This design comes from an exercise in tuning for small area on the open sky130 flow, not from production work.
Where RTL was checked, it was by simulation tests only, not by an equivalence proof against the original.
The series may have gaps, and a smaller design here may also do less where the tests do not look.
Only the layout flow was run in runs 3 and 11; the RTL was not checked for function there.
Power figures rest on the tool's default switching activity, not on a simulated workload.

## run.sh

```bash
#!/bin/bash
# synth_recipe.tcl (not shown) runs the flow's synth.tcl, then flattens the netlist and writes it again
# the make line also repeats each setting of config.mk as NAME=value (left out here)
make -C /OpenROAD-flow-scripts/flow DESIGN_CONFIG=/design/flow/config.mk WORK_HOME=/design/flow/orfs CLKGATE_MAP_FILE= SYNTH_SCRIPT=/design/flow/synth_recipe.tcl finish
```

## config.mk

```make
export PLATFORM = sky130hd
export DESIGN_NAME = dc_router_top
export DESIGN_NICKNAME = dc_router_top
export VERILOG_FILES = /design/flow/design.v
export SDC_FILE = /design/flow/constraint.sdc
export NUM_CORES = 4
export LEC_CHECK = 0
export CAP_MARGIN = 20
export CORE_MARGIN = 2
export CORE_UTILIZATION = 40
export SLEW_MARGIN = 20
```

## constraint.sdc

```tcl
create_clock -name core_clock -period 10.0 [get_ports {clk}]
set_input_delay 2.0000 -clock core_clock [delete_from_list [all_inputs] [get_ports {clk}]]
set_output_delay 2.0000 -clock core_clock [all_outputs]
set_load 0.01 [all_outputs]
```

## design.v

```verilog
module adder32b (a, b, clk, s);
	input [31:0] a;
	input [31:0] b;
	input clk;
	output [31:0] s;
	assign s = a + b;
endmodule
module counter1 (filesize,enable,pause,clk,count,done);
        input [31:0] filesize;
        input enable, clk, pause;
        output [31:0] count;
        output done;
reg[15:0] cnt;
reg done;
assign count = {16'b0, cnt};
always @(posedge clk)
begin
        if (enable)
        begin
                if (cnt != filesize[15:0] - 16'd1)
                begin
                        if (!pause)
                        begin
                                if (cnt == 0)
                                begin
                                        cnt <= 1;
                                        done <= 0;
                                end else
                                begin
                                        done <= 0;
                                        cnt <= cnt + 1;
                                end
                        end else
                        begin
                                cnt <= cnt;
                                done <= 0;
                        end
                end else
                begin
                        cnt <= cnt;
                        done <= 1;
                end
        end else
        begin
                cnt <= 0;
                done <= 0;
        end
end
endmodule
module filt_address_calc (offset, filesize, enable, pause, clk, addr, done);
	input [31:0] offset, filesize;
	input enable, pause, clk;
	output [31:0] addr;
	output done;
	wire [31:0] count;
	counter1 counter (.filesize(filesize),.enable(enable), .pause(pause), .clk(clk),.count(count), .done(done));
	adder32b adder (.a(offset), .b(count), .clk(clk), .s(addr));
endmodule
module addr_calc_top (offset, filesize, fft_enable, fir_enable, fft_read_pause, fir_read_pause, fft_write_pause, fir_write_pause, clk, addr, fft_read_done, fft_write_done, fir_read_done, fir_write_done);
    input [31:0] offset, filesize;
	input fir_enable, fft_enable, fft_read_pause, fir_read_pause, fft_write_pause, fir_write_pause, clk;
	output [31:0] addr;
	output fft_read_done, fft_write_done, fir_read_done, fir_write_done;
	wire [31:0] fft_read_addr, fft_write_addr, fir_read_addr, fir_write_addr;
	wire [31:0] filesize_plus;
	reg to_fft_go, from_fft_go, to_fir_go, from_fir_go;
assign filesize_plus = filesize + 1 ;
filt_address_calc fft_read_calc (.offset(offset), .filesize(filesize), .enable(fft_enable), .pause(fft_read_pause), .clk(clk), .addr(fft_read_addr), .done(fft_read_done));
filt_address_calc fft_write_calc (.offset(offset), .filesize(filesize), .enable(fft_enable), .pause(fft_write_pause), .clk(clk), .addr(fft_write_addr), .done(fft_write_done));
filt_address_calc fir_read_calc (.offset(offset), .filesize(filesize_plus), .enable(fir_enable), .pause(fir_read_pause), .clk(clk), .addr(fir_read_addr), .done(fir_read_done));
filt_address_calc fir_write_calc (.offset(offset), .filesize(filesize_plus), .enable(fir_enable), .pause(fir_write_pause), .clk(clk), .addr(fir_write_addr), .done(fir_write_done));
always @(*)
begin
	{to_fft_go, from_fft_go, to_fir_go, from_fir_go} = 4'b0000;
	if (fft_enable)
	begin
		case ({fft_read_pause, fft_write_pause})
		2'b01: {to_fft_go, from_fft_go} = 2'b10;
		2'b10: {to_fft_go, from_fft_go} = 2'b01;
		default: {to_fft_go, from_fft_go} = 2'b00;
		endcase
	end
	else if (fir_enable)
	begin
		case ({fir_read_pause, fir_write_pause})
		2'b01: {to_fir_go, from_fir_go} = 2'b10;
		2'b10: {to_fir_go, from_fir_go} = 2'b01;
		default: {to_fir_go, from_fir_go} = 2'b00;
		endcase
	end
end
assign addr = to_fft_go ? fft_read_addr :
              from_fft_go ? fft_write_addr :
              to_fir_go ? fir_read_addr :
              from_fir_go ? fir_write_addr : 32'b0;
endmodule
module pla_top (instruction, fft_read_done, fft_write_done, fir_read_done, fir_write_done, fft_enable, fir_enable, acc_done, clk, reset);
input clk, reset, fft_read_done, fft_write_done, fir_read_done, fir_write_done;
input [31:0] instruction;
output fft_enable, fir_enable, acc_done;
reg fft_enable, fir_enable, acc_done;
reg [31:0] instruction_prev;
reg instruction_valid_reg;
reg acc_done_reg;
wire instruction_changed;
wire fft_finished, fir_finished;
wire instruction_valid;
assign instruction_changed = (instruction != instruction_prev);
assign fft_finished = fft_read_done & fft_write_done;
assign fir_finished = fir_read_done & fir_write_done;
assign instruction_valid = instruction_changed | (instruction_valid_reg & !(fft_finished | fir_finished));
always @(posedge clk)
begin
	instruction_prev <= instruction;
	if (reset)
	begin
		instruction_valid_reg <= 0;
		acc_done_reg <= 0;
	end
	else
	begin
		instruction_valid_reg <= instruction_valid;
		acc_done_reg <= acc_done;
	end
end
always @(*)
begin
	fft_enable = 0;
	fir_enable = 0;
	acc_done = acc_done_reg;
	if (!reset)
	begin
		if (instruction == 2'b01 & instruction_valid == 1)
		begin
			fft_enable = !fft_finished;
			acc_done = fft_finished;
		end
		else if (instruction == 2'b10 & instruction_valid == 1)
		begin
			fir_enable = !fir_finished;
			acc_done = fir_finished;
		end
		if (fft_finished | fir_finished)
			acc_done = 1;
	end
	else
	begin
		acc_done = 0;
	end
end
endmodule
module data_bus_controller (data_bus_in, data_bus_out, fft_data_in, fir_data_in, fft_data_out, fir_data_out, to_fft_empty, to_fft_full, from_fft_empty, from_fft_full, to_fir_empty, to_fir_full, from_fir_empty, from_fir_full, data_to_fft, data_from_fft, data_to_fir, data_from_fir, fft_enable, fir_enable, fft_put_req, fft_get_req, fir_put_req, fir_get_req, ram_read_enable, ram_write_enable, clk, reset);
input [31:0] data_bus_in;
output [31:0] data_bus_out;
input [31:0] fft_data_in, fir_data_in;
input to_fft_empty, to_fft_full, from_fft_empty, from_fft_full, to_fir_empty, to_fir_full, from_fir_empty, from_fir_full, fft_enable, fir_enable, clk, reset;
output [31:0] fft_data_out, fir_data_out;
output data_to_fft, data_from_fft, data_to_fir, data_from_fir, fft_put_req, fft_get_req, fir_put_req, fir_get_req, ram_read_enable, ram_write_enable;
reg data_to_fft, data_from_fft, data_to_fir, data_from_fir, fft_put_req, fft_get_req, fir_put_req, fir_get_req, ram_read_enable, ram_write_enable;
reg fft_to, fft_from, fir_to, fir_from;
always @(*)
begin
	case ({to_fft_empty, to_fft_full, from_fft_empty, from_fft_full})
	4'b0000: {fft_to, fft_from} = 2'b01;
	4'b0001: {fft_to, fft_from} = 2'b01;
	4'b0010: {fft_to, fft_from} = 2'b10;
	4'b0100: {fft_to, fft_from} = 2'b01;
	4'b0101: {fft_to, fft_from} = 2'b01;
	4'b0110: {fft_to, fft_from} = 2'b00;
	4'b1000: {fft_to, fft_from} = 2'b10;
	4'b1001: {fft_to, fft_from} = 2'b01;
	4'b1010: {fft_to, fft_from} = 2'b10;
	default: {fft_to, fft_from} = 2'b00;
	endcase
	case ({to_fir_empty, to_fir_full, from_fir_empty, from_fir_full})
	4'b0000: {fir_to, fir_from} = 2'b01;
	4'b0001: {fir_to, fir_from} = 2'b01;
	4'b0010: {fir_to, fir_from} = 2'b10;
	4'b0100: {fir_to, fir_from} = 2'b01;
	4'b0101: {fir_to, fir_from} = 2'b01;
	4'b0110: {fir_to, fir_from} = 2'b00;
	4'b1000: {fir_to, fir_from} = 2'b10;
	4'b1001: {fir_to, fir_from} = 2'b01;
	4'b1010: {fir_to, fir_from} = 2'b10;
	default: {fir_to, fir_from} = 2'b00;
	endcase
end
always @(*)
begin
	{data_to_fft, data_from_fft, data_to_fir, data_from_fir} = 4'b0000;
	{fft_put_req, fft_get_req, fir_put_req, fir_get_req} = 4'b0000;
	{ram_read_enable, ram_write_enable} = 2'b00;
	if (fft_enable)
	begin
		{data_to_fft, data_from_fft} = {fft_to, fft_from};
		if (data_to_fft == 1)
		begin
			{fft_put_req, fft_get_req} = 2'b10;
			{ram_read_enable, ram_write_enable} = 2'b10;
		end
		else if (data_from_fft == 1)
		begin
			{fft_put_req, fft_get_req} = 2'b01;
			{ram_read_enable, ram_write_enable} = 2'b01;
		end
	end
	else if (fir_enable)
	begin
		{data_to_fir, data_from_fir} = {fir_to, fir_from};
		if (data_to_fir == 1)
		begin
			{fir_put_req, fir_get_req} = 2'b10;
			{ram_read_enable, ram_write_enable} = 2'b10;
		end
		else if (data_from_fir == 1)
		begin
			{fir_put_req, fir_get_req} = 2'b01;
			{ram_read_enable, ram_write_enable} = 2'b01;
		end
	end
end
	assign data_bus_out = data_from_fft ? fft_data_in : (data_from_fir ? fir_data_in : 32'b0);
	assign fft_data_out = (data_to_fft ? data_bus_in : 32'b0);
	assign fir_data_out = (data_to_fir ? data_bus_in : 32'b0);
endmodule
module dc_router_top (clk, reset, instruction, offset, filesize, acc_done, fft_enable, fir_enable, data_bus_in, data_bus_out, fft_data_in, fir_data_in, fft_data_out, fir_data_out, to_fft_empty, to_fft_full, from_fft_empty, from_fft_full, to_fir_empty, to_fir_full, from_fir_empty, from_fir_full, fft_put_req, fft_get_req, fir_put_req, fir_get_req, ram_read_enable, ram_write_enable, addr);
input clk, reset, to_fft_full, to_fft_empty, from_fft_full, from_fft_empty, to_fir_full, to_fir_empty, from_fir_full, from_fir_empty;
input [31:0] instruction, offset, filesize;
input [31:0] fft_data_in, fir_data_in;
output acc_done, fft_enable, fir_enable, fft_put_req, fft_get_req, fir_put_req, fir_get_req, ram_read_enable, ram_write_enable;
output [31:0] addr;
output [31:0] fft_data_out, fir_data_out;
input [31:0] data_bus_in;
output [31:0] data_bus_out;
wire fft_read_pause, fft_write_pause, fir_read_pause, fir_write_pause, data_to_fft, data_from_fft, data_to_fir, data_from_fir, fft_read_done, fft_write_done, fir_read_done, fir_write_done;
wire fft_put_req_reg, fft_get_req_reg, fir_put_req_reg, fir_get_req_reg, ram_read_enable_reg, ram_write_enable_reg;
reg ram_read_enable, ram_write_enable, fft_put_req, fft_get_req, fir_put_req, fir_get_req;
assign fft_read_pause = !data_to_fft;
assign fft_write_pause = !data_from_fft;
assign fir_read_pause = !data_to_fir;
assign fir_write_pause = !data_from_fir;
pla_top pla_top (.instruction(instruction), .fft_read_done(fft_read_done), .fft_write_done(fft_write_done), .fir_read_done(fir_read_done), .fir_write_done(fir_write_done), .fft_enable(fft_enable), .fir_enable(fir_enable), .acc_done(acc_done), .clk(clk), .reset(reset));
addr_calc_top addr_calc (.offset(offset), .filesize(filesize), .fft_enable(fft_enable), .fir_enable(fir_enable), .fft_read_pause(fft_read_pause), .fir_read_pause(fir_read_pause), .fft_write_pause(fft_write_pause), .fir_write_pause(fir_write_pause), .clk(clk), .addr(addr), .fft_read_done(fft_read_done), .fft_write_done(fft_write_done), .fir_read_done(fir_read_done), .fir_write_done(fir_write_done));
data_bus_controller data_cntl (.data_bus_in(data_bus_in), .data_bus_out(data_bus_out), .fft_data_in(fft_data_in), .fir_data_in(fir_data_in), .fft_data_out(fft_data_out), .fir_data_out(fir_data_out), .to_fft_empty(to_fft_empty), .to_fft_full(to_fft_full), .from_fft_empty(from_fft_empty), .from_fft_full(from_fft_full), .to_fir_empty(to_fir_empty), .to_fir_full(to_fir_full), .from_fir_empty(from_fir_empty), .from_fir_full(from_fir_full), .data_to_fft(data_to_fft), .data_from_fft(data_from_fft), .data_to_fir(data_to_fir), .data_from_fir(data_from_fir), .fft_enable(fft_enable), .fir_enable(fir_enable), .fft_put_req(fft_put_req_reg), .fft_get_req(fft_get_req_reg), .fir_put_req(fir_put_req_reg), .fir_get_req(fir_get_req_reg), .ram_read_enable(ram_read_enable_reg), .ram_write_enable(ram_write_enable_reg), .clk(clk), .reset(reset));
always @ (*)
begin
	if (fft_enable & fft_read_done)
	begin
		ram_read_enable = 0;
		ram_write_enable = ram_write_enable_reg;
		fft_put_req = 0;
		fft_get_req = fft_get_req_reg;
		fir_put_req = 0;
		fir_get_req = 0;
	end
	else if (fft_enable & fft_write_done)
	begin
		ram_read_enable = 0;
		ram_write_enable = 0;
		fft_put_req = 0;
		fft_get_req = 0;
		fir_put_req = 0;
		fir_get_req = 0;
	end
	else if (fft_enable & !fft_read_done & !fft_write_done)
	begin
		ram_read_enable = ram_read_enable_reg;
		ram_write_enable = ram_write_enable_reg;
		fft_put_req = fft_put_req_reg;
		fft_get_req = fft_get_req_reg;
		fir_put_req = 0;
		fir_get_req = 0;
	end
	else if (fir_enable & fir_read_done)
	begin
		ram_read_enable = 0;
		ram_write_enable = ram_write_enable_reg;
		fir_put_req = 0;
		fir_get_req = fir_get_req_reg;
		fft_put_req = 0;
		fft_get_req = 0;
	end
	else if (fir_enable & fir_write_done)
	begin
		ram_read_enable = 0;
		ram_write_enable = 0;
		fir_put_req = 0;
		fir_get_req = 0;
		fft_put_req = 0;
		fft_get_req = 0;
	end
	else if (fir_enable & !fir_read_done & !fft_write_done)
	begin
		ram_read_enable = ram_read_enable_reg;
		ram_write_enable = ram_write_enable_reg;
		fir_put_req = fir_put_req_reg;
		fir_get_req = fir_get_req_reg;
		fft_put_req = 0;
		fft_get_req = 0;
	end
	else
	begin
		ram_read_enable = 0;
		ram_write_enable = 0;
		fft_put_req = 0;
		fft_get_req = 0;
		fir_put_req = 0;
		fir_get_req = 0;
	end
end
endmodule
```

==> flow_metrics.tcl, run 1 <==
set metrics [dict create \
    timing.final.crit_share_pct 83.11 \
    critical_path_arrival_ns 6.31 \
    sw_frac_of_total_pct 28.11 \
    grt_pass1_wl_microns 65180 \
    clockBufferDepth 2 \
    path_class "input port to output pin" \
    final_nets 2002 \
    r2r_cells 10 \
    rsz0062_at_grt "no" \
    yosysWarnings 5 \
    dr.max_layer_used "met4" \
    tightestPinTransition_ns 0.8930 \
    routed_wl_microns 43670 \
    cts_tree "yes" \
    first_iter_violations 818 \
    grt_pass1_vias 11380 \
    dp_hpwl_microns 35150 \
    drive_gt1_share_pct 3.356 \
    synth.distinct_cells 76 \
    largest_reg_flops 32 \
    period_minus_slack_ns 8.311 \
    place_area_sq_um 14640 \
    synth-seq-area-share_pct 18.32 \
    run_status "no timing/DRC/antenna violations" \
    yosysMostFrequentCell "a21oi_1" \
    vias 12120 \
    cts_resized 0 \
    fin_setup_tns_ns 0 \
    max_freq_mhz 120.3 \
    grt_max_degree 53 \
    post-cts-setup-buffers 0 \
    clock_latency_ns 0.37 \
    fp.dieW_microns 170.9 \
    yosys.area_share.xor_xnor_pct 17.11 \
    reg2reg_to "addr_calc.fft_write_calc.counter.cnt[12]" \
    met2_length_microns 21090 \
    powerDensity_nw_per_um2 65.67 \
    hold_viol_final 0 \
    detail_route.wl_per_cell_microns 20.72 \
    p_leak_nw 5.671 \
    antenna_found_initial 2 \
]
## run 1: kinds of logic (layout without fill, tap and decap cells)
group                      after synthesis  after routing
AOI/OAI and AO/OA                      413            413
xor gates and xnor gates               191            191
adders and majority gates               77             77
buffers and inverters                  122            393
DFF                                    102            102
muxes                                    6              6
other                                    0              2
and+or+nand+nor                        546            546
## run 1: power groups by stage
stage / clock network, mW / registers, mW / logic [mW]
2_1_floorplan: 0 / 0.425 / 0.0916
3_3_place_gp: 0 / 0.425 / 0.205
3_5_place_dp: 0 / 0.425 / 0.206
4_1_cts: 0.364 / 0.416 / 0.207
5_1_grt: 0.381 / 0.416 / 0.222
6_report: 0.359 / 0.416 / 0.207
## run 1: layout make-up
type                            count  area, sq um  share of cell area (%)
Antenna cell                        2        5.005                 0.03348
Clock buffer                       10        239.0                   1.599
Clock inverter                      6        53.80                  0.3600
Inverter                           40        150.1                   1.005
Multi-Input combinational cell   1233         8648                   57.86
Sequential cell                   102         2042                   13.66
Tap cell                          378        473.0                   3.164
Timing Repair Buffer              337         3336                   22.32
## run 1: critical path, stage by stage
cell	delay, ns
clkdlybuf4s50_1	0.45
nor4_1	0.44
nand4_1	0.19
nor2_1	0.24
o31ai_1	0.11
buf_4	0.18
nor3_2	0.63
buf_4	0.53
nand3_1	0.15
or3b_2	0.24
o21ai_0	0.08
a2111oi_0	0.42
clkdlybuf4s50_1	0.64
## run 1: placed cells by master (no fill, tap or decap), types with 11 or more instances in the layout
cell type	n
nor2b_1	11
o21a_1	16
clkdlybuf4s50_1	322
a22o_1	35
nand3_1	40
nand2_1	89
a221oi_1	12
nor3_1	36
nand4_1	22
a31oi_1	14
a21oi_1	129
nor4_1	38
a211oi_1	12
xor2_1	79
a21o_1	22
inv_1	40
dfxtp_1	102
nor2_1	112
o21ai_0	84
buf_4	15
or3_1	33
xnor3_1	17
ha_1	73
xnor2_1	95
and2_1	72
and3_1	28
## run 1: layer usage
layer  track usage [%]  vias up
met5                 0        -
met4             12.71        0
met3             4.765       94
met2             51.45      541
met1             34.92     5572
li1                  -     5917
## run 1: worst min-delay path by stage
stage                                 to  slack, ns  depth (start not counted)
floorplan           pla_top.acc_done_reg       0.48                          2
global placement    pla_top.acc_done_reg       0.51                          2
detailed placement  pla_top.acc_done_reg       0.52                          2
CTS                 pla_top.acc_done_reg       0.53                          2
global route        pla_top.acc_done_reg       0.61                          2
finish              pla_top.acc_done_reg       0.54                          2
## run 1: per-stage QoR
stage               setup WS, ns  std cells  total power [mW]  utilization, %
global route               1.364       2108             1.019           54.10
CTS                        1.726       2106            0.9872           54.05
global placement           1.762       2090            0.6303           52.99
detailed placement         1.738       2090            0.6313           52.99
floorplan                  3.344       1457            0.5165               -
finish                     1.689       2108            0.9815           54.10
run_1/cts_layout.png
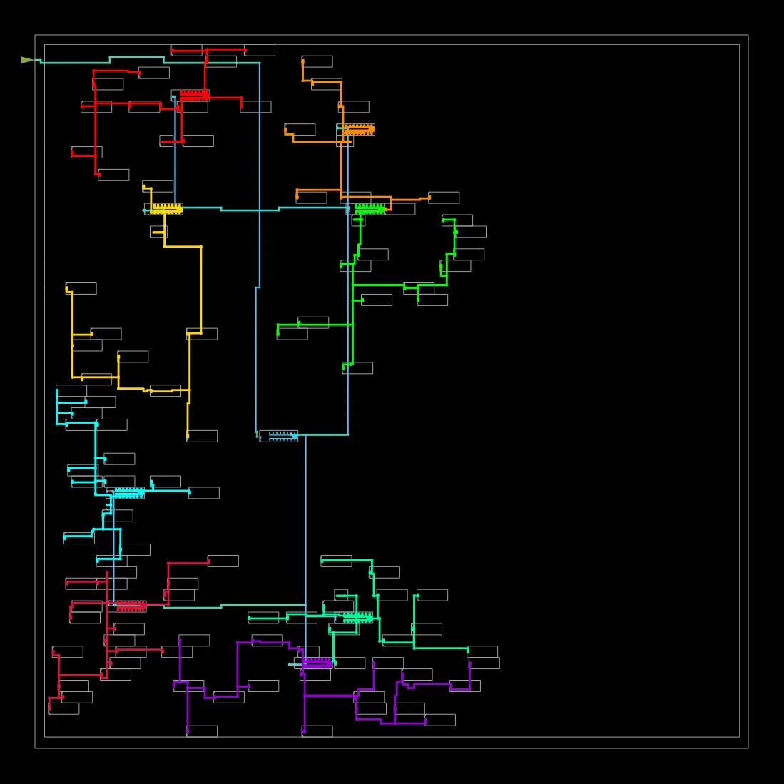
clk sinks: 102
# H-tree levels: 3
cts bufs inserted: 9

run_1/registers.png
Scale: 3 px per micron.
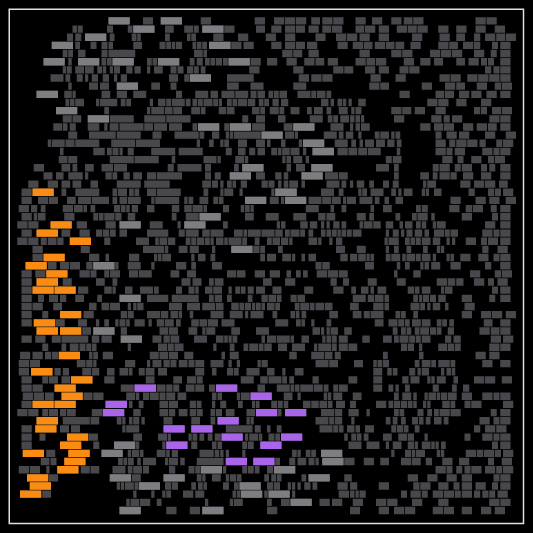
- purple: addr_calc.fir_write_calc.counter.cnt (flops 16; where bottom middle)
- orange: pla_top.instruction_prev (flops 32)
- not coloured: 54

run_1/pdn.png
Scale: 3 px per micron. Pins as bars on the die edge.
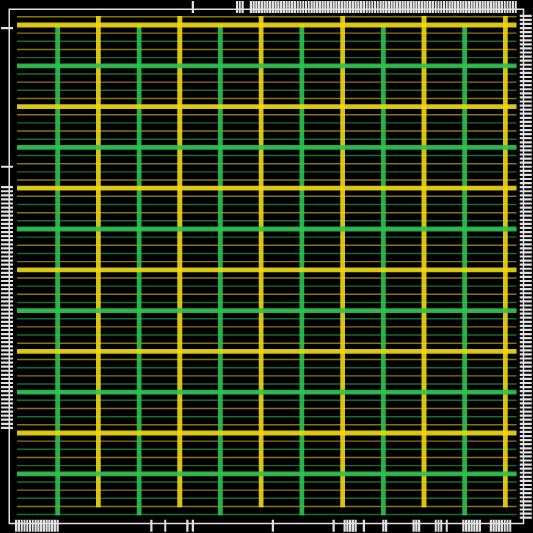
- green: VSS
- yellow: VDD
- signal pins: 339
- met5 straps: 12
- met1 rails: 62
- rows: 61
- met4 straps: 12
Core Region: 27630 sq um
Die Y: 170.9 microns
worst vdd ir: 100.1 uV

run_1/gate_families.png
Scale: 3 px per micron.
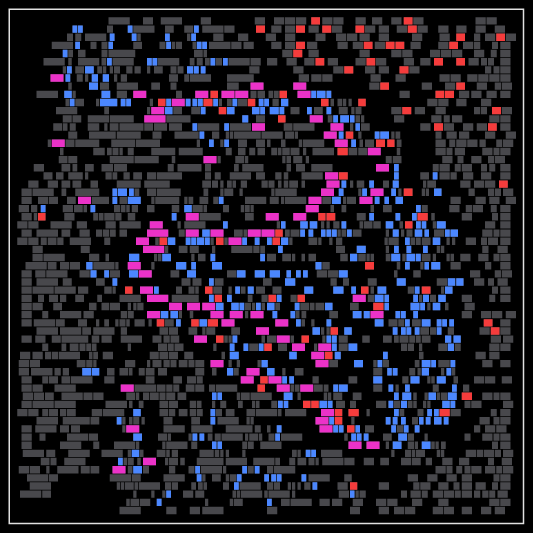
- magenta: adder and majority cells (cells 77; most used ha_1)
- red: AND-OR and OR-AND gates (cells 84; most used a22o_1)
- blue: inverting AOI/OAI gates (cells 329; most used a21oi_1)
multi-input combinational area share: 57.86%
commonest non-fill, non-tap cell in the layout: clkdlybuf4s50_1
Layout Cells excl Fill: 2108

==> inputs of run 2 (changes only) <==
==> design.v (replaced) <==
module dc_router_top (clk, reset, instruction, offset, filesize, acc_done, fft_enable, fir_enable, data_bus_in, data_bus_out, fft_data_in, fir_data_in, fft_data_out, fir_data_out, to_fft_empty, to_fft_full, from_fft_empty, from_fft_full, to_fir_empty, to_fir_full, from_fir_empty, from_fir_full, fft_put_req, fft_get_req, fir_put_req, fir_get_req, ram_read_enable, ram_write_enable, addr);
input clk, reset, to_fft_full, to_fft_empty, from_fft_full, from_fft_empty, to_fir_full, to_fir_empty, from_fir_full, from_fir_empty;
input [31:0] instruction, offset, filesize;
input [31:0] fft_data_in, fir_data_in;
output acc_done, fft_enable, fir_enable, fft_put_req, fft_get_req, fir_put_req, fir_get_req, ram_read_enable, ram_write_enable;
output [31:0] addr;
output [31:0] fft_data_out, fir_data_out;
input [31:0] data_bus_in;
output [31:0] data_bus_out;
reg prev1, prev2;           
reg valid_reg, acc_done_reg;
reg sel_fir_q;              
reg [15:0] rcnt, wcnt;      
reg rdone, wdone;           
wire hi_zero = ~|instruction[31:2];
wire is1 = hi_zero & ~instruction[1] & instruction[0];
wire is2 = hi_zero & instruction[1] & ~instruction[0];
wire fft_read_done  = rdone & ~sel_fir_q;
wire fft_write_done = wdone & ~sel_fir_q;
wire fir_read_done  = rdone & sel_fir_q;
wire fir_write_done = wdone & sel_fir_q;
wire fft_finished = fft_read_done & fft_write_done;
wire fir_finished = fir_read_done & fir_write_done;
wire finished = rdone & wdone;
wire changed = (is1 & ~prev1) | (is2 & ~prev2);
wire valid = changed | (valid_reg & ~finished);
assign fft_enable = ~reset & is1 & valid & ~fft_finished;
assign fir_enable = ~reset & is2 & valid & ~fir_finished;
assign acc_done = ~reset & (finished | (acc_done_reg & ~(valid & (is1 | is2))));
reg fft_to, fft_from, fir_to, fir_from;
always @(*)
begin
	case ({to_fft_empty, to_fft_full, from_fft_empty, from_fft_full})
	4'b0000: {fft_to, fft_from} = 2'b01;
	4'b0001: {fft_to, fft_from} = 2'b01;
	4'b0010: {fft_to, fft_from} = 2'b10;
	4'b0100: {fft_to, fft_from} = 2'b01;
	4'b0101: {fft_to, fft_from} = 2'b01;
	4'b1000: {fft_to, fft_from} = 2'b10;
	4'b1001: {fft_to, fft_from} = 2'b01;
	4'b1010: {fft_to, fft_from} = 2'b10;
	default: {fft_to, fft_from} = 2'b00;
	endcase
	case ({to_fir_empty, to_fir_full, from_fir_empty, from_fir_full})
	4'b0000: {fir_to, fir_from} = 2'b01;
	4'b0001: {fir_to, fir_from} = 2'b01;
	4'b0010: {fir_to, fir_from} = 2'b10;
	4'b0100: {fir_to, fir_from} = 2'b01;
	4'b0101: {fir_to, fir_from} = 2'b01;
	4'b1000: {fir_to, fir_from} = 2'b10;
	4'b1001: {fir_to, fir_from} = 2'b01;
	4'b1010: {fir_to, fir_from} = 2'b10;
	default: {fir_to, fir_from} = 2'b00;
	endcase
end
wire data_to_fft   = fft_enable & fft_to;
wire data_from_fft = fft_enable & fft_from;
wire data_to_fir   = fir_enable & fir_to;
wire data_from_fir = fir_enable & fir_from;
assign fft_put_req = data_to_fft & ~fft_read_done & ~fft_write_done;
assign fft_get_req = data_from_fft & (fft_read_done | ~fft_write_done);
assign fir_put_req = data_to_fir & ~fir_read_done & ~fir_write_done & ~fft_write_done;
assign fir_get_req = data_from_fir & (fir_read_done | (~fir_write_done & ~fft_write_done));
assign ram_read_enable = fft_put_req | fir_put_req;
assign ram_write_enable = fft_get_req | fir_get_req;
assign fft_data_out = data_to_fft ? data_bus_in : 32'b0;
assign fir_data_out = data_to_fir ? data_bus_in : 32'b0;
assign data_bus_out = data_from_fft ? fft_data_in : (data_from_fir ? fir_data_in : 32'b0);
wire enabled = fft_enable | fir_enable;
wire go_read = data_to_fft | data_to_fir;
wire go_write = data_from_fft | data_from_fir;
wire same = ~(fir_enable ^ sel_fir_q);
wire [15:0] rcur = same ? rcnt : 16'b0;
wire [15:0] wcur = same ? wcnt : 16'b0;
wire [15:0] target = filesize[15:0] - {15'b0, fft_enable};
wire req = (rcur == target);
wire weq = (wcur == target);
wire [15:0] cur = go_read ? rcur : wcur;
wire [15:0] inc = cur + 16'd1;
assign addr = (go_read | go_write) ? offset + {16'b0, cur} : 32'b0;
always @(posedge clk)
begin
	prev1 <= is1;
	prev2 <= is2;
	valid_reg <= ~reset & valid;
	acc_done_reg <= acc_done;
	sel_fir_q <= fir_enable;
	rdone <= enabled & req;
	wdone <= enabled & weq;
	rcnt <= ~enabled ? 16'b0 : ((go_read & ~req) ? inc : rcur);
	wcnt <= ~enabled ? 16'b0 : ((go_write & ~weq) ? inc : wcur);
end
endmodule
run_2/cell_classes.png
Scale: 3 px per micron.
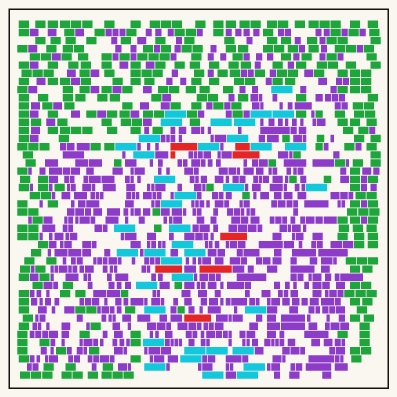
- green: other buffers and delay cells (cells 338)
- cyan: flip-flops (cells 39)
- red: clock drivers and dummy loads (cells 8)
- purple: all other logic (cells 724)
Cell Rows: 44
Core Region: 14530 sq um

==> run 2 against run 1 <==
Effect of this change: hold slack worse by 0.037 ns; setup slack worse by 1.2 ns; critical path depth is 6 higher; fmax is 12% lower; routed wire length is 40% lower; flip-flop and latch count is 63 lower; clock power is 47% lower.
==> flow_metrics.tcl, run 2 <==
set metrics [dict create \
    r2r_cells 15 \
    final_nets 1334 \
    area_growth_pct 59.98 \
    synth-seq-area-share_pct 13.16 \
    critical_path_arrival_ns 7.48 \
    timing.final.crit_share_pct 94.76 \
    p_total_mw 0.4739 \
    synthAdderAreaFrac_pct 5.187 \
    fin_skew_ns 0.004441 \
    end_kind "output pin" \
    detail_route.wl_per_cell_microns 20.17 \
    synth_area_leaders "dfxtp_1 (13%), and2_1 (7.3%), nand2_1 (5.6%)" \
    setup-violations-final 0 \
    place_area_sq_um 9318 \
    synth_top_cells_by_count "nand2_1 (89), nor2_1 (76), and2_1 (69), a21oi_1 (39), dfxtp_1 (39)" \
    io_pins 339 \
    yosysWarnings 1 \
    holdPathEnd "acc_done_reg" \
    run_status "no timing/DRC/antenna violations" \
    syn-num-nets 1034 \
    worstHoldStart "acc_done_reg" \
    period_minus_slack_ns 9.476 \
    clk_pin_slew_ns 0.06 \
    max_freq_mhz 105.5 \
    cp-start-kind "input port" \
    drcViolationCount 0 \
    utilization_pct 65.32 \
    final_area_sq_um 9494 \
    ctsHoldBuffers 0 \
    path_class "input port to output pin" \
    reg2reg_to "rcnt[2]" \
    powerDensity_nw_per_um2 49.92 \
    netlist_area_sq_um 5934 \
    max_slew_margin_pct 34.40 \
    p_leak_nw 3.481 \
    r2r_start "sel_fir_q" \
    synth-edff-count 0 \
    detail-route-antenna-nets 0 \
    rrSetupSlack_ns 4.84 \
    synth.distinct_cells 86 \
    tightestPinTransition_ns 0.9829 \
    cts.sinks 39 \
    io_buffers 322 \
    routed_wl_microns 26100 \
    drive_gt1_share_pct 6.132 \
    initial_core_util_pct 40.83 \
    grtUsageTotal_pct 31.65 \
    async_flop_share_pct 0 \
    layout_commonest_cell "clkdlybuf4s50_1" \
    slew_violations 0 \
    grt_pass1_wl_microns 40030 \
    htreeDepth 2 \
    cts-root-buf "clkbuf_16" \
    netlist_instances 808 \
    gp_congestion 0.8971 \
    postSynthRegisterBits 39 \
    grt_max_degree 36 \
    firstDrtPassIters 5 \
    cts_tree "yes" \
    avgSynthCellArea_sq_um 7.345 \
    synth.largest_area_cell "dfxtp_1" \
    cp_data_required_time_ns 8.00 \
    grt_pass1_vias 6912 \
    numCtsBuffers 5 \
    yosysTopAreaCellShare_pct 13.16 \
    final_cell_mix "clkdlybuf4s50_1 (322), nand2_1 (89), nor2_1 (75)" \
    overflow 0 \
    muxShareOfSynthArea_pct 4.343 \
    rsz0062_at_grt "no" \
    synth_compound_area_share_pct 23.91 \
    whs_ns 0.5046 \
    vias 7273 \
    hold_viol_final 0 \
    clock_latency_ns 0.29 \
    cap_violations 0 \
    avgViaCountPerCell 5.621 \
    synthSimpleGateAreaFrac_pct 36.62 \
    post-cts-setup-buffers 0 \
    antenna_found_initial 1 \
    cts_resized 0 \
    hold_class "flop to flop" \
    fillers 1333 \
    first_iter_violations 655 \
    yosys.area_share.xor_xnor_pct 12.33 \
    yosysMostFrequentCell "nand2_1" \
    clockBufferDepth 2 \
    reg_top3 "rcnt: 16 flops, wcnt: 16 flops" \
    hold_depth 2 \
    cp_max_fo 10 \
    dp_hpwl_microns 21100 \
    ys.flop_type "dfxtp_1" \
    die-area_sq_um 15830 \
    fin_setup_tns_ns 0 \
    synth_top_family_by_area "simple AND/OR/NAND/NOR gates" \
]
run_2/pdn.png
Scale: 4 px per micron. Pins as bars on the die edge.
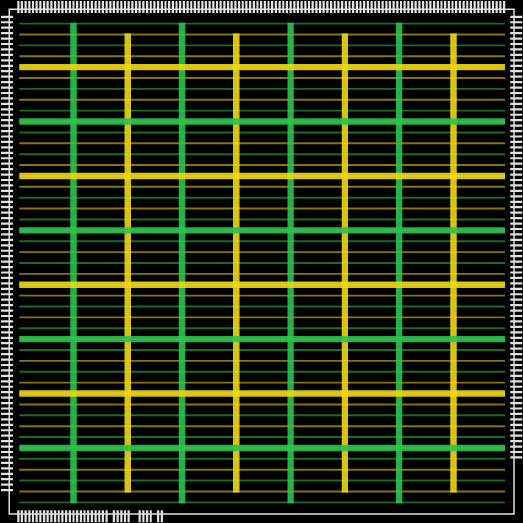
worst vdd ir: 55.63 uV
width of the die: 125.8 microns

==> run 2: changes by cell type in the layout (fill, tap and decap cells not counted), moves of 12 or more <==
cell | previous run | this run
ha_1 | 73 | 23
xor2_1 | 79 | 22
a21o_1 | 22 | 9
or3_1 | 33 | 11
nand3_1 | 40 | 23
nor2_1 | 112 | 75
a21oi_1 | 129 | 39
and3_1 | 28 | 16
o21ai_0 | 84 | 36
xnor2_1 | 95 | 35
inv_1 | 40 | 13
nor4_1 | 38 | 16
dfxtp_1 | 102 | 39
==> run 2: per-stage QoR <==
stage / cells / setup WS (ns)
2_1_floorplan: 808 / 1.895
3_3_place_gp: 1285 / 0.6014
3_5_place_dp: 1285 / 0.5908
4_1_cts: 1293 / 0.5471
5_1_grt: 1293 / 0.01049
6_report: 1294 / 0.5239
==> run 2: per-layer routing <==
layer  vias to the layer above  GRT usage (%)  routed length, microns
met2                       356          50.21                   11640
met5                         -              0                       0
li1                       3556              -                       -
met3                        29          9.558                    2910
met4                         0          6.787                     442
met1                      3332          42.66                   11100
==> run 2: critical path, stage by stage <==
cell,delay [ns]
clkdlybuf4s50_1,0.41
nand2b_1,0.25
or4_1,0.63
o22ai_1,0.61
nand2_1,0.34
nand2_1,0.14
a21oi_1,0.15
ha_1,0.25
fa_1,0.41
nand3_1,0.12
a21oi_1,0.08
o21bai_1,0.19
a21oi_1,0.14
o2111ai_1,0.30
a211oi_1,0.19
nor2_1,0.43
o21ai_0,0.14
a21oi_1,0.15
clkdlybuf4s50_1,0.55
==> run 2: cell type report <==
| type | count | area [sq um] | area share, % |
|---|---|---|---|
| clock buffer | 6 | 138.9 | 1.463 |
| sequential | 39 | 780.7 | 8.224 |
| clock inverter | 2 | 35.03 | 0.3690 |
| inverter | 13 | 48.80 | 0.5140 |
| tap | 184 | 230.2 | 2.425 |
| multi-input combinational | 711 | 4915 | 51.77 |
| timing repair buffer | 338 | 3343 | 35.21 |
| antenna | 1 | 2.502 | 0.02636 |
==> run 2: kinds of logic (layout without fill, tap and decap cells) <==
group,after synthesis,in the layout
simple gates,404,404
flops,39,39
compound gates,192,192
xor+xnor,67,67
fa+ha+maj,24,24
mux,24,24
buf+inv,58,359
other cells,0,1
==> run 2: report_power, final <==
group	internal, mW	switching [mW]
logic	0.0841	0.0457
clock network	0.124	0.0647
registers	0.155	0.0000000000160
total	0.364	0.110
==> run 2: worst max path at each step <==
stage,startpoint,endpoint,cells past startpoint
global placement,instruction[1],addr[28],19
CTS,instruction[1],addr[28],19
floorplan,instruction[1],addr[25],18
finish,instruction[1],addr[28],19
detailed placement,instruction[1],addr[22],19
global route,reset,addr[24],19
run_2/zoom.png
Window x 48 to 78, y 48 to 78 microns. Cells in grey, sequential cells in the stronger grey; small squares are vias.
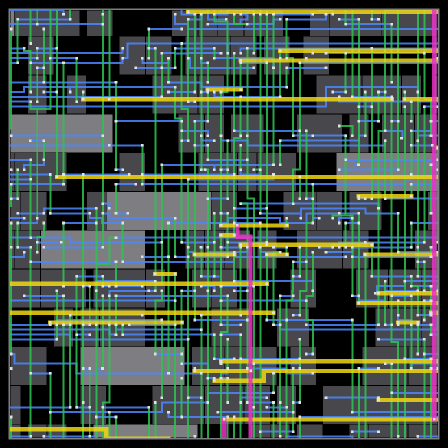

==> inputs of run 3 (changes only) <==
--- a/design.v
+++ b/design.v
@@ -71,12 +71,19 @@
 wire go_write = data_from_fft | data_from_fir;
 wire same = ~(fir_enable ^ sel_fir_q);
-wire [15:0] rcur = same ? rcnt : 16'b0;
-wire [15:0] wcur = same ? wcnt : 16'b0;
 wire [15:0] target = filesize[15:0] - {15'b0, fft_enable};
-wire req = (rcur == target);
-wire weq = (wcur == target);
-wire [15:0] cur = go_read ? rcur : wcur;
+wire target_zero = ~|target;
+wire req = same ? (rcnt == target) : target_zero;
+wire weq = same ? (wcnt == target) : target_zero;
+wire sel_r = go_read & same;
+wire sel_w = go_write & same;
+wire [15:0] cur = ({16{sel_r}} & rcnt) | ({16{sel_w}} & wcnt);
 wire [15:0] inc = cur + 16'd1;
-assign addr = (go_read | go_write) ? offset + {16'b0, cur} : 32'b0;
+wire inc_r = go_read & ~req;
+wire inc_w = go_write & ~weq;
+wire keep_r = enabled & same & ~inc_r;
+wire keep_w = enabled & same & ~inc_w;
+wire go = go_read | go_write;
+wire [31:0] offset_g = offset & {32{go}};
+assign addr = offset_g + {16'b0, cur};
 always @(posedge clk)
 begin
@@ -88,6 +95,6 @@
 	rdone <= enabled & req;
 	wdone <= enabled & weq;
-	rcnt <= ~enabled ? 16'b0 : ((go_read & ~req) ? inc : rcur);
-	wcnt <= ~enabled ? 16'b0 : ((go_write & ~weq) ? inc : wcur);
+	rcnt <= ({16{inc_r}} & inc) | ({16{keep_r}} & rcnt);
+	wcnt <= ({16{inc_w}} & inc) | ({16{keep_w}} & wcnt);
 end
 endmodule
==> flow/run.sh (new file) <==
#!/bin/bash
# Standard layout, with the smallest buffer on the ports instead of the
# default delay buffer. Each step's output goes to a log file of its own.
set -euo pipefail
bash standard.sh synth > synth.log 2>&1
bash standard.sh "BUFFER_PORTS_ARGS=-buffer_cell sky130_fd_sc_hd__buf_1" finish > finish.log 2>&1
==> standard.sh (new file) <==
#!/bin/bash
# synth_recipe.tcl (not shown) runs the flow's synth.tcl, then flattens the netlist and writes it again
# the make line also repeats each setting of config.mk as NAME=value (left out here)
make -C /OpenROAD-flow-scripts/flow DESIGN_CONFIG=/design/flow/config.mk WORK_HOME=/design/flow/orfs CLKGATE_MAP_FILE= SYNTH_SCRIPT=/design/flow/synth_recipe.tcl "${@:-finish}"
--- a/config.mk
+++ b/config.mk
@@ -6,4 +6,5 @@
 export NUM_CORES = 4
 export LEC_CHECK = 0
+export ABC_AREA = 1
 export CAP_MARGIN = 20
 export CORE_MARGIN = 2
removed: run.sh
run_3/zoom.png
Window x 44 to 74, y 44 to 74 microns. Cells in grey, sequential cells in the stronger grey; small squares are vias.
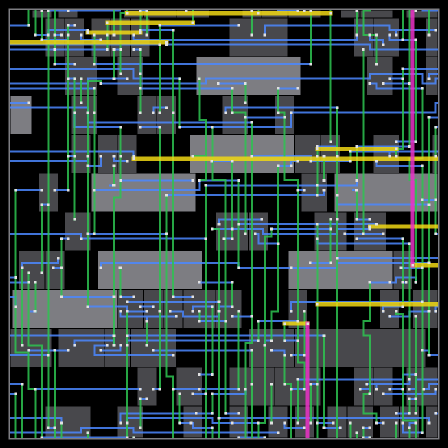
- green: met2
- yellow: met3
- magenta: met4
- blue: met1
- netlist names of flops here include: rcnt (4), wcnt (3)
- cells with their middle in the window: 72
- most frequent: nand2_1 (16), nand3_1 (11)
- sequential cells in the window: 7

==> run 3 against run 2 <==
Effect of this change: still clean on timing, DRC and antenna; first-iteration DRC count shrank 29%; flip-flop and latch count is the same; die area shrank 11%; clock skew grew 0.0013 ns; fmax grew 5.5%; design area shrank 29%; combinational power shrank about 50%; total power shrank 13%; critical path depth grew 9; sequential power is essentially flat; count of clock-buffer cells in the layout is the same.
==> flow_metrics.tcl, run 3 <==
set metrics [dict create \
    cap_violations 0 \
    netlist_area_sq_um 5254 \
    synth-seq-area-share_pct 14.86 \
    critical_path_arrival_ns 6.98 \
    fin_setup_tns_ns 0 \
    routed_wl_microns 22350 \
    end_kind "output pin" \
    gp_congestion 0.9426 \
    dp_hpwl_microns 18760 \
    die-area_sq_um 14070 \
    fp.dieW_microns 118.6 \
    final_cell_mix "buf_1 (322), nand2_1 (249), nor2_1 (163)" \
    antenna_found_initial 2 \
    grtUsageTotal_pct 30.25 \
    timing.final.crit_share_pct 89.83 \
    area_growth_pct 28.34 \
    grt_pass1_vias 6118 \
    cp-start-kind "input port" \
    whs_ns 0.4597 \
    synth_area_leaders "nand2_1 (18%), dfxtp_1 (15%), nor2_1 (12%)" \
    avgSynthCellArea_sq_um 5.565 \
    drcViolationCount 0 \
    hold_depth 2 \
    io_buffers 322 \
    clk_pin_slew_ns 0.06 \
    reg_top3 "rcnt: 16 flops, wcnt: 16 flops" \
    met2_length_microns 10350 \
    initial_core_util_pct 41.30 \
    dr.max_layer_used "met5" \
    drive_gt1_share_pct 5.036 \
    cts_resized 0 \
    fin_skew_ns 0.005700 \
    rrSetupSlack_ns 6.02 \
    reg2reg_to "wcnt[11]" \
    cts.sinks 39 \
    first_iter_violations 466 \
    synth_top_family_by_area "simple AND/OR/NAND/NOR gates" \
    vias 6979 \
    powerDensity_nw_per_um2 61.27 \
    async_flop_share_pct 0 \
    run_status "no timing/DRC/antenna violations" \
    detail_route.wl_per_cell_microns 15.69 \
    muxShareOfSynthArea_pct 0 \
    htreeDepth 2 \
    yosysWarnings 1 \
    synth_top_cells_by_count "nand2_1 (249), nor2_1 (163), inv_1 (138), nand3_1 (100), xor2_1 (41)" \
    postSynthRegisterBits 39 \
    holdPathEnd "rcnt[15]" \
    cp_data_required_time_ns 8.00 \
    post-cts-setup-buffers 0 \
    synthSimpleGateAreaFrac_pct 50.15 \
    cts_tree "yes" \
    p_leak_nw 3.263 \
    hold_viol_final 0 \
    critical-path-max-stage-delay_ns 0.49 \
    synth.distinct_cells 44 \
    ctsHoldBuffers 0 \
    wl_met1_microns 9241 \
]
run_3/cell_classes.png
Scale: 3 px per micron.
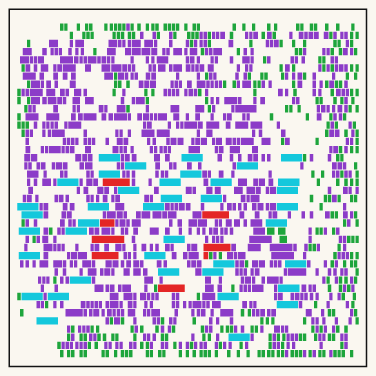
- cyan: flip-flops (cells 39)
- red: clock drivers and dummy loads (cells 8)
- purple: all other logic (cells 879)
- green: other buffers and delay cells (cells 325)
Cell Rows: 41
Core Region: 12720 sq um

-- run 3: cell types whose count changed after synthesis, sizes merged, moves of 19 or more --
cell / delta
and2: -69
xor2: +19
nand2: +174
nor2: +97
xnor2: -20
inv: +132
nor3: -23
a22o: -33
nand3: +81
-- run 3: cells by family (layout without fill, tap and decap cells) --
| group | Yosys count | count (layout) |
|---|---|---|
| compound gates | 67 | 67 |
| xor+xnor | 57 | 57 |
| fa+ha+maj | 20 | 20 |
| buf+inv | 173 | 480 |
| flops | 39 | 39 |
| other cells | 0 | 2 |
| simple gates | 588 | 588 |
-- run 3: power breakdown --
part           leakage, nW    switching [mW]  internal [mW]  total (mW)
sequential           0.314  0.00000000000314          0.155       0.155
combinational         2.86            0.0398         0.0253      0.0652
clock               0.0869            0.0684          0.124       0.193
-- run 3: per-layer routing --
metal  vias up  global-route usage (%)
met5         -                   4.044
met4         2                   9.375
met3        40                   8.253
met2       295                   48.28
met1      3078                   39.23
li1       3564                       -
-- run 3: critical path: cells and delay by family --
| kind | cells | cell delay [ns] |
|---|---|---|
| buffers and inverters | 4 | 0.36 |
| AND/OR/NAND/NOR | 17 | 2.63 |
| AO/OA/AOI/OAI | 5 | 1.38 |
| adder cells (fa/ha/maj) | 2 | 0.59 |
-- run 3: how the worst max path moves through the flow --
stage	end	slack [ns]	cells past startpoint
after floorplan	addr[28]	2.18	24
after global placement	addr[30]	1.07	28
after detailed placement	addr[30]	1.09	28
after CTS	addr[30]	1.06	28
after global routing	addr[30]	0.41	29
final	addr[30]	1.02	28
-- run 3: layout make-up --
cell class / instances / area (sq um)
multi-input cells: 732 / 3785
inverters: 147 / 551.8
fillers: 1479 / 5979
well taps: 172 / 215.2
clock inverters: 2 / 35.03
clock buffers: 6 / 138.9
repair buffers: 325 / 1231
diodes: 2 / 5.005
flip-flops and latches: 39 / 780.7
-- run 3: metrics by stage --
stage	cells	setup WS (ns)	area (sq um)
5_1_grt	1425	0.4069	6743
6_report	1425	1.017	6743
4_1_cts	1423	1.061	6738
3_5_place_dp	1415	1.093	6564
3_3_place_gp	1415	1.072	6564
2_1_floorplan	944	2.176	5254
run_3/pdn.png
Scale: 4 px per micron. Pins as bars on the die edge.
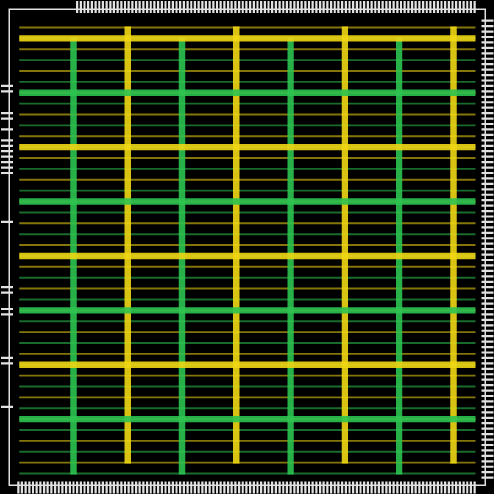

==> inputs of run 4 (changes only) <==
--- a/design.v
+++ b/design.v
@@ -70,20 +70,19 @@
 wire go_read = data_to_fft | data_to_fir;
 wire go_write = data_from_fft | data_from_fir;
-wire same = ~(fir_enable ^ sel_fir_q);
-wire [15:0] target = filesize[15:0] - {15'b0, fft_enable};
+wire go = go_read | go_write;
+wire same = is1 ^ sel_fir_q;
+wire dir_read = sel_fir_q ? fir_to : fft_to;
+wire [15:0] sel_cnt = dir_read ? rcnt : wcnt;
+wire [15:0] target = filesize[15:0] - {15'b0, is1};
 wire target_zero = ~|target;
 wire req = same ? (rcnt == target) : target_zero;
 wire weq = same ? (wcnt == target) : target_zero;
-wire sel_r = go_read & same;
-wire sel_w = go_write & same;
-wire [15:0] cur = ({16{sel_r}} & rcnt) | ({16{sel_w}} & wcnt);
-wire [15:0] inc = cur + 16'd1;
+wire [15:0] inc = same ? sel_cnt + 16'd1 : 16'd1;
 wire inc_r = go_read & ~req;
 wire inc_w = go_write & ~weq;
 wire keep_r = enabled & same & ~inc_r;
 wire keep_w = enabled & same & ~inc_w;
-wire go = go_read | go_write;
-wire [31:0] offset_g = offset & {32{go}};
-assign addr = offset_g + {16'b0, cur};
+wire [31:0] sum = offset + {16'b0, sel_cnt};
+assign addr = go ? (same ? sum : offset) : 32'b0;
 always @(posedge clk)
 begin
==> flow/run.sh (replaced) <==
#!/bin/bash
# Standard synthesis, then the combinational logic re-mapped for area (flip-flops
# untouched), then the standard layout with the smallest buffer on the ports.
# Each tool's output goes to a log file of its own in this folder.
set -euo pipefail
HERE=$(pwd)
RES=$HERE/orfs/results/$FLOW_PLATFORM/dc_router_top/base
bash standard.sh synth > synth.log 2>&1
cp $RES/1_2_yosys.v $HERE/std_synth.v
DONT_USE=$(awk '/^export DONT_USE_CELLS/{f=1} f{print} f && !/\\$/{f=0}' $FLOW_HOME/platforms/$FLOW_PLATFORM/config.mk | sed 's/export DONT_USE_CELLS *+\?= *//' | tr -d '\\' | tr '\n' ' ')
LIB=$FLOW_HOME/platforms/$FLOW_PLATFORM/lib/sky130_fd_sc_hd__tt_025C_1v80.lib \
IN_V=$HERE/std_synth.v OUT_V=$RES/1_2_yosys.v TOP=$FLOW_TOP \
ABC_SCRIPT=$HERE/flow/area.abc STAT=$HERE/resynth_stat.txt DONT_USE="$DONT_USE" \
  $FLOW_HOME/../tools/install/yosys/bin/yosys -c $HERE/flow/resynth.tcl > resynth.log 2>&1
rm -f $RES/1_synth.odb $RES/1_synth.sdc
bash standard.sh "BUFFER_PORTS_ARGS=-buffer_cell sky130_fd_sc_hd__buf_1" finish > finish.log 2>&1
==> flow/area.abc (new file) <==
strash
dch
amap
==> flow/resynth.tcl (new file) <==
# Re-map the standard synthesis's combinational logic for area. The flip-flops
# are kept as they are (same cells, same instance names).
set lib $::env(LIB)
yosys read_liberty -overwrite -ignore_miss_func $lib
yosys blackbox sky130_fd_sc_hd__df* sky130_fd_sc_hd__sdf* sky130_fd_sc_hd__edf* sky130_fd_sc_hd__dl*
yosys read_verilog $::env(IN_V)
yosys hierarchy -top $::env(TOP)
yosys flatten
yosys opt -purge
set du {}
foreach c $::env(DONT_USE) { lappend du -dont_use $c }
yosys abc -liberty $lib {*}$du -script $::env(ABC_SCRIPT)
yosys opt_clean -purge
yosys hilomap -singleton -hicell sky130_fd_sc_hd__conb_1 HI -locell sky130_fd_sc_hd__conb_1 LO
yosys splitnets
yosys opt_clean -purge
yosys insbuf -buf sky130_fd_sc_hd__buf_1 A X
yosys tee -o $::env(STAT) stat -liberty $lib
yosys write_verilog -noattr -noexpr -nohex -nodec $::env(OUT_V)
--- a/config.mk
+++ b/config.mk
@@ -10,3 +10,6 @@
 export CORE_MARGIN = 2
 export CORE_UTILIZATION = 40
+export CTS_BUF_LIST = sky130_fd_sc_hd__clkbuf_8
+export CTS_CLUSTER_DIAMETER = 200
+export CTS_CLUSTER_SIZE = 40
 export SLEW_MARGIN = 20
run_4/pdn.png
Scale: 4 px per micron. Pins as bars on the die edge.
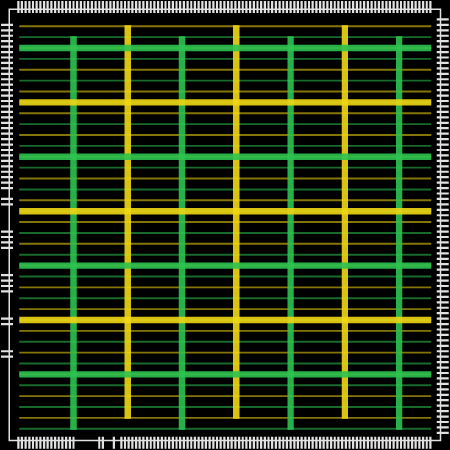
- green: VSS
- yellow: VDD
- signal pins: 339
- rows: 37

run_4/gate_families.png
Scale: 6 px per micron.
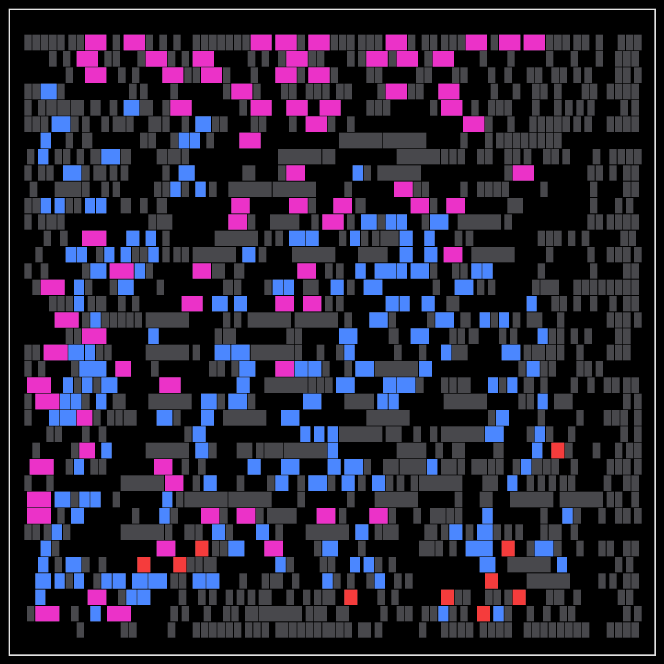
- red: AND and OR gates (cells 10; most used or3_1)
- blue: inverting AOI/OAI gates (cells 172; most used a21oi_1)
- magenta: AND-OR and OR-AND gates (cells 75; most used a32o_1; where widely spread)
Layout Cells excl Fill: 1181
multi-input combinational area share: 52.13%
commonest non-fill, non-tap cell in the layout: buf_1

==> run 4 against run 3 <==
Effect of this change: via count is 5.9% lower; critical path depth is 1 higher; count of clock-buffer cells in the layout decreased by 1; fmax is 3.2% lower; routed wire length down 6.4%; global-route usage increased by 4.6 points; largest power group is now registers; highest routed layer is now met4.
==> flow_metrics.tcl, run 4 <==
set metrics [dict create \
    run_status "no timing/DRC/antenna violations" \
    cap_violations 0 \
    crit_top_cell "nor2_1" \
    io_buffers 322 \
    ctsHoldBuffers 0 \
    first_iter_violations 677 \
    die_h_microns 107.4 \
    reg_top3 "rcnt: 16 flops, wcnt: 16 flops" \
    clockBufferDepth 2 \
    drcViolationCount 0 \
    setup-violations-final 0 \
    critical_path_arrival_ns 7.28 \
    netlist_instances 699 \
    fp.dieW_microns 107.4 \
    netlist_area_sq_um 4278 \
    whs_ns 0.4757 \
    detail-route-antenna-nets 0 \
    overflow 0 \
    end_kind "output pin" \
    place_area_sq_um 5772 \
    core-area_sq_um 10370 \
    clk_pin_slew_ns 0.08 \
    critical-path-max-stage-delay_ns 0.36 \
    post-cts-setup-buffers 0 \
    max_freq_mhz 107.7 \
    final_nets 1243 \
    detail_route.wl_per_cell_microns 17.72 \
    num_rows 37 \
    grt_pass1_vias 5527 \
    cp_max_fo 17 \
    cts_tree "yes" \
    initial_core_util_pct 41.25 \
    rsz0062_at_grt "no" \
    fin_setup_tns_ns 0 \
    cp_data_required_time_ns 8.00 \
    tightestPinTransition_ns 0.8312 \
    cts.sinks 39 \
    path_class "input port to output pin" \
    cts-root-buf "clkbuf_8" \
    grtUsageTotal_pct 34.90 \
    numCtsBuffers 5 \
    max_slew_margin_pct 44.25 \
    avgSynthCellArea_sq_um 6.120 \
    cp-start-kind "input port" \
    gp_congestion 1.007 \
    dp_hpwl_microns 17200 \
    final_cell_mix "buf_1 (322), nor2_1 (174), clkinv_1 (124)" \
    fin_skew_ns 0.004348 \
    io_pins 339 \
]
## run 4: cell types whose count changed in the layout (fill, tap and decap cells not counted), sizes merged, moves of 22 or more
cell    previous run  this run
nand3            104         6
a21oi             23        49
xor2              41         1
inv              145         2
o22a               0        22
nand2            265        47
o22ai              8        32
clkinv             3       125
a32o               0        34
## run 4: worst max-delay path: cells and delay by family
family	cells	cell delay (ns)
AOI/OAI and AO/OA	12	2.29
and+or+nand+nor	14	2.45
buffers and inverters	3	0.55
## run 4: path summary, 6_finish.rpt
kind                                      from      endpoint  depth (start not counted)
worst min-delay path              acc_done_reg  acc_done_reg                          2
worst min register to register    acc_done_reg  acc_done_reg                          2
worst max register to register       sel_fir_q      wcnt[15]                         20
worst max-delay path            from_fir_empty      addr[31]                         29
## run 4: layer usage
layer	GRT usage [%]	share of wire (%)
met5	0	0
met4	11.63	3.0
met3	4.782	8.4
met2	53.80	45
met1	49.87	44
## run 4: area by class of cell
cell class / instances / area [sq um]
well taps: 136 / 170.2
diodes: 3 / 7.507
inverters: 124 / 465.4
fillers: 1166 / 4497
clock inverters: 3 / 12.51
clock buffers: 5 / 68.82
multi-input cells: 536 / 3062
repair buffers: 335 / 1306
flip-flops and latches: 39 / 780.7
## run 4: power breakdown
group            switching (mW)  internal (mW)
clock network            0.0591         0.0470
logic                    0.0541         0.0325
registers      0.00000000000291          0.155
## run 4: through the flow
step	worst slack, ns	utilization (%)	std cells	power [mW]
2_1_floorplan	0.5387	-	699	0.1979
3_3_place_gp	0.6294	55.66	1170	0.2425
3_5_place_dp	0.5707	55.66	1170	0.2429
4_1_cts	0.5505	56.44	1178	0.3466
5_1_grt	0.008522	56.61	1180	0.3683
6_report	0.7151	56.64	1181	0.3479
run_4/cts_layout.png
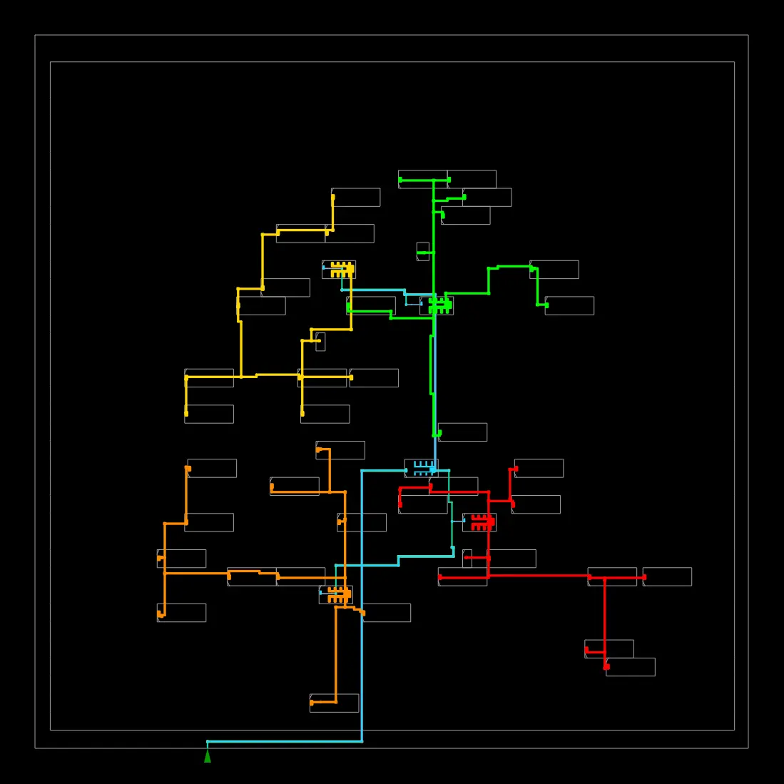

==> inputs of run 5 (changes only) <==
--- a/design.v
+++ b/design.v
@@ -83,6 +83,19 @@
 wire keep_r = enabled & same & ~inc_r;
 wire keep_w = enabled & same & ~inc_w;
-wire [31:0] sum = offset + {16'b0, sel_cnt};
-assign addr = go ? (same ? sum : offset) : 32'b0;
+wire [16:0] sum_lo = {1'b0, offset[15:0]} + {1'b0, sel_cnt};
+wire carry = same & sum_lo[16];
+wire [15:0] prop;
+genvar i;
+generate
+	for (i = 0; i < 16; i = i + 1) begin : g_prop
+		if (i == 0) begin : g0
+			assign prop[i] = carry;
+		end else begin : gi
+			assign prop[i] = carry & (&offset[15+i:16]);
+		end
+	end
+endgenerate
+wire [15:0] sum_hi = offset[31:16] ^ prop;
+assign addr = go ? {sum_hi, same ? sum_lo[15:0] : offset[15:0]} : 32'b0;
 always @(posedge clk)
 begin
==> flow/run.sh (replaced) <==
#!/bin/bash
# Standard synthesis; then the combinational logic re-mapped for area by ABC
# with a few scripts, keeping the smallest netlist whose pre-layout timing
# has some slack left (flip-flops untouched); then the standard layout with
# the smallest buffer on the ports. Each tool run logs to a file of its own.
set -euo pipefail
HERE=$(pwd)
PLAT=$FLOW_HOME/platforms/$FLOW_PLATFORM
RES=$HERE/orfs/results/$FLOW_PLATFORM/dc_router_top/base
YOSYS=$FLOW_HOME/../tools/install/yosys/bin/yosys
export LIB=$PLAT/lib/sky130_fd_sc_hd__tt_025C_1v80.lib
export TECH_LEF=$PLAT/lef/sky130_fd_sc_hd.tlef
export SC_LEF=$PLAT/lef/sky130_fd_sc_hd_merged.lef
export TOP=$FLOW_TOP
export SDC=$HERE/constraint.sdc
export DONT_USE=$(awk '/^export DONT_USE_CELLS/{f=1} f{print} f && !/\\$/{f=0}' $PLAT/config.mk | sed 's/export DONT_USE_CELLS *+\?= *//' | tr -d '\\' | tr '\n' ' ')
MARGIN=0.4

bash standard.sh synth > synth.log 2>&1
cp $RES/1_2_yosys.v $HERE/std_synth.v

mkdir -p $HERE/resynth
best=""; best_area=""; best_slack=""
for s in $HERE/flow/abc_*.script; do
  n=$(basename $s .script)
  IN_V=$HERE/std_synth.v OUT_V=$HERE/resynth/$n.v ABC_SCRIPT=$s STAT=$HERE/resynth/$n.stat \
    $YOSYS -c $HERE/flow/resynth.tcl > $HERE/resynth_$n.log 2>&1 || continue
  NET=$HERE/resynth/$n.v openroad -no_init -exit $HERE/flow/sta.tcl > $HERE/sta_$n.log 2>&1 || continue
  area=$(sed -n 's/.*Chip area for module .*: *//p' $HERE/resynth/$n.stat | head -1)
  slack=$(sed -n 's/^SLACK *//p' $HERE/sta_$n.log | tail -1)
  echo "$n area $area slack $slack" >> $HERE/resynth_choice.txt
  if [[ -z "$best" ]] || python3 -c "
import sys
a,s,ba,bs,m=map(float,sys.argv[1:])
ok,bok=s>=m,bs>=m
sys.exit(0 if (ok and (not bok or a<ba)) or (not ok and not bok and s>bs) else 1)" "$area" "$slack" "$best_area" "$best_slack" "$MARGIN"; then
    best=$n; best_area=$area; best_slack=$slack
  fi
done
echo "chosen $best area $best_area slack $best_slack" >> $HERE/resynth_choice.txt
if [[ -n "$best" ]]; then
  cp $HERE/resynth/$best.v $RES/1_2_yosys.v
  rm -f $RES/1_synth.odb $RES/1_synth.sdc
fi
bash standard.sh "BUFFER_PORTS_ARGS=-buffer_cell sky130_fd_sc_hd__buf_1" finish > finish.log 2>&1
==> flow/abc_a3.script (new file) <==
strash
dch
amap
==> flow/abc_c1.script (new file) <==
strash
balance; rewrite; refactor; balance; rewrite; rewrite -z; balance; refactor -z; rewrite -z; balance
dch -f
amap
==> flow/abc_c4.script (new file) <==
strash
dch
amap
topo
mfs2
strash
dch
amap
topo
mfs2
strash
dch
amap
==> flow/abc_c5.script (new file) <==
strash
dch -f
amap
topo
mfs2
strash
dch -f
amap
topo
mfs2
strash
dch -f
amap
==> flow/abc_c6.script (new file) <==
strash
balance; rewrite; refactor; balance; rewrite; rewrite -z; balance; refactor -z; rewrite -z; balance
dch
amap
topo
mfs2
strash
dch
amap
topo
mfs2
strash
dch
amap
==> flow/abc_c7.script (new file) <==
strash
dch
amap
topo
mfs2 -W 8 -M 5000
strash
dch
amap
topo
mfs2 -W 8 -M 5000
strash
dch
amap
topo
mfs2 -W 8 -M 5000
strash
dch
amap
==> flow/sta.tcl (new file) <==
# Quick pre-layout timing of a candidate netlist (no wires; ports driven and
# loaded through the smallest buffer, as the layout will be).
read_lef $::env(TECH_LEF)
read_lef $::env(SC_LEF)
read_liberty $::env(LIB)
read_verilog $::env(NET)
link_design $::env(TOP)
read_sdc $::env(SDC)
set_driving_cell -lib_cell sky130_fd_sc_hd__buf_1 [delete_from_list [all_inputs] [get_ports clk]]
set_load [expr 0.01 + [[get_lib_pins sky130_fd_sc_hd__buf_1/A] capacitance]] [all_outputs]
report_checks -path_delay max -fields {fanout cap slew}
puts "SLACK [sta::worst_slack -max]"
removed: flow/area.abc
run_5/cts_layout.png
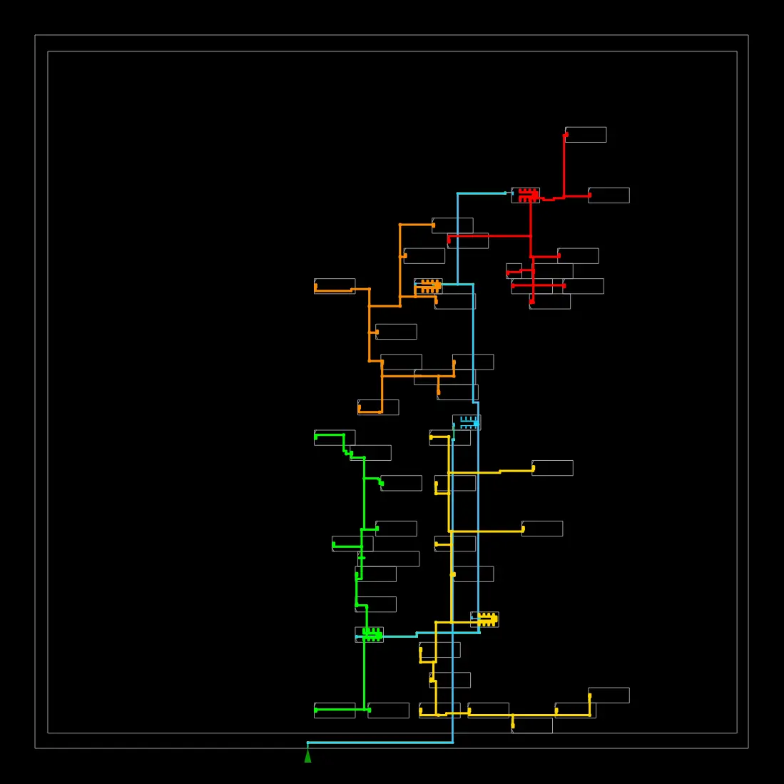
cts bufs inserted: 5
CTS root buf: clkbuf_8
clk sinks: 39
# H-tree levels: 2
count of flip-flops and latches: 39

run_5/pdn.png
Scale: 4 px per micron. Pins as bars on the die edge.
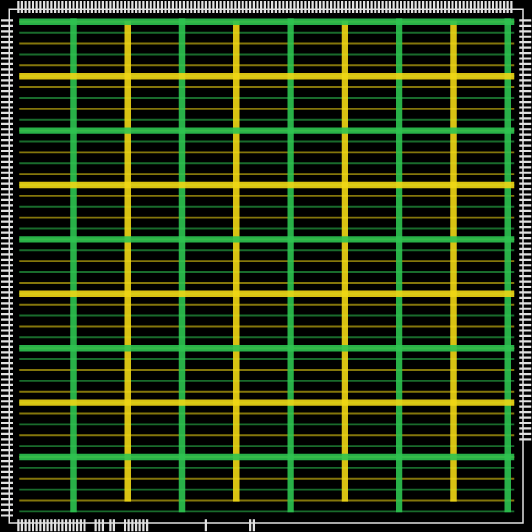
- yellow: VDD
- green: VSS
- rows: 45
- signal pins: 339
- met1 rails: 46

==> run 5 against run 4 <==
Effect of this change: still clean; total power rose by 26%; register-to-register slack improved by 1.1 ns; largest power group is now the clock network; die area rose by 42%; highest routed layer is now met5.
==> flow_metrics.tcl, run 5 <==
set metrics [dict create \
    cts_tree "yes" \
    synth.distinct_cells 51 \
    run_status "no timing/DRC/antenna violations" \
    end_kind "output pin" \
    fp.dieW_microns 128.1 \
    synth.largest_area_cell "nand2_1" \
    use_met2_pct 43.54 \
    synth_top_cells_by_count "nand2_1 (298), nor2_1 (193), inv_1 (154), nand3_1 (98), nand4_1 (43)" \
    cp-start-kind "input port" \
    syn-num-nets 1324 \
    netlist_instances 1101 \
    max_slew_margin_pct 31.36 \
    period_minus_slack_ns 8.222 \
    final_cell_mix "buf_1 (322), nand2_1 (298), nor2_1 (192)" \
    slew_violations 0 \
    die-area_sq_um 16400 \
    die_h_microns 128.1 \
    ctsHoldBuffers 0 \
    post-cts-setup-buffers 0 \
    cp_data_required_time_ns 8.00 \
    fin_skew_ns 0.01355 \
    routed_wl_microns 23780 \
    p_leak_nw 3.573 \
    clock_latency_ns 0.31 \
    tightestPinTransition_ns 1.027 \
    place_area_sq_um 7395 \
    antenna_found_initial 3 \
    yosysMostFrequentCell "nand2_1" \
    io_buffers 322 \
    firstDrtPassIters 5 \
    first_iter_violations 343 \
    top_usage_layer "met2" \
    rsz0062_at_grt "no" \
    fin_setup_tns_ns 0 \
    whs_ns 0.4638 \
    max_freq_mhz 121.6 \
    reg_top3 "rcnt: 16 flops, wcnt: 16 flops" \
    async_flop_share_pct 0 \
    grt_max_degree 38 \
    area_growth_pct 22.43 \
    overflow 0 \
    final_area_sq_um 7538 \
    initial_core_util_pct 40.65 \
    core-area_sq_um 15150 \
    path_class "input port to output pin" \
    io_pins 339 \
    grt_pass1_wl_microns 35200 \
    grt_pass1_vias 6797 \
    synth-seq-area-share_pct 12.68 \
    layout_commonest_cell "buf_1" \
    fillers 1704 \
    multi_input_area_sq_um 4559 \
    clockBufferDepth 2 \
    detail_route.wl_per_cell_microns 15.02 \
    dp_hpwl_microns 19280 \
    drive_gt1_share_pct 7.317 \
    drcViolationCount 0 \
    gp_congestion 0.9148 \
    yosysTopAreaCellShare_pct 18.17 \
    cts_resized 0 \
    timing.final.crit_share_pct 82.22 \
    powerDensity_nw_per_um2 58.27 \
    setup-violations-final 0 \
    yosysWarnings 1 \
    netlist_area_sq_um 6157 \
    synth_area_leaders "nand2_1 (18%), dfxtp_1 (13%), nor2_1 (12%)" \
    seq_area_sq_um 780.7 \
    critical_path_arrival_ns 6.22 \
    hold_viol_final 0 \
    cap_violations 0 \
    detail-route-antenna-nets 0 \
    grt_use_met3_pct 6.928 \
    avgSynthCellArea_sq_um 5.592 \
    avgViaCountPerCell 4.924 \
    clk_pin_slew_ns 0.09 \
    final_nets 1616 \
    ys.flop_type "dfxtp_1" \
    postSynthRegisterBits 39 \
    irDropWorstVdd_uv 45.19 \
    cp_max_fo 21 \
    synth-edff-count 0 \
    vias 7795 \
    met1_usage_pct 34.91 \
    hold_class "flop to flop" \
    grtUsageTotal_pct 27.21 \
    num_rows 45 \
]
## run 5: report_power, final
group,switching (mW),total [mW],internal [mW]
clock,0.0641,0.164,0.0996
combinational,0.0747,0.120,0.0458
sequential,0.00000000000274,0.155,0.155
## run 5: worst max-delay path, cell delays in order
cell	delay [ns]
buf_1	0.17
nor2_1	0.10
nor3_4	0.19
nand2_1	0.36
nand2_2	0.50
nand2_1	0.12
o21ai_2	0.16
ha_1	0.23
inv_1	0.07
fa_1	0.37
inv_1	0.08
nand3_1	0.07
nand2_1	0.14
nand3_1	0.09
nand2_1	0.16
nand3_1	0.13
a21oi_2	0.23
nand2_1	0.15
nor3_4	0.31
nand4_1	0.16
nand2_1	0.09
inv_1	0.04
nor2_1	0.10
buf_1	0.18
## run 5: area by class of cell
| type | count | area share, % |
|---|---|---|
| antenna | 1 | 0.03320 |
| tap | 188 | 3.120 |
| inverter | 161 | 8.017 |
| multi-input combinational | 863 | 60.48 |
| sequential | 39 | 10.36 |
| clock inverter | 3 | 0.8963 |
| clock buffer | 5 | 0.9129 |
| timing repair buffer | 323 | 16.18 |
## run 5: logic make-up (layout without fill, tap and decap cells)
logic type	count (synthesis)	in the layout	synth area share, %
multiplexers	2	2	0.3252
other	0	1	0
buffers and inverters	199	492	13.39
adder cells (fa/ha/maj)	21	21	4.389
AO/OA/AOI/OAI	89	89	8.393
XOR/XNOR	29	29	5.040
flip-flops	39	39	12.68
AND/OR/NAND/NOR	722	722	55.78
## run 5: metal layers
layer | part of all wire [%] | vias up | wire, microns
met5 | 0.17 | - | 41
met4 | 3.4 | 6 | 820
met3 | 8.7 | 38 | 2060
met2 | 45 | 299 | 10670
met1 | 43 | 3374 | 10180
li1 | - | 4078 | -
## run 5: worst paths after layout
check	startpoint	to	slack, ns	cells after the start
worst max-delay path	to_fft_empty	addr[30]	1.78	24
worst min-delay path	rcnt[5]	rcnt[5]	0.46	2
worst max register to register	sel_fir_q	wcnt[10]	6.90	13
worst min register to register	rcnt[5]	rcnt[5]	0.46	2
## run 5: per-stage QoR
| stage | cells | util, % | power [mW] | setup slack, ns |
|---|---|---|---|---|
| after floorplan | 1101 | - | 0.2285 | 3.221 |
| after global placement | 1573 | 48.75 | 0.2772 | 1.812 |
| after detailed placement | 1574 | 48.82 | 0.2779 | 1.758 |
| after CTS | 1582 | 49.72 | 0.4408 | 1.754 |
| after global routing | 1582 | 49.76 | 0.4636 | 1.295 |
| final | 1583 | 49.77 | 0.4393 | 1.778 |
run_5/zoom.png
Window x 49 to 79, y 49 to 79 microns. Cells in grey, sequential cells in the stronger grey; small squares are vias.
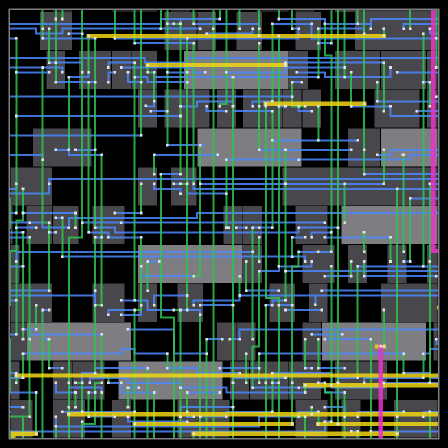

==> inputs of run 6 (changes only) <==
--- a/flow/sta.tcl
+++ b/flow/sta.tcl
@@ -8,5 +8,5 @@
 read_sdc $::env(SDC)
 set_driving_cell -lib_cell sky130_fd_sc_hd__buf_1 [delete_from_list [all_inputs] [get_ports clk]]
-set_load [expr 0.01 + [[get_lib_pins sky130_fd_sc_hd__buf_1/A] capacitance]] [all_outputs]
+set_load 0.012 [all_outputs]
 report_checks -path_delay max -fields {fanout cap slew}
 puts "SLACK [sta::worst_slack -max]"
run_6/zoom.png
Window x 38 to 68, y 38 to 68 microns. Cells in grey, sequential cells in the stronger grey; small squares are vias.
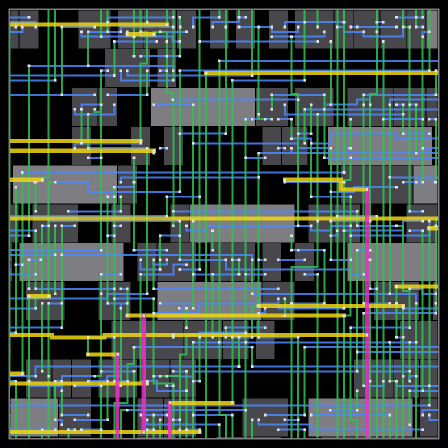
- blue: met1
- magenta: met4
- green: met2
- yellow: met3
- sequential cells in the window: 8
- cells with their middle in the window: 69
- most frequent: o21ai_0 (10), clkinv_1 (9), dfxtp_1 (8)
- netlist names of flops here include: rcnt (4), wcnt (4)

==> run 6 against run 5 <==
Effect of this change: highest routed layer unchanged; die area down 30%; sequential share of layout area up 3.0 points; first-iteration DRC count up 94%; clock skew down 0.0082 ns; largest power group is now registers; combinational power down 24%; setup slack worse by 0.34 ns; register-to-register slack worse by 1.4 ns.
==> flow_metrics.tcl, run 6 <==
set metrics [dict create \
    run_status "no timing/DRC/antenna violations" \
    reg_top3 "rcnt: 16 flops, wcnt: 16 flops" \
    grt_pass1_vias 5664 \
    drive_gt1_share_pct 2.404 \
    layout_commonest_cell "buf_1" \
    layout_setup_ws_ns 1.442 \
    area_growth_pct 38.20 \
    io_buffers 322 \
    hold_viol_final 0 \
    cts_tree "yes" \
    cp-start-kind "input port" \
    die-area_sq_um 11400 \
    clockBufferDepth 2 \
    irDropWorstVdd_uv 47.15 \
    ctsHoldBuffers 0 \
    fp.dieW_microns 106.8 \
    timing.final.crit_share_pct 85.58 \
    end_kind "output pin" \
    vias 6603 \
    r2r_cells 19 \
    drcViolationCount 0 \
    critical_path.n_buffers_inverters 8 \
    clock_latency_ns 0.31 \
    cts-root-buf "clkbuf_8" \
    die_h_microns 106.8 \
    yosysWarnings 1 \
    syn-num-nets 899 \
    htreeDepth 2 \
    io_pins 339 \
    netlist_instances 697 \
    cts_resized 0 \
    tightestPinTransition_ns 0.8814 \
    post-cts-setup-buffers 0 \
    rrSetupSlack_ns 5.52 \
    numCtsBuffers 5 \
    hold_depth 2 \
    critical_path.top_delay_family "compound AO/OA/AOI/OAI gates" \
    r2r_start "sel_fir_q" \
    cts.sinks 39 \
    antenna_found_initial 3 \
    avgSynthCellArea_sq_um 6.062 \
    rsz0062_at_grt "no" \
    fin_skew_ns 0.005396 \
    routed_wl_microns 22230 \
    avgViaCountPerCell 5.605 \
    detail-route-antenna-nets 0 \
    path_class "input port to output pin" \
    clk_pin_slew_ns 0.08 \
    dp_hpwl_microns 18890 \
    cp_data_required_time_ns 8.00 \
    cp-startpoint "from_fft_full" \
    final_cell_mix "buf_1 (322), nor2_1 (149), clkinv_1 (116)" \
    final_nets 1241 \
    firstDrtPassIters 5 \
    grtUsageTotal_pct 37.37 \
    slowest_stage "o41ai_1" \
    path_cells "buf_1 -> nor2_1 -> o21ai_0 -> o22ai_2 -> buf_4 -> clkinv_1 -> buf_4 -> o22ai_1 -> clkinv_1 -> a21oi_1 -> nor2_1 -> nand2_1 -> nand3_1 -> o21ai_0 -> clkinv_1 -> a21oi_1 -> nor3_1 -> o41ai_1 -> nor3_1 -> nand4b_1 -> clkinv_1 -> and3_1 -> nor3_1 -> buf_1" \
    hold_class "flop to flop" \
    netlist_area_sq_um 4225 \
    whs_ns 0.4856 \
    initial_core_util_pct 41.11 \
    powerDensity_nw_per_um2 65.74 \
    p_leak_nw 1.860 \
    cp.depth 24 \
]
run_6/cell_classes.png
Scale: 4 px per micron.
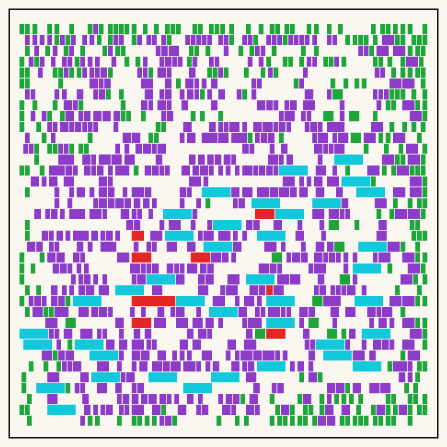
- red: clock drivers and dummy loads (cells 8)
- green: other buffers and delay cells (cells 335)
- purple: all other logic (cells 658)
- cyan: flip-flops (cells 39)
Core Region: 10280 sq um
Cell Rows: 37
fraction of area in registers: 13.37%

## run 6: changes by cell type in the layout (fill, tap and decap cells not counted), sizes merged, moves of 34 or more
cell	delta
clkinv	+118
nor2	-61
nand2	-259
nand4	-39
o22ai	+34
nand3	-121
inv	-161
## run 6: layout make-up
| cell class | count | area [sq um] |
|---|---|---|
| Antenna cell | 2 | 5.005 |
| Clock buffer | 5 | 68.82 |
| Clock inverter | 3 | 43.79 |
| Fill cell | 1147 | 4438 |
| Inverter | 116 | 435.4 |
| Multi-Input combinational cell | 542 | 3029 |
| Sequential cell | 39 | 780.7 |
| Tap cell | 136 | 170.2 |
| Timing Repair Buffer | 335 | 1306 |
## run 6: metrics by stage
stage	cell area (sq um)	power (mW)	utilization, %	cells
floorplan	4225	0.1983	-	697
global placement	5722	0.2468	55.67	1168
detailed placement	5722	0.2471	55.67	1168
CTS	5834	0.3824	56.77	1176
global route	5834	0.4031	56.77	1176
finish	5839	0.3839	56.82	1178
## run 6: tightest hold or removal path: cells and delay by family (launching register included)
| kind | cells | cell delay (ns) |
|---|---|---|
| and+or+nand+nor | 1 | 0.05 |
| AOI/OAI and AO/OA | 1 | 0.09 |
| DFF | 1 | 0.31 |
## run 6: metal layers
| metal | share of wire [%] | vias up | global-route usage [%] |
|---|---|---|---|
| li1 | - | 3235 | - |
| met1 | 38 | 2992 | 43.57 |
| met2 | 46 | 329 | 63.83 |
| met3 | 12 | 45 | 12.83 |
| met4 | 3.7 | 2 | 12.71 |
| met5 | 0.049 | - | 0 |
## run 6: worst min path at each step
stage / startpoint / to / slack [ns]
after floorplan: wcnt[0] / wcnt[0] / 0.48
after global routing: acc_done_reg / acc_done_reg / 0.50
final: acc_done_reg / acc_done_reg / 0.49
after global placement: acc_done_reg / acc_done_reg / 0.46
after CTS: acc_done_reg / acc_done_reg / 0.48
after detailed placement: acc_done_reg / acc_done_reg / 0.46
## run 6: power breakdown
part,internal [mW],switching [mW]
logic,0.0336,0.0571
registers,0.155,0.00000000000269
clock network,0.0744,0.0636
run_6/pdn.png
Scale: 4 px per micron. Pins as bars on the die edge.
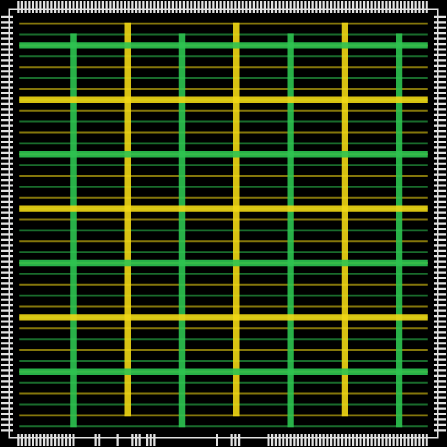

==> inputs of run 7 (changes only) <==
--- a/flow/run.sh
+++ b/flow/run.sh
@@ -15,5 +15,5 @@
 export SDC=$HERE/constraint.sdc
 export DONT_USE=$(awk '/^export DONT_USE_CELLS/{f=1} f{print} f && !/\\$/{f=0}' $PLAT/config.mk | sed 's/export DONT_USE_CELLS *+\?= *//' | tr -d '\\' | tr '\n' ' ')
-MARGIN=0.4
+MARGIN=0.1
 
 bash standard.sh synth > synth.log 2>&1
==> flow/abc_f1.script (new file) <==
strash
dch
amap
topo
mfs3 -a
strash
dch
amap
==> flow/abc_f3.script (new file) <==
strash
dc2
dch
amap
topo
mfs2
strash
dc2
dch
amap
==> flow/abc_f4.script (new file) <==
strash
dch -x
amap -F 2 -A 4
topo
mfs2
strash
dch -x
amap
==> flow/abc_f5.script (new file) <==
strash
dch
amap
topo
mfs2
strash
dch
amap
topo
mfs2
strash
dch
amap
topo
mfs2
strash
dch
amap
topo
mfs2
strash
dch
amap
run_7/pdn.png
Scale: 4 px per micron. Pins as bars on the die edge.
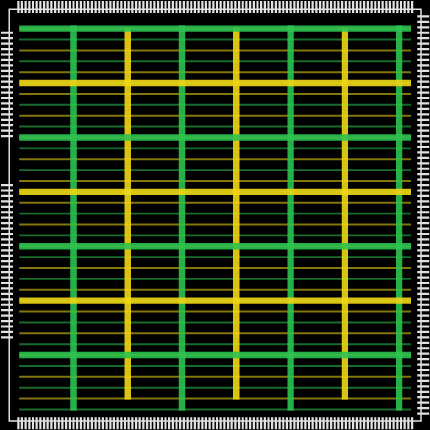
- green: VSS
- yellow: VDD
- signal pins: 339
- met4 straps: 7

==> run 7 against run 6 <==
Effect of this change: flip-flop and latch count unchanged; die area decreased by 7.7%; total power decreased by 4.6%; global-route usage increased by 1.0 points; routed wire length decreased by 5.0%; via count decreased by 5.1%; setup slack got worse by 0.86 ns; clock power decreased by 11%; synthesized cell count decreased by 9.3%; non-clock buffer count increased by 1; sequential share of layout area increased by 0.72 points; fmax decreased by 9.1%; critical path type unchanged; critical endpoint is now addr[30]; largest power group unchanged; highest routed layer unchanged.
==> flow_metrics.tcl, run 7 <==
set metrics [dict create \
    reg_top3 "rcnt: 16 flops, wcnt: 16 flops" \
    numCtsBuffers 5 \
    end_kind "output pin" \
    cts_tree "yes" \
    seqPwrFrac_pct 42.4 \
    sw_frac_of_total_pct 31.64 \
    cap_violations 0 \
    die-area_sq_um 10520 \
    overflow 0 \
    period_minus_slack_ns 9.416 \
    layout_commonest_cell "buf_1" \
    detail-route-antenna-nets 0 \
    timing.final.crit_share_pct 94.16 \
    irDropWorstVdd_uv 49.83 \
    rsz0062_at_grt "no" \
    rrSetupSlack_ns 5.22 \
    grtUsageTotal_pct 38.38 \
    hold_viol_final 0 \
    avgViaCountPerCell 5.671 \
    antenna_found_initial 0 \
    cp_data_required_time_ns 8.00 \
    die_h_microns 102.6 \
    run_status "no timing/DRC/antenna violations" \
    final_cell_mix "buf_1 (321), nor2_1 (139), clkinv_1 (112)" \
    power_frac_comb_pct 24.1 \
    grt_pass1_vias 5512 \
    net-switching-power_mw 0.1158 \
    dp_hpwl_microns 17580 \
    slew_violations 0 \
    grt_pass1_wl_microns 30160 \
    yosysWarnings 1 \
    drcViolationCount 0 \
    cts.sinks 39 \
    tightestPinTransition_ns 0.8365 \
    hold_class "flop to flop" \
    p_total_mw 0.3661 \
    num_rows 35 \
    final_nets 1177 \
    io_pins 339 \
    cp-start-kind "input port" \
    grt_max_degree 35 \
    drive_gt1_share_pct 3.791 \
    cts-root-buf "clkbuf_8" \
    first_iter_violations 545 \
    initial_core_util_pct 41.68 \
    setup-violations-final 0 \
    p_int_mw 0.2503 \
    hold_depth 2 \
    gp_congestion 1.056 \
    firstDrtPassIters 6 \
    avgSynthCellArea_sq_um 6.151 \
    max_freq_mhz 106.2 \
    path_class "input port to output pin" \
    netlist_area_sq_um 3887 \
    netlist_instances 632 \
    fin_setup_tns_ns 0 \
    crit_end "addr[30]" \
    critical_path_arrival_ns 7.42 \
    core-area_sq_um 9328 \
    max_slew_margin_pct 44.23 \
    syn-num-nets 834 \
    area_growth_pct 42.55 \
    clk_pin_slew_ns 0.08 \
    detail_route.wl_per_cell_microns 19.11 \
    clock_latency_ns 0.29 \
    reg2reg_to "rcnt[11]" \
    r2r_cells 20 \
    vias 6266 \
    p_leak_nw 1.745 \
    io_buffers 322 \
    fin_skew_ns 0.009341 \
    routed_wl_microns 21110 \
    powerDensity_nw_per_um2 66.06 \
    p_clk_share_pct 33.5 \
    cp_max_fo 16 \
    htreeDepth 2 \
    n_antenna_cell 0 \
    fp.dieW_microns 102.6 \
    r2r_start "sel_fir_q" \
    clockBufferDepth 2 \
    cp-startpoint "to_fir_empty" \
]
run_7/cts_layout.png
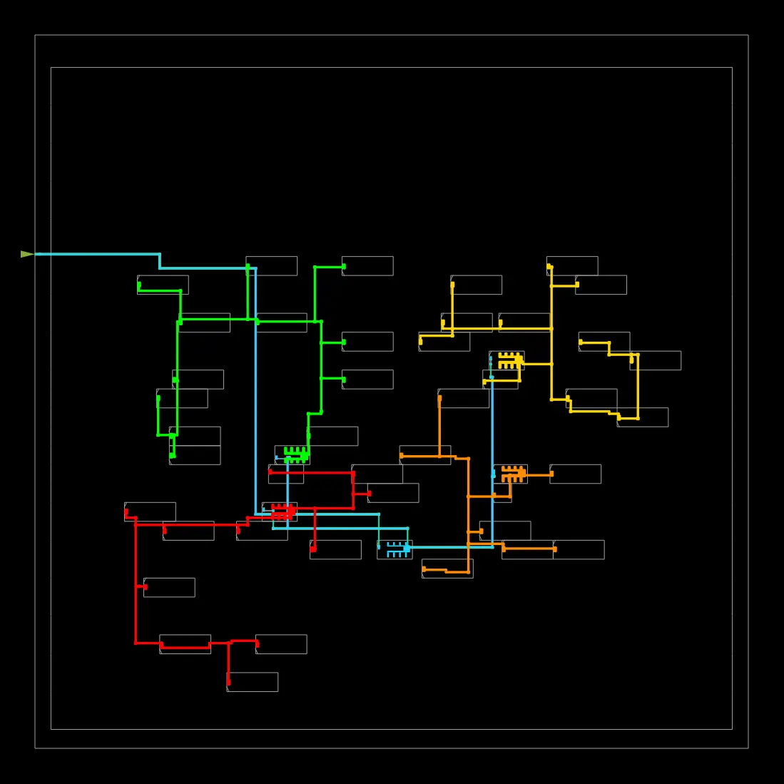

## run 7: changes by cell type in the layout (fill, tap and decap cells not counted), moves of 10 or more
cell     previous run  this run
nand2_1            48        38
o22ai_1            35        60
o21a_1             18         3
nor2_1            149       139
o22a_1             15         1
o21ai_0            62        40
## run 7: final cells by class
cell class / count / area [sq um]
Timing Repair Buffer: 336 / 1328
Sequential cell: 39 / 780.7
Fill cell: 1010 / 3786
Clock buffer: 7 / 96.34
Inverter: 114 / 427.9
Clock inverter: 1 / 7.507
Tap cell: 129 / 161.4
Multi-Input combinational cell: 479 / 2740
## run 7: metrics by stage
step	hold slack, ns	cell area (sq um)	utilization (%)	cells	worst slack, ns
global route	0.5094	5542	59.41	1105	0.07182
CTS	0.4956	5470	58.65	1102	0.02518
global placement	0.4705	5366	57.53	1094	0.1508
finish	0.4930	5542	59.41	1105	0.5842
floorplan	0.4592	3887	-	632	0.5049
detailed placement	0.4823	5366	57.53	1094	0.04209
## run 7: worst max-delay path, cell delays in order
cell      delay (ns)
buf_1           0.14
nor2_1          0.07
or3_1           0.39
o22ai_4         0.18
buf_12          0.18
o22ai_1         0.13
o21ai_0         0.31
o21a_1          0.21
a21oi_1         0.10
nor2_1          0.10
nor2_1          0.09
nor3_2          0.15
nor3_1          0.10
nor4_2          0.33
nor2_2          0.11
nor4_2          0.20
nor4_1          0.11
a311oi_1        0.36
and3_1          0.25
and3_1          0.20
and3_1          0.20
and3_1          0.20
and3_1          0.21
and3_4          0.25
and3_2          0.24
nor2_1          0.06
a211oi_2        0.33
clkbuf_2        0.20
## run 7: power by group through the flow
stage	Combinational (mW)	Sequential [mW]	Clock, mW
5_1_grt	0.0967	0.155	0.129
6_report	0.0883	0.155	0.123
3_3_place_gp	0.0817	0.159	0
2_1_floorplan	0.0355	0.159	0
3_5_place_dp	0.0832	0.159	0
4_1_cts	0.0837	0.155	0.122
## run 7: routing by layer
metal / global-route usage [%] / part of all wire (%) / up-vias
met4: 9.949 / 2.2 / 2
li1: - / - / 2992
met3: 16.88 / 15 / 44
met1: 52.49 / 41 / 2833
met2: 54.65 / 42 / 395
met5: 4.808 / 0.31 / -
## run 7: how the worst min path moves through the flow
stage          startpoint        to
2_1_floorplan     rcnt[8]   rcnt[8]
3_3_place_gp     rcnt[11]  rcnt[11]
3_5_place_dp      rcnt[2]   rcnt[2]
4_1_cts           wcnt[2]   wcnt[2]
5_1_grt          rcnt[10]  rcnt[10]
6_report          wcnt[2]   wcnt[2]
## run 7: what timing repair did
| action | CTS | global route |
|---|---|---|
| setup endpoints to repair | 0 | 5 |
| endpoints found under the hold margin | 0 | 0 |
| setup buffers | 0 | 3 |
| hold buffers | 0 | 0 |
| gates resized for setup | 0 | 14 |
run_7/zoom.png
Window x 36 to 66, y 36 to 66 microns. Cells in grey, sequential cells in the stronger grey; small squares are vias.
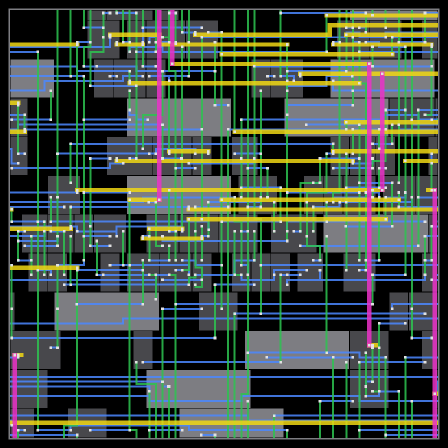

==> inputs of run 8 (changes only) <==
--- a/flow/run.sh
+++ b/flow/run.sh
@@ -43,3 +43,5 @@
   rm -f $RES/1_synth.odb $RES/1_synth.sdc
 fi
-bash standard.sh "BUFFER_PORTS_ARGS=-buffer_cell sky130_fd_sc_hd__buf_1" finish > finish.log 2>&1
+bash standard.sh "BUFFER_PORTS_ARGS=-buffer_cell sky130_fd_sc_hd__buf_1" \
+  "CTS_ARGS=-sink_clustering_enable -repair_clock_nets -dont_use_dummy_load -buf_list {sky130_fd_sc_hd__clkbuf_4 sky130_fd_sc_hd__clkbuf_8} -sink_clustering_size 40 -sink_clustering_max_diameter 200" \
+  finish > finish.log 2>&1
run_8/zoom.png
Window x 36 to 66, y 36 to 66 microns. Cells in grey, sequential cells in the stronger grey; small squares are vias.
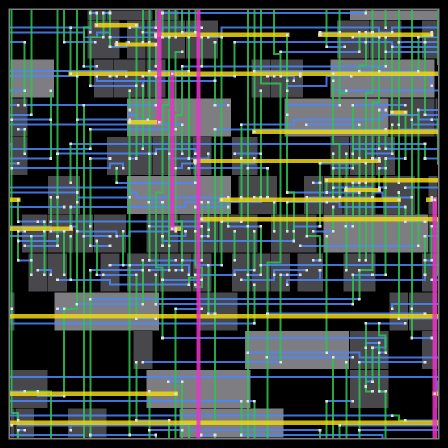
- green: met2
- blue: met1
- yellow: met3
- magenta: met4
- most frequent: clkinv_1 (15), o22ai_1 (13), dfxtp_1 (9)
- sequential cells in the window: 9
- netlist names of flops here include: rcnt (3), wcnt (3)
- cells with their middle in the window: 66

run_8/gate_families.png
Scale: 6 px per micron.
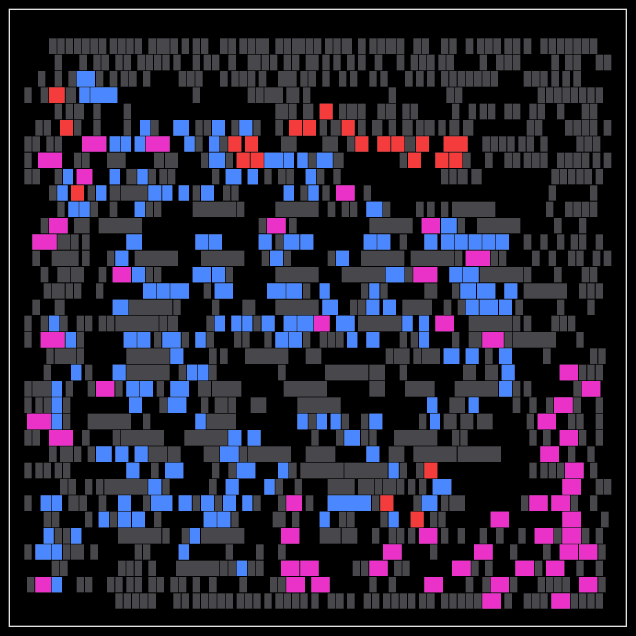
- magenta: AND-OR and OR-AND gates (cells 54; most used a22o_1)
- red: AND and OR gates (cells 22; most used and3_1)
- blue: inverting AOI/OAI gates (cells 165; most used o22ai_1)

==> run 8 against run 7 <==
Effect of this change: still clean; fmax is 0.36% lower; sequential power about the same; first-iteration DRC count is 5.5% lower; cell count shrank 0.27%; clock skew rose by 0.0098 ns; combinational power is essentially flat; sequential share of layout area increased by 0.090 points; die area unchanged; setup slack got worse by 0.034 ns; synthesized cell count is the same; global-route usage down 0.14 points; area after synthesis unchanged; critical path type unchanged; critical endpoint unchanged; largest power group unchanged.
==> flow_metrics.tcl, run 8 <==
set metrics [dict create \
    area_growth_pct 41.65 \
    avgSynthCellArea_sq_um 6.151 \
    grtUsageTotal_pct 38.23 \
    netlist_area_sq_um 3887 \
    grt_pass1_wl_microns 30080 \
    whs_ns 0.4925 \
    fin_skew_ns 0.01911 \
    p_leak_nw 1.731 \
    first_iter_violations 515 \
    critical-path-max-stage-delay_ns 0.39 \
    crit_top_cell "and3_1" \
    met1_usage_pct 51.95 \
    multi_input_area_sq_um 2740 \
    hold_viol_final 0 \
    die-area_sq_um 10520 \
    clock_latency_ns 0.29 \
    clockBufferDepth 2 \
    layout_commonest_cell "buf_1" \
    irDropWorstVdd_uv 44.72 \
    dp.cells 1094 \
    antenna_found_initial 0 \
    fp.dieW_microns 102.6 \
    worstHoldStart "wcnt[2]" \
    detail-route-antenna-nets 0 \
    num_rows 35 \
    seq_area_sq_um 780.7 \
    r2r_cells 20 \
    run_status "no timing/DRC/antenna violations" \
    top_usage_layer "met2" \
    tightestPinTransition_ns 0.8545 \
    firstDrtPassIters 7 \
    io_buffers 322 \
    p_total_mw 0.3416 \
    netlist_instances 632 \
    avgViaCountPerCell 5.737 \
    timing.final.crit_share_pct 94.50 \
    gp_congestion 1.056 \
    powerDensity_nw_per_um2 62.04 \
    rrSetupSlack_ns 5.18 \
    slew_violations 0 \
    grt_use_met3_pct 17.15 \
    r2r_start "sel_fir_q" \
    use_met2_pct 54.75 \
    reg_top3 "rcnt: 16 flops, wcnt: 16 flops" \
    io_pins 339 \
    ctsHoldBuffers 0 \
    yosysWarnings 1 \
    overflow 0 \
    critical_path.top_delay_family "simple AND/OR/NAND/NOR gates" \
    max_freq_mhz 105.8 \
    layout.cells.non_filler 1102 \
    vias 6322 \
    period_minus_slack_ns 9.450 \
    cp-start-kind "input port" \
    die_h_microns 102.6 \
    fillers 1014 \
    fin_setup_tns_ns 0 \
    syn-num-nets 834 \
    path_class "input port to output pin" \
    cp_data_required_time_ns 8.00 \
    rsz0062_at_grt "no" \
    cts_tree "yes" \
    drcViolationCount 0 \
    detail_route.wl_per_cell_microns 19.13 \
    max_slew_margin_pct 42.56 \
    dp_hpwl_microns 17580 \
    final_nets 1177 \
    crit_end "addr[30]" \
    utilization_pct 59.03 \
    n_antenna_cell 0 \
    slowest_stage "or3_1" \
    setup-violations-final 0 \
    initial_core_util_pct 41.68 \
    grt_max_degree 35 \
    final_cell_mix "buf_1 (321), nor2_1 (139), clkinv_1 (112)" \
    cts-root-buf "clkbuf_8" \
    core-area_sq_um 9328 \
    critical_path.n_buffers_inverters 3 \
    cp-startpoint "to_fir_empty" \
    reg2reg_to "rcnt[11]" \
    cp_max_fo 16 \
    end_kind "output pin" \
]
## run 8: worst reg2reg max path, delay by kind of cell (launching register included)
family | cells | cell delay (ns)
simple gates | 3 | 0.79
flops | 1 | 0.39
buf+inv | 3 | 0.56
compound gates | 14 | 2.99
## run 8: worst min-delay path by stage
stage,slack [ns],end,cells after the start
2_1_floorplan,0.46,rcnt[8],2
3_3_place_gp,0.47,rcnt[11],2
3_5_place_dp,0.48,rcnt[2],2
4_1_cts,0.49,wcnt[2],2
5_1_grt,0.51,rcnt[10],2
6_report,0.49,wcnt[2],2
## run 8: stage by stage
stage	worst slack (ns)	instance area, sq um
final	0.5498	5507
after detailed placement	0.04209	5366
after floorplan	0.5049	3887
after global routing	0.07536	5507
after global placement	0.1508	5366
after CTS	0.02518	5435
## run 8: repair_timing
action	CTS	global route
setup buffers	0	3
gates resized for setup	0	14
setup endpoints to repair	0	5
## run 8: layer usage
metal / share of wire (%) / vias up
met2: 42 / 372
li1: - / 2990
met1: 41 / 2921
met5: 0.31 / -
met3: 15 / 37
met4: 2.1 / 2
## run 8: area by class of cell
type                            instances  share of cell area, %
Tap cell                              129                  2.931
Clock buffer                            5                  1.250
Multi-Input combinational cell        479                  49.76
Timing Repair Buffer                  336                  24.11
Inverter                              114                  7.771
Sequential cell                        39                  14.18
## run 8: power by group
part | internal, mW | switching [mW]
sequential | 0.155 | 0.00000000000211
combinational | 0.0323 | 0.0560
clock | 0.0450 | 0.0531
total | 0.233 | 0.109
==> inputs of run 9 (changes only) <==
--- a/flow/run.sh
+++ b/flow/run.sh
@@ -44,4 +44,4 @@
 fi
 bash standard.sh "BUFFER_PORTS_ARGS=-buffer_cell sky130_fd_sc_hd__buf_1" \
-  "CTS_ARGS=-sink_clustering_enable -repair_clock_nets -dont_use_dummy_load -buf_list {sky130_fd_sc_hd__clkbuf_4 sky130_fd_sc_hd__clkbuf_8} -sink_clustering_size 40 -sink_clustering_max_diameter 200" \
+  "CTS_ARGS=-sink_clustering_enable -repair_clock_nets -dont_use_dummy_load -buf_list sky130_fd_sc_hd__clkbuf_8 -sink_clustering_size 40 -sink_clustering_max_diameter 200" \
   finish > finish.log 2>&1
run_9/cell_classes.png
Scale: 4 px per micron.
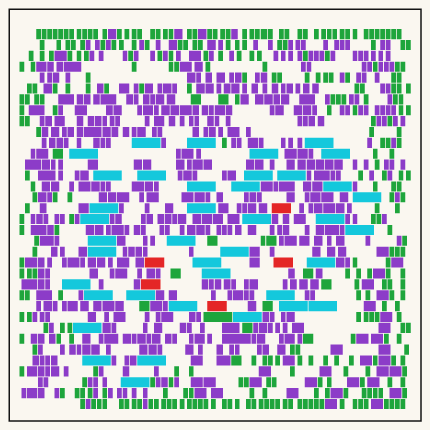
- cyan: flip-flops (cells 39)
- green: other buffers and delay cells (cells 336)
- red: cells driving clock nets (cells 5)
- purple: all other logic (cells 593)

run_9/cts_layout.png
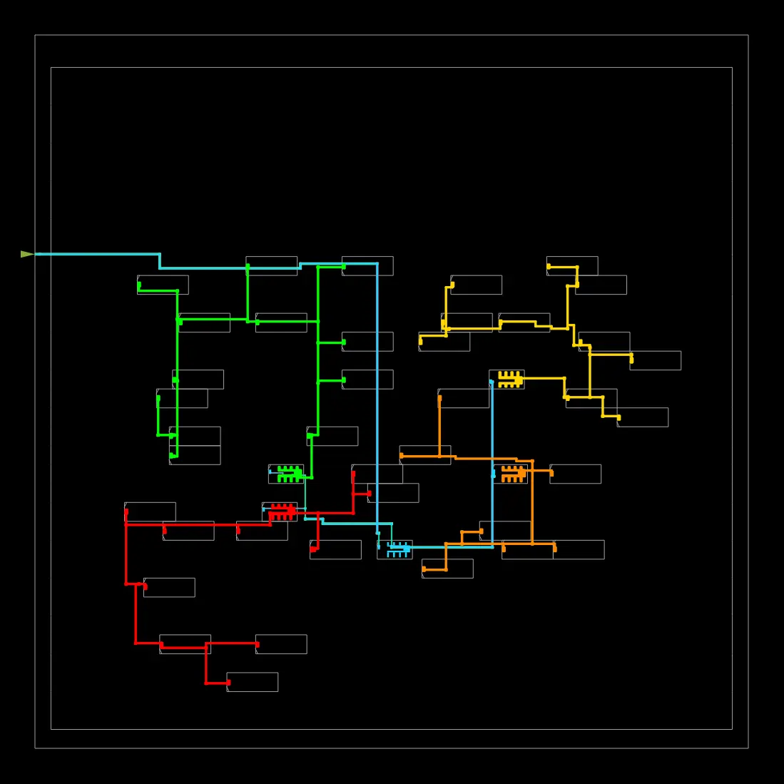

==> run 9 against run 8 <==
Effect of this change: critical path depth is the same; highest routed layer unchanged; via count unchanged; largest cell class unchanged; clock power about the same; total power unchanged; critical path type unchanged; sequential power barely moved; largest power group unchanged.
==> flow_metrics.tcl, run 9 <==
set metrics [dict create \
    run_status "no timing/DRC/antenna violations" \
    p_total_mw 0.3416 \
    fin_skew_ns 0.01911 \
    initial_core_util_pct 41.68 \
    rsz0062_at_grt "no" \
    cts_tree "yes" \
    layout_commonest_cell "buf_1" \
    tightestPinTransition_ns 0.8545 \
    avgViaCountPerCell 5.737 \
    p_int_mw 0.2325 \
    clock_latency_ns 0.29 \
    timing.final.crit_share_pct 94.50 \
    cp.depth 28 \
    area_growth_pct 41.65 \
    yosysWarnings 1 \
    critical_path.top_delay_family "simple AND/OR/NAND/NOR gates" \
    reg2reg_to "rcnt[11]" \
    avgSynthCellArea_sq_um 6.151 \
    cp-start-kind "input port" \
    grt_pass1_wl_microns 30080 \
    net-switching-power_mw 0.1091 \
    die-area_sq_um 10520 \
    detail_route.wl_per_cell_microns 19.13 \
    fin_setup_tns_ns 0 \
    core-area_sq_um 9328 \
    hold_viol_final 0 \
    powerDensity_nw_per_um2 62.04 \
    hold_class "flop to flop" \
    critical-path-max-stage-delay_ns 0.39 \
    grt_pass1_vias 5509 \
    r2r_start "sel_fir_q" \
    slew_violations 0 \
    die_h_microns 102.6 \
    rrSetupSlack_ns 5.18 \
    grt_max_degree 35 \
    firstDrtPassIters 7 \
    max_freq_mhz 105.8 \
    antenna_found_initial 0 \
    r2r_cells 20 \
    crit_top_cell "and3_1" \
    cp_max_fo 16 \
    gp_congestion 1.056 \
    slowest_stage "or3_1" \
    clockBufferDepth 2 \
    clk_pin_slew_ns 0.07 \
    fillers 1014 \
    p_leak_nw 1.731 \
    period_minus_slack_ns 9.450 \
    final_cell_mix "buf_1 (321), nor2_1 (139), clkinv_1 (112)" \
    n_antenna_cell 0 \
    power_frac_comb_pct 25.8 \
    grtUsageTotal_pct 38.23 \
    layout_setup_ws_ns 0.5498 \
    syn-num-nets 834 \
    cap_violations 0 \
    fp.dieW_microns 102.6 \
    max_slew_margin_pct 42.56 \
    sw_frac_of_total_pct 31.94 \
    dp_hpwl_microns 17580 \
    num_rows 35 \
    detail-route-antenna-nets 0 \
    multi_input_area_sq_um 2740 \
    final_nets 1177 \
    io_buffers 322 \
    htreeDepth 2 \
    numCtsBuffers 5 \
    irDropWorstVdd_uv 44.72 \
    io_pins 339 \
    path_class "input port to output pin" \
    overflow 0 \
    drcViolationCount 0 \
    seqPwrFrac_pct 45.4 \
    cts.sinks 39 \
    drive_gt1_share_pct 3.494 \
    cp-startpoint "to_fir_empty" \
    cts-root-buf "clkbuf_8" \
    end_kind "output pin" \
    place_ws_ns 0.04209 \
    critical_path.n_buffers_inverters 3 \
    routed_wl_microns 21080 \
    crit_end "addr[30]" \
    first_iter_violations 515 \
    seq_area_sq_um 780.7 \
    whs_ns 0.4925 \
    netlist_instances 632 \
    setup-violations-final 0 \
]
-- run 9: how the worst min path moves through the flow --
stage	startpoint	end	slack [ns]	cells past startpoint
2_1_floorplan	rcnt[8]	rcnt[8]	0.46	2
3_3_place_gp	rcnt[11]	rcnt[11]	0.47	2
3_5_place_dp	rcnt[2]	rcnt[2]	0.48	2
4_1_cts	wcnt[2]	wcnt[2]	0.49	2
5_1_grt	rcnt[10]	rcnt[10]	0.51	2
6_report	wcnt[2]	wcnt[2]	0.49	2
-- run 9: layout make-up --
cell class	instances	area share, %
clock buffer	5	1.250
inverter	114	7.771
multi-input combinational	479	49.76
sequential	39	14.18
tap	129	2.931
timing repair buffer	336	24.11
-- run 9: per-stage QoR --
step                instances  cell area [sq um]
global placement         1094               5366
detailed placement       1094               5366
global route             1102               5507
floorplan                 632               3887
finish                   1102               5507
CTS                      1099               5435
-- run 9: layer usage --
metal	up-vias	routed length (microns)	GRT usage (%)
li1	2990	-	-
met1	2921	8647	51.95
met2	372	8826	54.75
met3	37	3108	17.15
met4	2	435	9.641
met5	-	65	4.808
-- run 9: power by group through the flow --
stage	Clock (mW)	Sequential, mW	Combinational (mW)
6_report	0.0982	0.155	0.0883
5_1_grt	0.103	0.155	0.0967
4_1_cts	0.0983	0.155	0.0837
3_5_place_dp	0	0.159	0.0832
3_3_place_gp	0	0.159	0.0817
2_1_floorplan	0	0.159	0.0355
-- run 9: timing repair --
action	in CTS	in global routing
hold buffers	0	0
setup buffers	0	3
endpoints found under the setup margin	0	5
resized for setup	0	14
-- run 9: worst reg2reg max path, stage by stage (launching register included) --
cell and delay (ns):
dfxtp_1 0.39, clkinv_1 0.16, o22ai_1 0.11, buf_4 0.27
clkinv_1 0.13, o2111ai_1 0.12, a221oi_1 0.25, o221ai_1 0.17
a221oi_1 0.23, o221ai_1 0.16, a2111oi_0 0.48, o21ai_0 0.16
a2111oi_0 0.33, o221a_1 0.25, o221a_1 0.17, o221ai_1 0.11
nand2b_1 0.16, nor2b_1 0.14, o21ai_0 0.13, nand2b_1 0.49
o22ai_1 0.32
==> inputs of run 10 (changes only) <==
==> config.mk (replaced) <==
export PLATFORM = sky130hd
export DESIGN_NAME = dc_router_top
export DESIGN_NICKNAME = dc_router_top
export VERILOG_FILES = /design/flow/design.v
export SDC_FILE = /design/flow/constraint.sdc
export NUM_CORES = 4
export LEC_CHECK = 0
export ABC_AREA = 1
export CAP_MARGIN = 5
export CORE_MARGIN = 2
export CORE_UTILIZATION = 40
export SLEW_MARGIN = 5
==> run 10 against run 9 <==
Effect of this change: still clean; combinational power barely moved; hold slack did not move; via count did not move; design area did not move; total power did not move; non-clock buffer count did not move; core utilization did not move; first-iteration DRC count did not move; critical path depth did not move; sequential share of layout area did not move; cell count did not move; clock power barely moved; critical endpoint unchanged; largest cell class unchanged; largest power group unchanged.
==> flow_metrics.tcl, run 10 <==
set metrics [dict create \
    grt_max_degree 35 \
    drcViolationCount 0 \
    timing.final.crit_share_pct 94.50 \
    layout_commonest_cell "buf_1" \
    max_slew_margin_pct 42.56 \
    max_freq_mhz 105.8 \
    layout_setup_ws_ns 0.5498 \
    critical_path_arrival_ns 7.45 \
    final_nets 1177 \
    slowest_stage "or3_1" \
    cts-root-buf "clkbuf_8" \
    net-switching-power_mw 0.1091 \
    clock_latency_ns 0.29 \
    routed_wl_microns 21080 \
    cp_max_fo 16 \
    netlist_instances 632 \
    clk_pin_slew_ns 0.07 \
    initial_core_util_pct 41.68 \
    cp_data_required_time_ns 8.00 \
    htreeDepth 2 \
    p_clk_share_pct 28.7 \
    gp_congestion 1.056 \
    hold_viol_final 0 \
    whs_ns 0.4925 \
    path_class "input port to output pin" \
    cts_tree "yes" \
    setup-violations-final 0 \
    detail-route-antenna-nets 0 \
    cp-start-kind "input port" \
    avgViaCountPerCell 5.737 \
    final_cell_mix "buf_1 (321), nor2_1 (139), clkinv_1 (112)" \
    hold_class "flop to flop" \
    overflow 0 \
    end_kind "output pin" \
    ctsHoldBuffers 0 \
    grt_pass1_vias 5509 \
    cts.sinks 39 \
    p_total_mw 0.3416 \
    num_rows 35 \
    grtUsageTotal_pct 38.23 \
    reg_top3 "rcnt: 16 flops, wcnt: 16 flops" \
    netlist_area_sq_um 3887 \
    slew_violations 0 \
    fin_skew_ns 0.01911 \
    rsz0062_at_grt "no" \
    syn-num-nets 834 \
    grt_pass1_wl_microns 30080 \
    die_h_microns 102.6 \
    seqPwrFrac_pct 45.4 \
    sw_frac_of_total_pct 31.94 \
    run_status "no timing/DRC/antenna violations" \
    period_minus_slack_ns 9.450 \
    place_ws_ns 0.04209 \
]
## run 10: layer usage
metal,vias to the layer above,track usage (%),routed length (microns)
met5,-,4.808,65
met1,2921,51.95,8647
met4,2,9.641,435
li1,2990,-,-
met3,37,17.15,3108
met2,372,54.75,8826
## run 10: cell type report
class | count | area [sq um]
Multi-Input combinational cell | 479 | 2740
Sequential cell | 39 | 780.7
Inverter | 114 | 427.9
Fill cell | 1014 | 3821
Clock buffer | 5 | 68.82
Tap cell | 129 | 161.4
Timing Repair Buffer | 336 | 1328
## run 10: path summary, 6_finish.rpt
path                            cells past startpoint  endpoint    startpoint  slack [ns]
worst min register to register                      2   wcnt[2]       wcnt[2]        0.49
worst max-delay path                               28  addr[30]  to_fir_empty        0.55
worst min-delay path                                2   wcnt[2]       wcnt[2]        0.49
worst max register to register                     20  rcnt[11]     sel_fir_q        5.18
## run 10: repair_timing
action                                  CTS  global route
buffers inserted                          0             3
endpoints found under the setup margin    0             5
resized for setup                         0            14
## run 10: power by group through the flow
stage	logic, mW	clock network, mW	registers, mW
after global routing	0.0967	0.103	0.155
after CTS	0.0837	0.0983	0.155
after global placement	0.0817	0	0.159
final	0.0883	0.0982	0.155
after floorplan	0.0355	0	0.159
after detailed placement	0.0832	0	0.159
## run 10: stage by stage
stage | cells | area (sq um)
after floorplan | 632 | 3887
after global placement | 1094 | 5366
after detailed placement | 1094 | 5366
after CTS | 1099 | 5435
after global routing | 1102 | 5507
final | 1102 | 5507
## run 10: worst register-to-register path, stage by stage (launching register included)
cell and delay, ns:
dfxtp_1 0.39, clkinv_1 0.16, o22ai_1 0.11, buf_4 0.27, clkinv_1 0.13, o2111ai_1 0.12, a221oi_1 0.25, o221ai_1 0.17
a221oi_1 0.23, o221ai_1 0.16, a2111oi_0 0.48, o21ai_0 0.16, a2111oi_0 0.33, o221a_1 0.25, o221a_1 0.17, o221ai_1 0.11
nand2b_1 0.16, nor2b_1 0.14, o21ai_0 0.13, nand2b_1 0.49, o22ai_1 0.32
==> inputs of run 11 (changes only) <==
--- a/design.v
+++ b/design.v
@@ -85,16 +85,6 @@
 wire [16:0] sum_lo = {1'b0, offset[15:0]} + {1'b0, sel_cnt};
 wire carry = same & sum_lo[16];
-wire [15:0] prop;
-genvar i;
-generate
-	for (i = 0; i < 16; i = i + 1) begin : g_prop
-		if (i == 0) begin : g0
-			assign prop[i] = carry;
-		end else begin : gi
-			assign prop[i] = carry & (&offset[15+i:16]);
-		end
-	end
-endgenerate
-wire [15:0] sum_hi = offset[31:16] ^ prop;
+wire [15:0] hi_inc = offset[31:16] + 16'd1;
+wire [15:0] sum_hi = carry ? hi_inc : offset[31:16];
 assign addr = go ? {sum_hi, same ? sum_lo[15:0] : offset[15:0]} : 32'b0;
 always @(posedge clk)
--- a/config.mk
+++ b/config.mk
@@ -7,6 +7,9 @@
 export LEC_CHECK = 0
 export ABC_AREA = 1
-export CAP_MARGIN = 5
+export CAP_MARGIN = 20
 export CORE_MARGIN = 2
 export CORE_UTILIZATION = 40
-export SLEW_MARGIN = 5
+export CTS_BUF_LIST = sky130_fd_sc_hd__clkbuf_8
+export CTS_CLUSTER_DIAMETER = 200
+export CTS_CLUSTER_SIZE = 40
+export SLEW_MARGIN = 20
run_11/zoom.png
Window x 36 to 66, y 36 to 66 microns. Cells in grey, sequential cells in the stronger grey; small squares are vias.
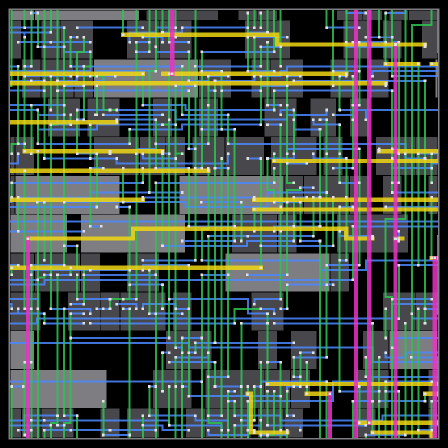
- magenta: met4
- green: met2
- blue: met1
- yellow: met3
- most frequent: clkinv_1 (18), o22ai_1 (12), dfxtp_1 (7)
- netlist names of flops here include: rcnt (4), wcnt (3)
- cells with their middle in the window: 77
- sequential cells in the window: 7

run_11/gate_families.png
Scale: 6 px per micron.
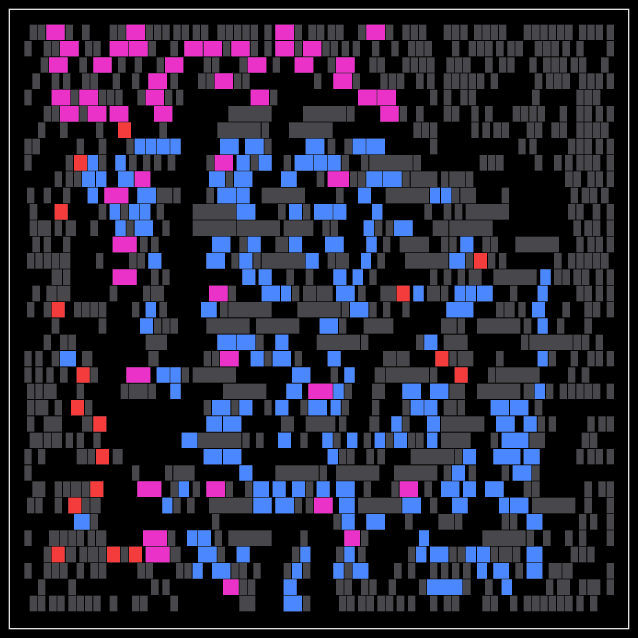
- magenta: AND-OR and OR-AND gates (cells 50; most used a22o_1)
- red: AND and OR gates (cells 17; most used and3_1)
- blue: inverting AOI/OAI gates (cells 172; most used o22ai_1)
multi-input combinational area share: 49.26%
Layout Cells excl Fill: 1112

==> run 11 against run 10 <==
Effect of this change: non-clock buffer count decreased by 2; hold slack improved by 0.015 ns; critical path depth increased by 5; sequential power about the same; register-to-register slack about the same; global-route usage decreased by 2.9 points; combinational power decreased by 7.5%; clock power decreased by 0.4%; fmax decreased by 0.84%; cell count increased by 0.91%; largest power group unchanged.
==> flow_metrics.tcl, run 11 <==
set metrics [dict create \
    slew_violations 0 \
    numCtsBuffers 5 \
    routed_wl_microns 20100 \
    yosysWarnings 1 \
    crit_top_cell "and3_1" \
    max_freq_mhz 104.9 \
    die_h_microns 103.0 \
    core-area_sq_um 9639 \
    path_class "input port to output pin" \
    final_area_sq_um 5527 \
    irDropWorstVdd_uv 47.13 \
    grtUsageTotal_pct 35.32 \
    multi_input_area_sq_um 2723 \
    place_area_sq_um 5368 \
    cts.sinks 39 \
    timing.final.crit_share_pct 95.30 \
    detail-route-antenna-nets 0 \
    cp-start-kind "input port" \
    avgViaCountPerCell 5.674 \
    gp_congestion 0.9475 \
    layout_setup_ws_ns 0.4697 \
    grt_pass1_vias 5419 \
    first_iter_violations 427 \
    detail_route.wl_per_cell_microns 18.08 \
    io_pins 339 \
    setup-violations-final 0 \
    die-area_sq_um 10610 \
    critical_path_arrival_ns 7.53 \
    r2r_cells 16 \
    syn-num-nets 834 \
    fin_setup_tns_ns 0 \
    htreeDepth 2 \
    max_slew_margin_pct 18.47 \
    cp_max_fo 6 \
    grt_max_degree 35 \
    tightestPinTransition_ns 1.213 \
    slowest_stage "or3_1" \
    hold_class "flop to flop" \
    place_ws_ns 0.1773 \
    period_minus_slack_ns 9.530 \
    run_status "no timing/DRC/antenna violations" \
    fp.dieW_microns 103.0 \
    end_kind "output pin" \
    layout_commonest_cell "buf_1" \
    hold_depth 2 \
    fin_skew_ns 0.01822 \
    cts-root-buf "clkbuf_8" \
    cts_tree "yes" \
    netlist_area_sq_um 3920 \
    firstDrtPassIters 5 \
    vias 6309 \
    whs_ns 0.5077 \
    hold_viol_final 0 \
    powerDensity_nw_per_um2 60.58 \
    drcViolationCount 0 \
    io_buffers 322 \
    p_total_mw 0.3348 \
    critical-path-max-stage-delay_ns 0.37 \
    p_leak_nw 1.711 \
    clock_latency_ns 0.30 \
    netlist_instances 632 \
    fillers 1057 \
    reg_top3 "rcnt: 16 flops, wcnt: 16 flops" \
    initial_core_util_pct 40.67 \
    grt_pass1_wl_microns 27890 \
    antenna_found_initial 8 \
    clk_pin_slew_ns 0.08 \
    final_nets 1175 \
    overflow 0 \
    cap_violations 0 \
    drive_gt1_share_pct 2.781 \
    final_cell_mix "buf_1 (322), nor2_1 (141), clkinv_1 (123)" \
    seq_area_sq_um 780.7 \
    avgSynthCellArea_sq_um 6.203 \
    clockBufferDepth 2 \
    dp_hpwl_microns 16690 \
    cp_data_required_time_ns 8.00 \
    num_rows 36 \
    area_growth_pct 40.98 \
]
## run 11: timing repair
item	in CTS	in global routing
endpoints found under the setup margin	0	6
hold buffers	0	0
resized for setup	0	8
buffers inserted	0	4
## run 11: worst max-delay path, delay by kind of cell
family / cells / cell delay (ns)
simple gates: 18 / 3.17
compound gates: 9 / 1.52
buf+inv: 6 / 0.83
## run 11: through the flow
step                util, %  instances
floorplan                 -        632
global placement      55.69       1095
detailed placement    55.69       1095
CTS                   56.40       1100
global route          57.31       1111
finish                57.33       1112
## run 11: metal layers
metal | up-vias | global-route usage (%) | share of wire (%)
met4 | 2 | 21.36 | 5.0
li1 | 3021 | - | -
met2 | 334 | 58.69 | 48
met1 | 2899 | 40.66 | 37
met5 | - | 0 | 0.080
met3 | 53 | 9.085 | 10
## run 11: cell type report
type / instances / share of cell area [%]
inverter: 124 / 8.422
tap: 133 / 3.011
multi-input combinational: 469 / 49.26
sequential: 39 / 14.13
clock buffer: 5 / 1.245
timing repair buffer: 334 / 23.57
antenna: 8 / 0.3622
## run 11: worst paths after layout
path / slack (ns) / to / start
max: 0.47 / addr[31] / from_fir_empty
min reg2reg: 0.51 / rcnt[13] / rcnt[13]
min: 0.51 / rcnt[13] / rcnt[13]
max reg2reg: 5.18 / rcnt[5] / sel_fir_q
## run 11: report_power, final
part             switching [mW]  total, mW  internal [mW]
clock network            0.0528     0.0978         0.0450
registers      0.00000000000233      0.155          0.155
logic                    0.0497     0.0817         0.0320

==> notes/layouts.md <==
Pictures saved along the way, in no particular order.

Placed cells, one colour a class.
shot_01.png
Scale: 3 px per micron.
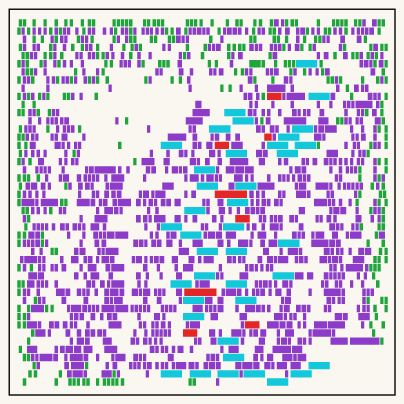
shot_02.png
Scale: 4 px per micron.
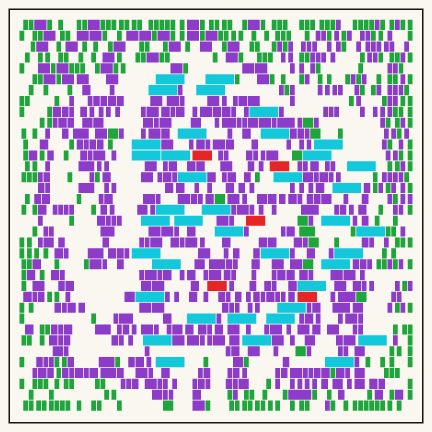
shot_03.png
Scale: 3 px per micron.
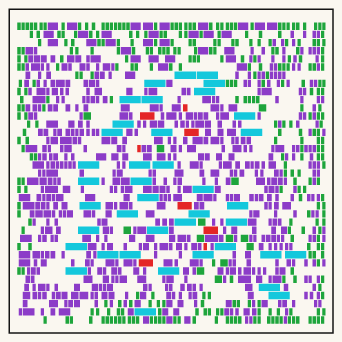
shot_04.png
Scale: 4 px per micron.
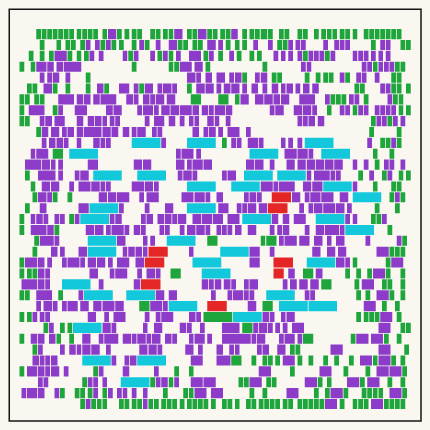
shot_02.png is run 11.
shot_01.png is run 5.
shot_03.png is run 4.
shot_04.png is run 7.

Key to shot_04.png:
- green: other buffers and delay cells (cells 336)
- red: clock drivers and dummy loads (cells 8)
- cyan: flip-flops (cells 39)
- purple: all other logic (cells 593)


==> screenshots <==
Gate families picked out.
(a)
Scale: 4 px per micron.
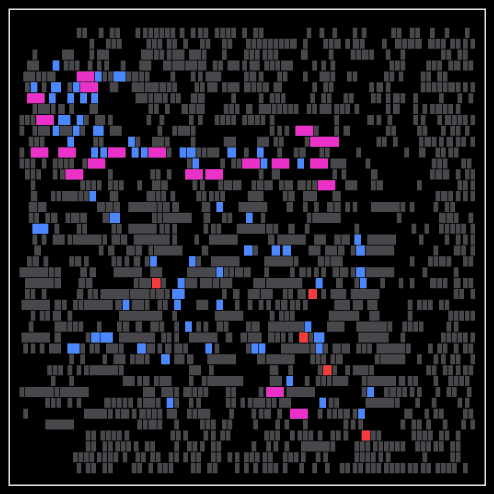
(b)
Scale: 6 px per micron.
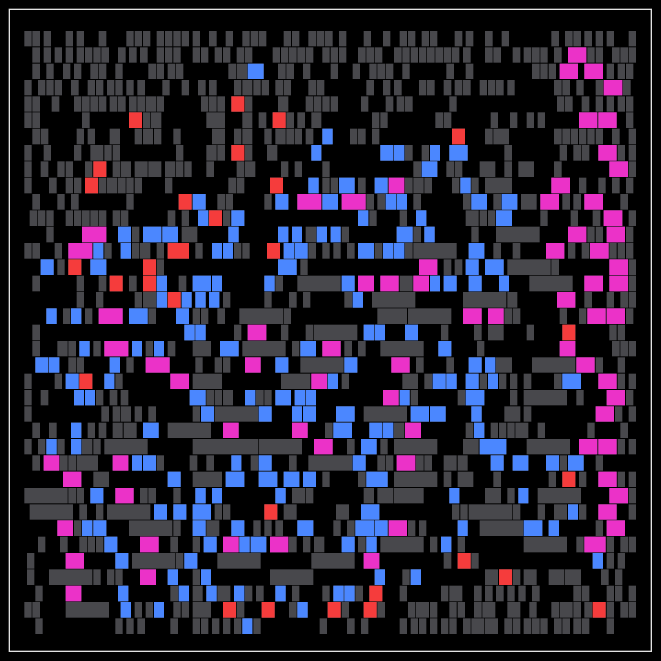
(c)
Scale: 4 px per micron.
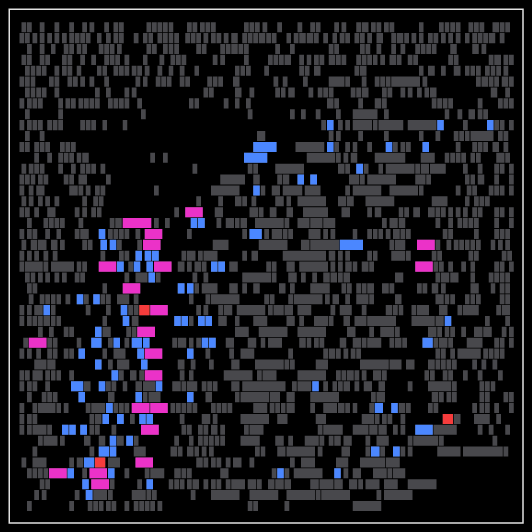
(d)
Scale: 4 px per micron.
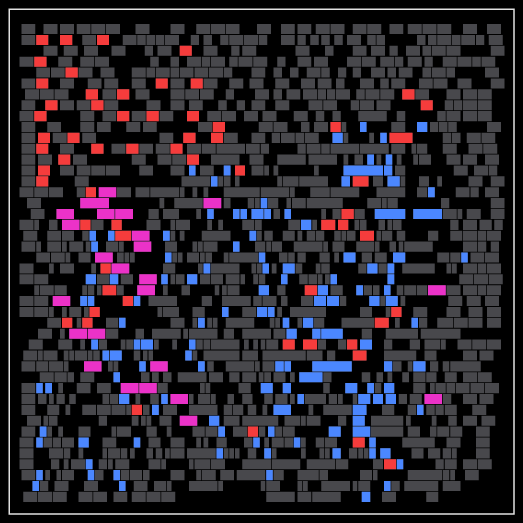
(e)
Scale: 6 px per micron.
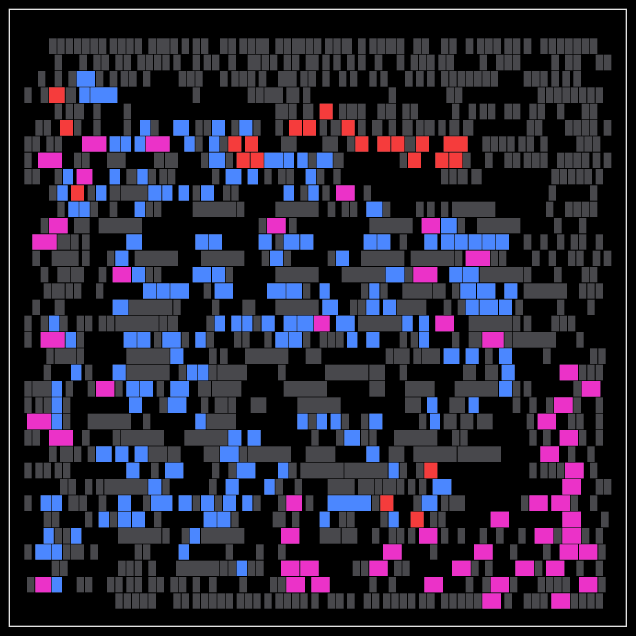
(c) comes from run 5.
(b) comes from run 6.
(a) comes from run 3.
(d) comes from run 2.
(e) comes from run 7.

Key to (c):
- red: AND-OR and OR-AND gates (cells 3; most used a21o_1)
- blue: inverting AOI/OAI gates (cells 86; most used a21oi_1)
- magenta: adder and majority cells (cells 21; most used ha_1)

port drivers added, routing unchanged:
The results above use ideal ports. As a check the final layouts listed here were re-extracted and re-timed, cells and wires unchanged.
Step 1 sets driving cells, clkbuf_16 on the clock port and buf_2 on the other inputs (assumed; they add their load-dependent delay and slew).
Step 2 also shifts input and output timing later by t, the mid clock arrival at the registers, as if the neighbouring blocks saw the same clock.
Three values: ideal, step 1, step 2; two values: the first two.
| run | t (ns) | slack for setup (ns) | worst hold slack (ns) | worst setup path at the end | slew at the worst register clock pin (ns) |
|---|---|---|---|---|---|
| run 1 | 0.419 | 1.689 / 1.669 / 1.669 | 0.541 / 0.541 / 0.541 | input to output | 0.08 / 0.08 |
| run 2 | 0.334 | 0.524 / 0.495 / 0.495 | 0.505 / 0.505 / 0.505 | input to output | 0.06 / 0.06 |
| run 3 | 0.324 | 1.017 / 0.990 / 0.990 | 0.460 / 0.460 / 0.460 | input to output | 0.06 / 0.06 |
| run 4 | 0.328 | 0.715 / 0.692 / 0.692 | 0.476 / 0.476 / 0.476 | input to output | 0.08 / 0.08 |
| run 5 | 0.338 | 1.778 / 1.752 / 1.752 | 0.464 / 0.464 / 0.464 | input to output | 0.09 / 0.09 |
| run 6 | 0.336 | 1.442 / 1.421 / 1.421 | 0.486 / 0.486 / 0.486 | input to output | 0.08 / 0.08 |
| run 7 | 0.325 | 0.584 / 0.552 / 0.552 | 0.493 / 0.493 / 0.493 | input to output | 0.08 / 0.08 |
| run 8 | 0.320 | 0.550 / 0.517 / 0.517 | 0.492 / 0.492 / 0.492 | input to output | 0.08 / 0.08 |
| run 9 | 0.320 | 0.550 / 0.517 / 0.517 | 0.492 / 0.492 / 0.492 | input to output | 0.08 / 0.08 |
| run 10 | 0.320 | 0.550 / 0.517 / 0.517 | 0.492 / 0.492 / 0.492 | input to output | 0.08 / 0.08 |
| run 11 | 0.322 | 0.470 / 0.406 / 0.406 | 0.508 / 0.508 / 0.508 | input to output | 0.08 / 0.08 |
After both steps setup and hold are still met in every run listed. The setup slack of run 11, which loses most, moves by -0.064 ns with the drivers and by -0.064 ns with both steps.
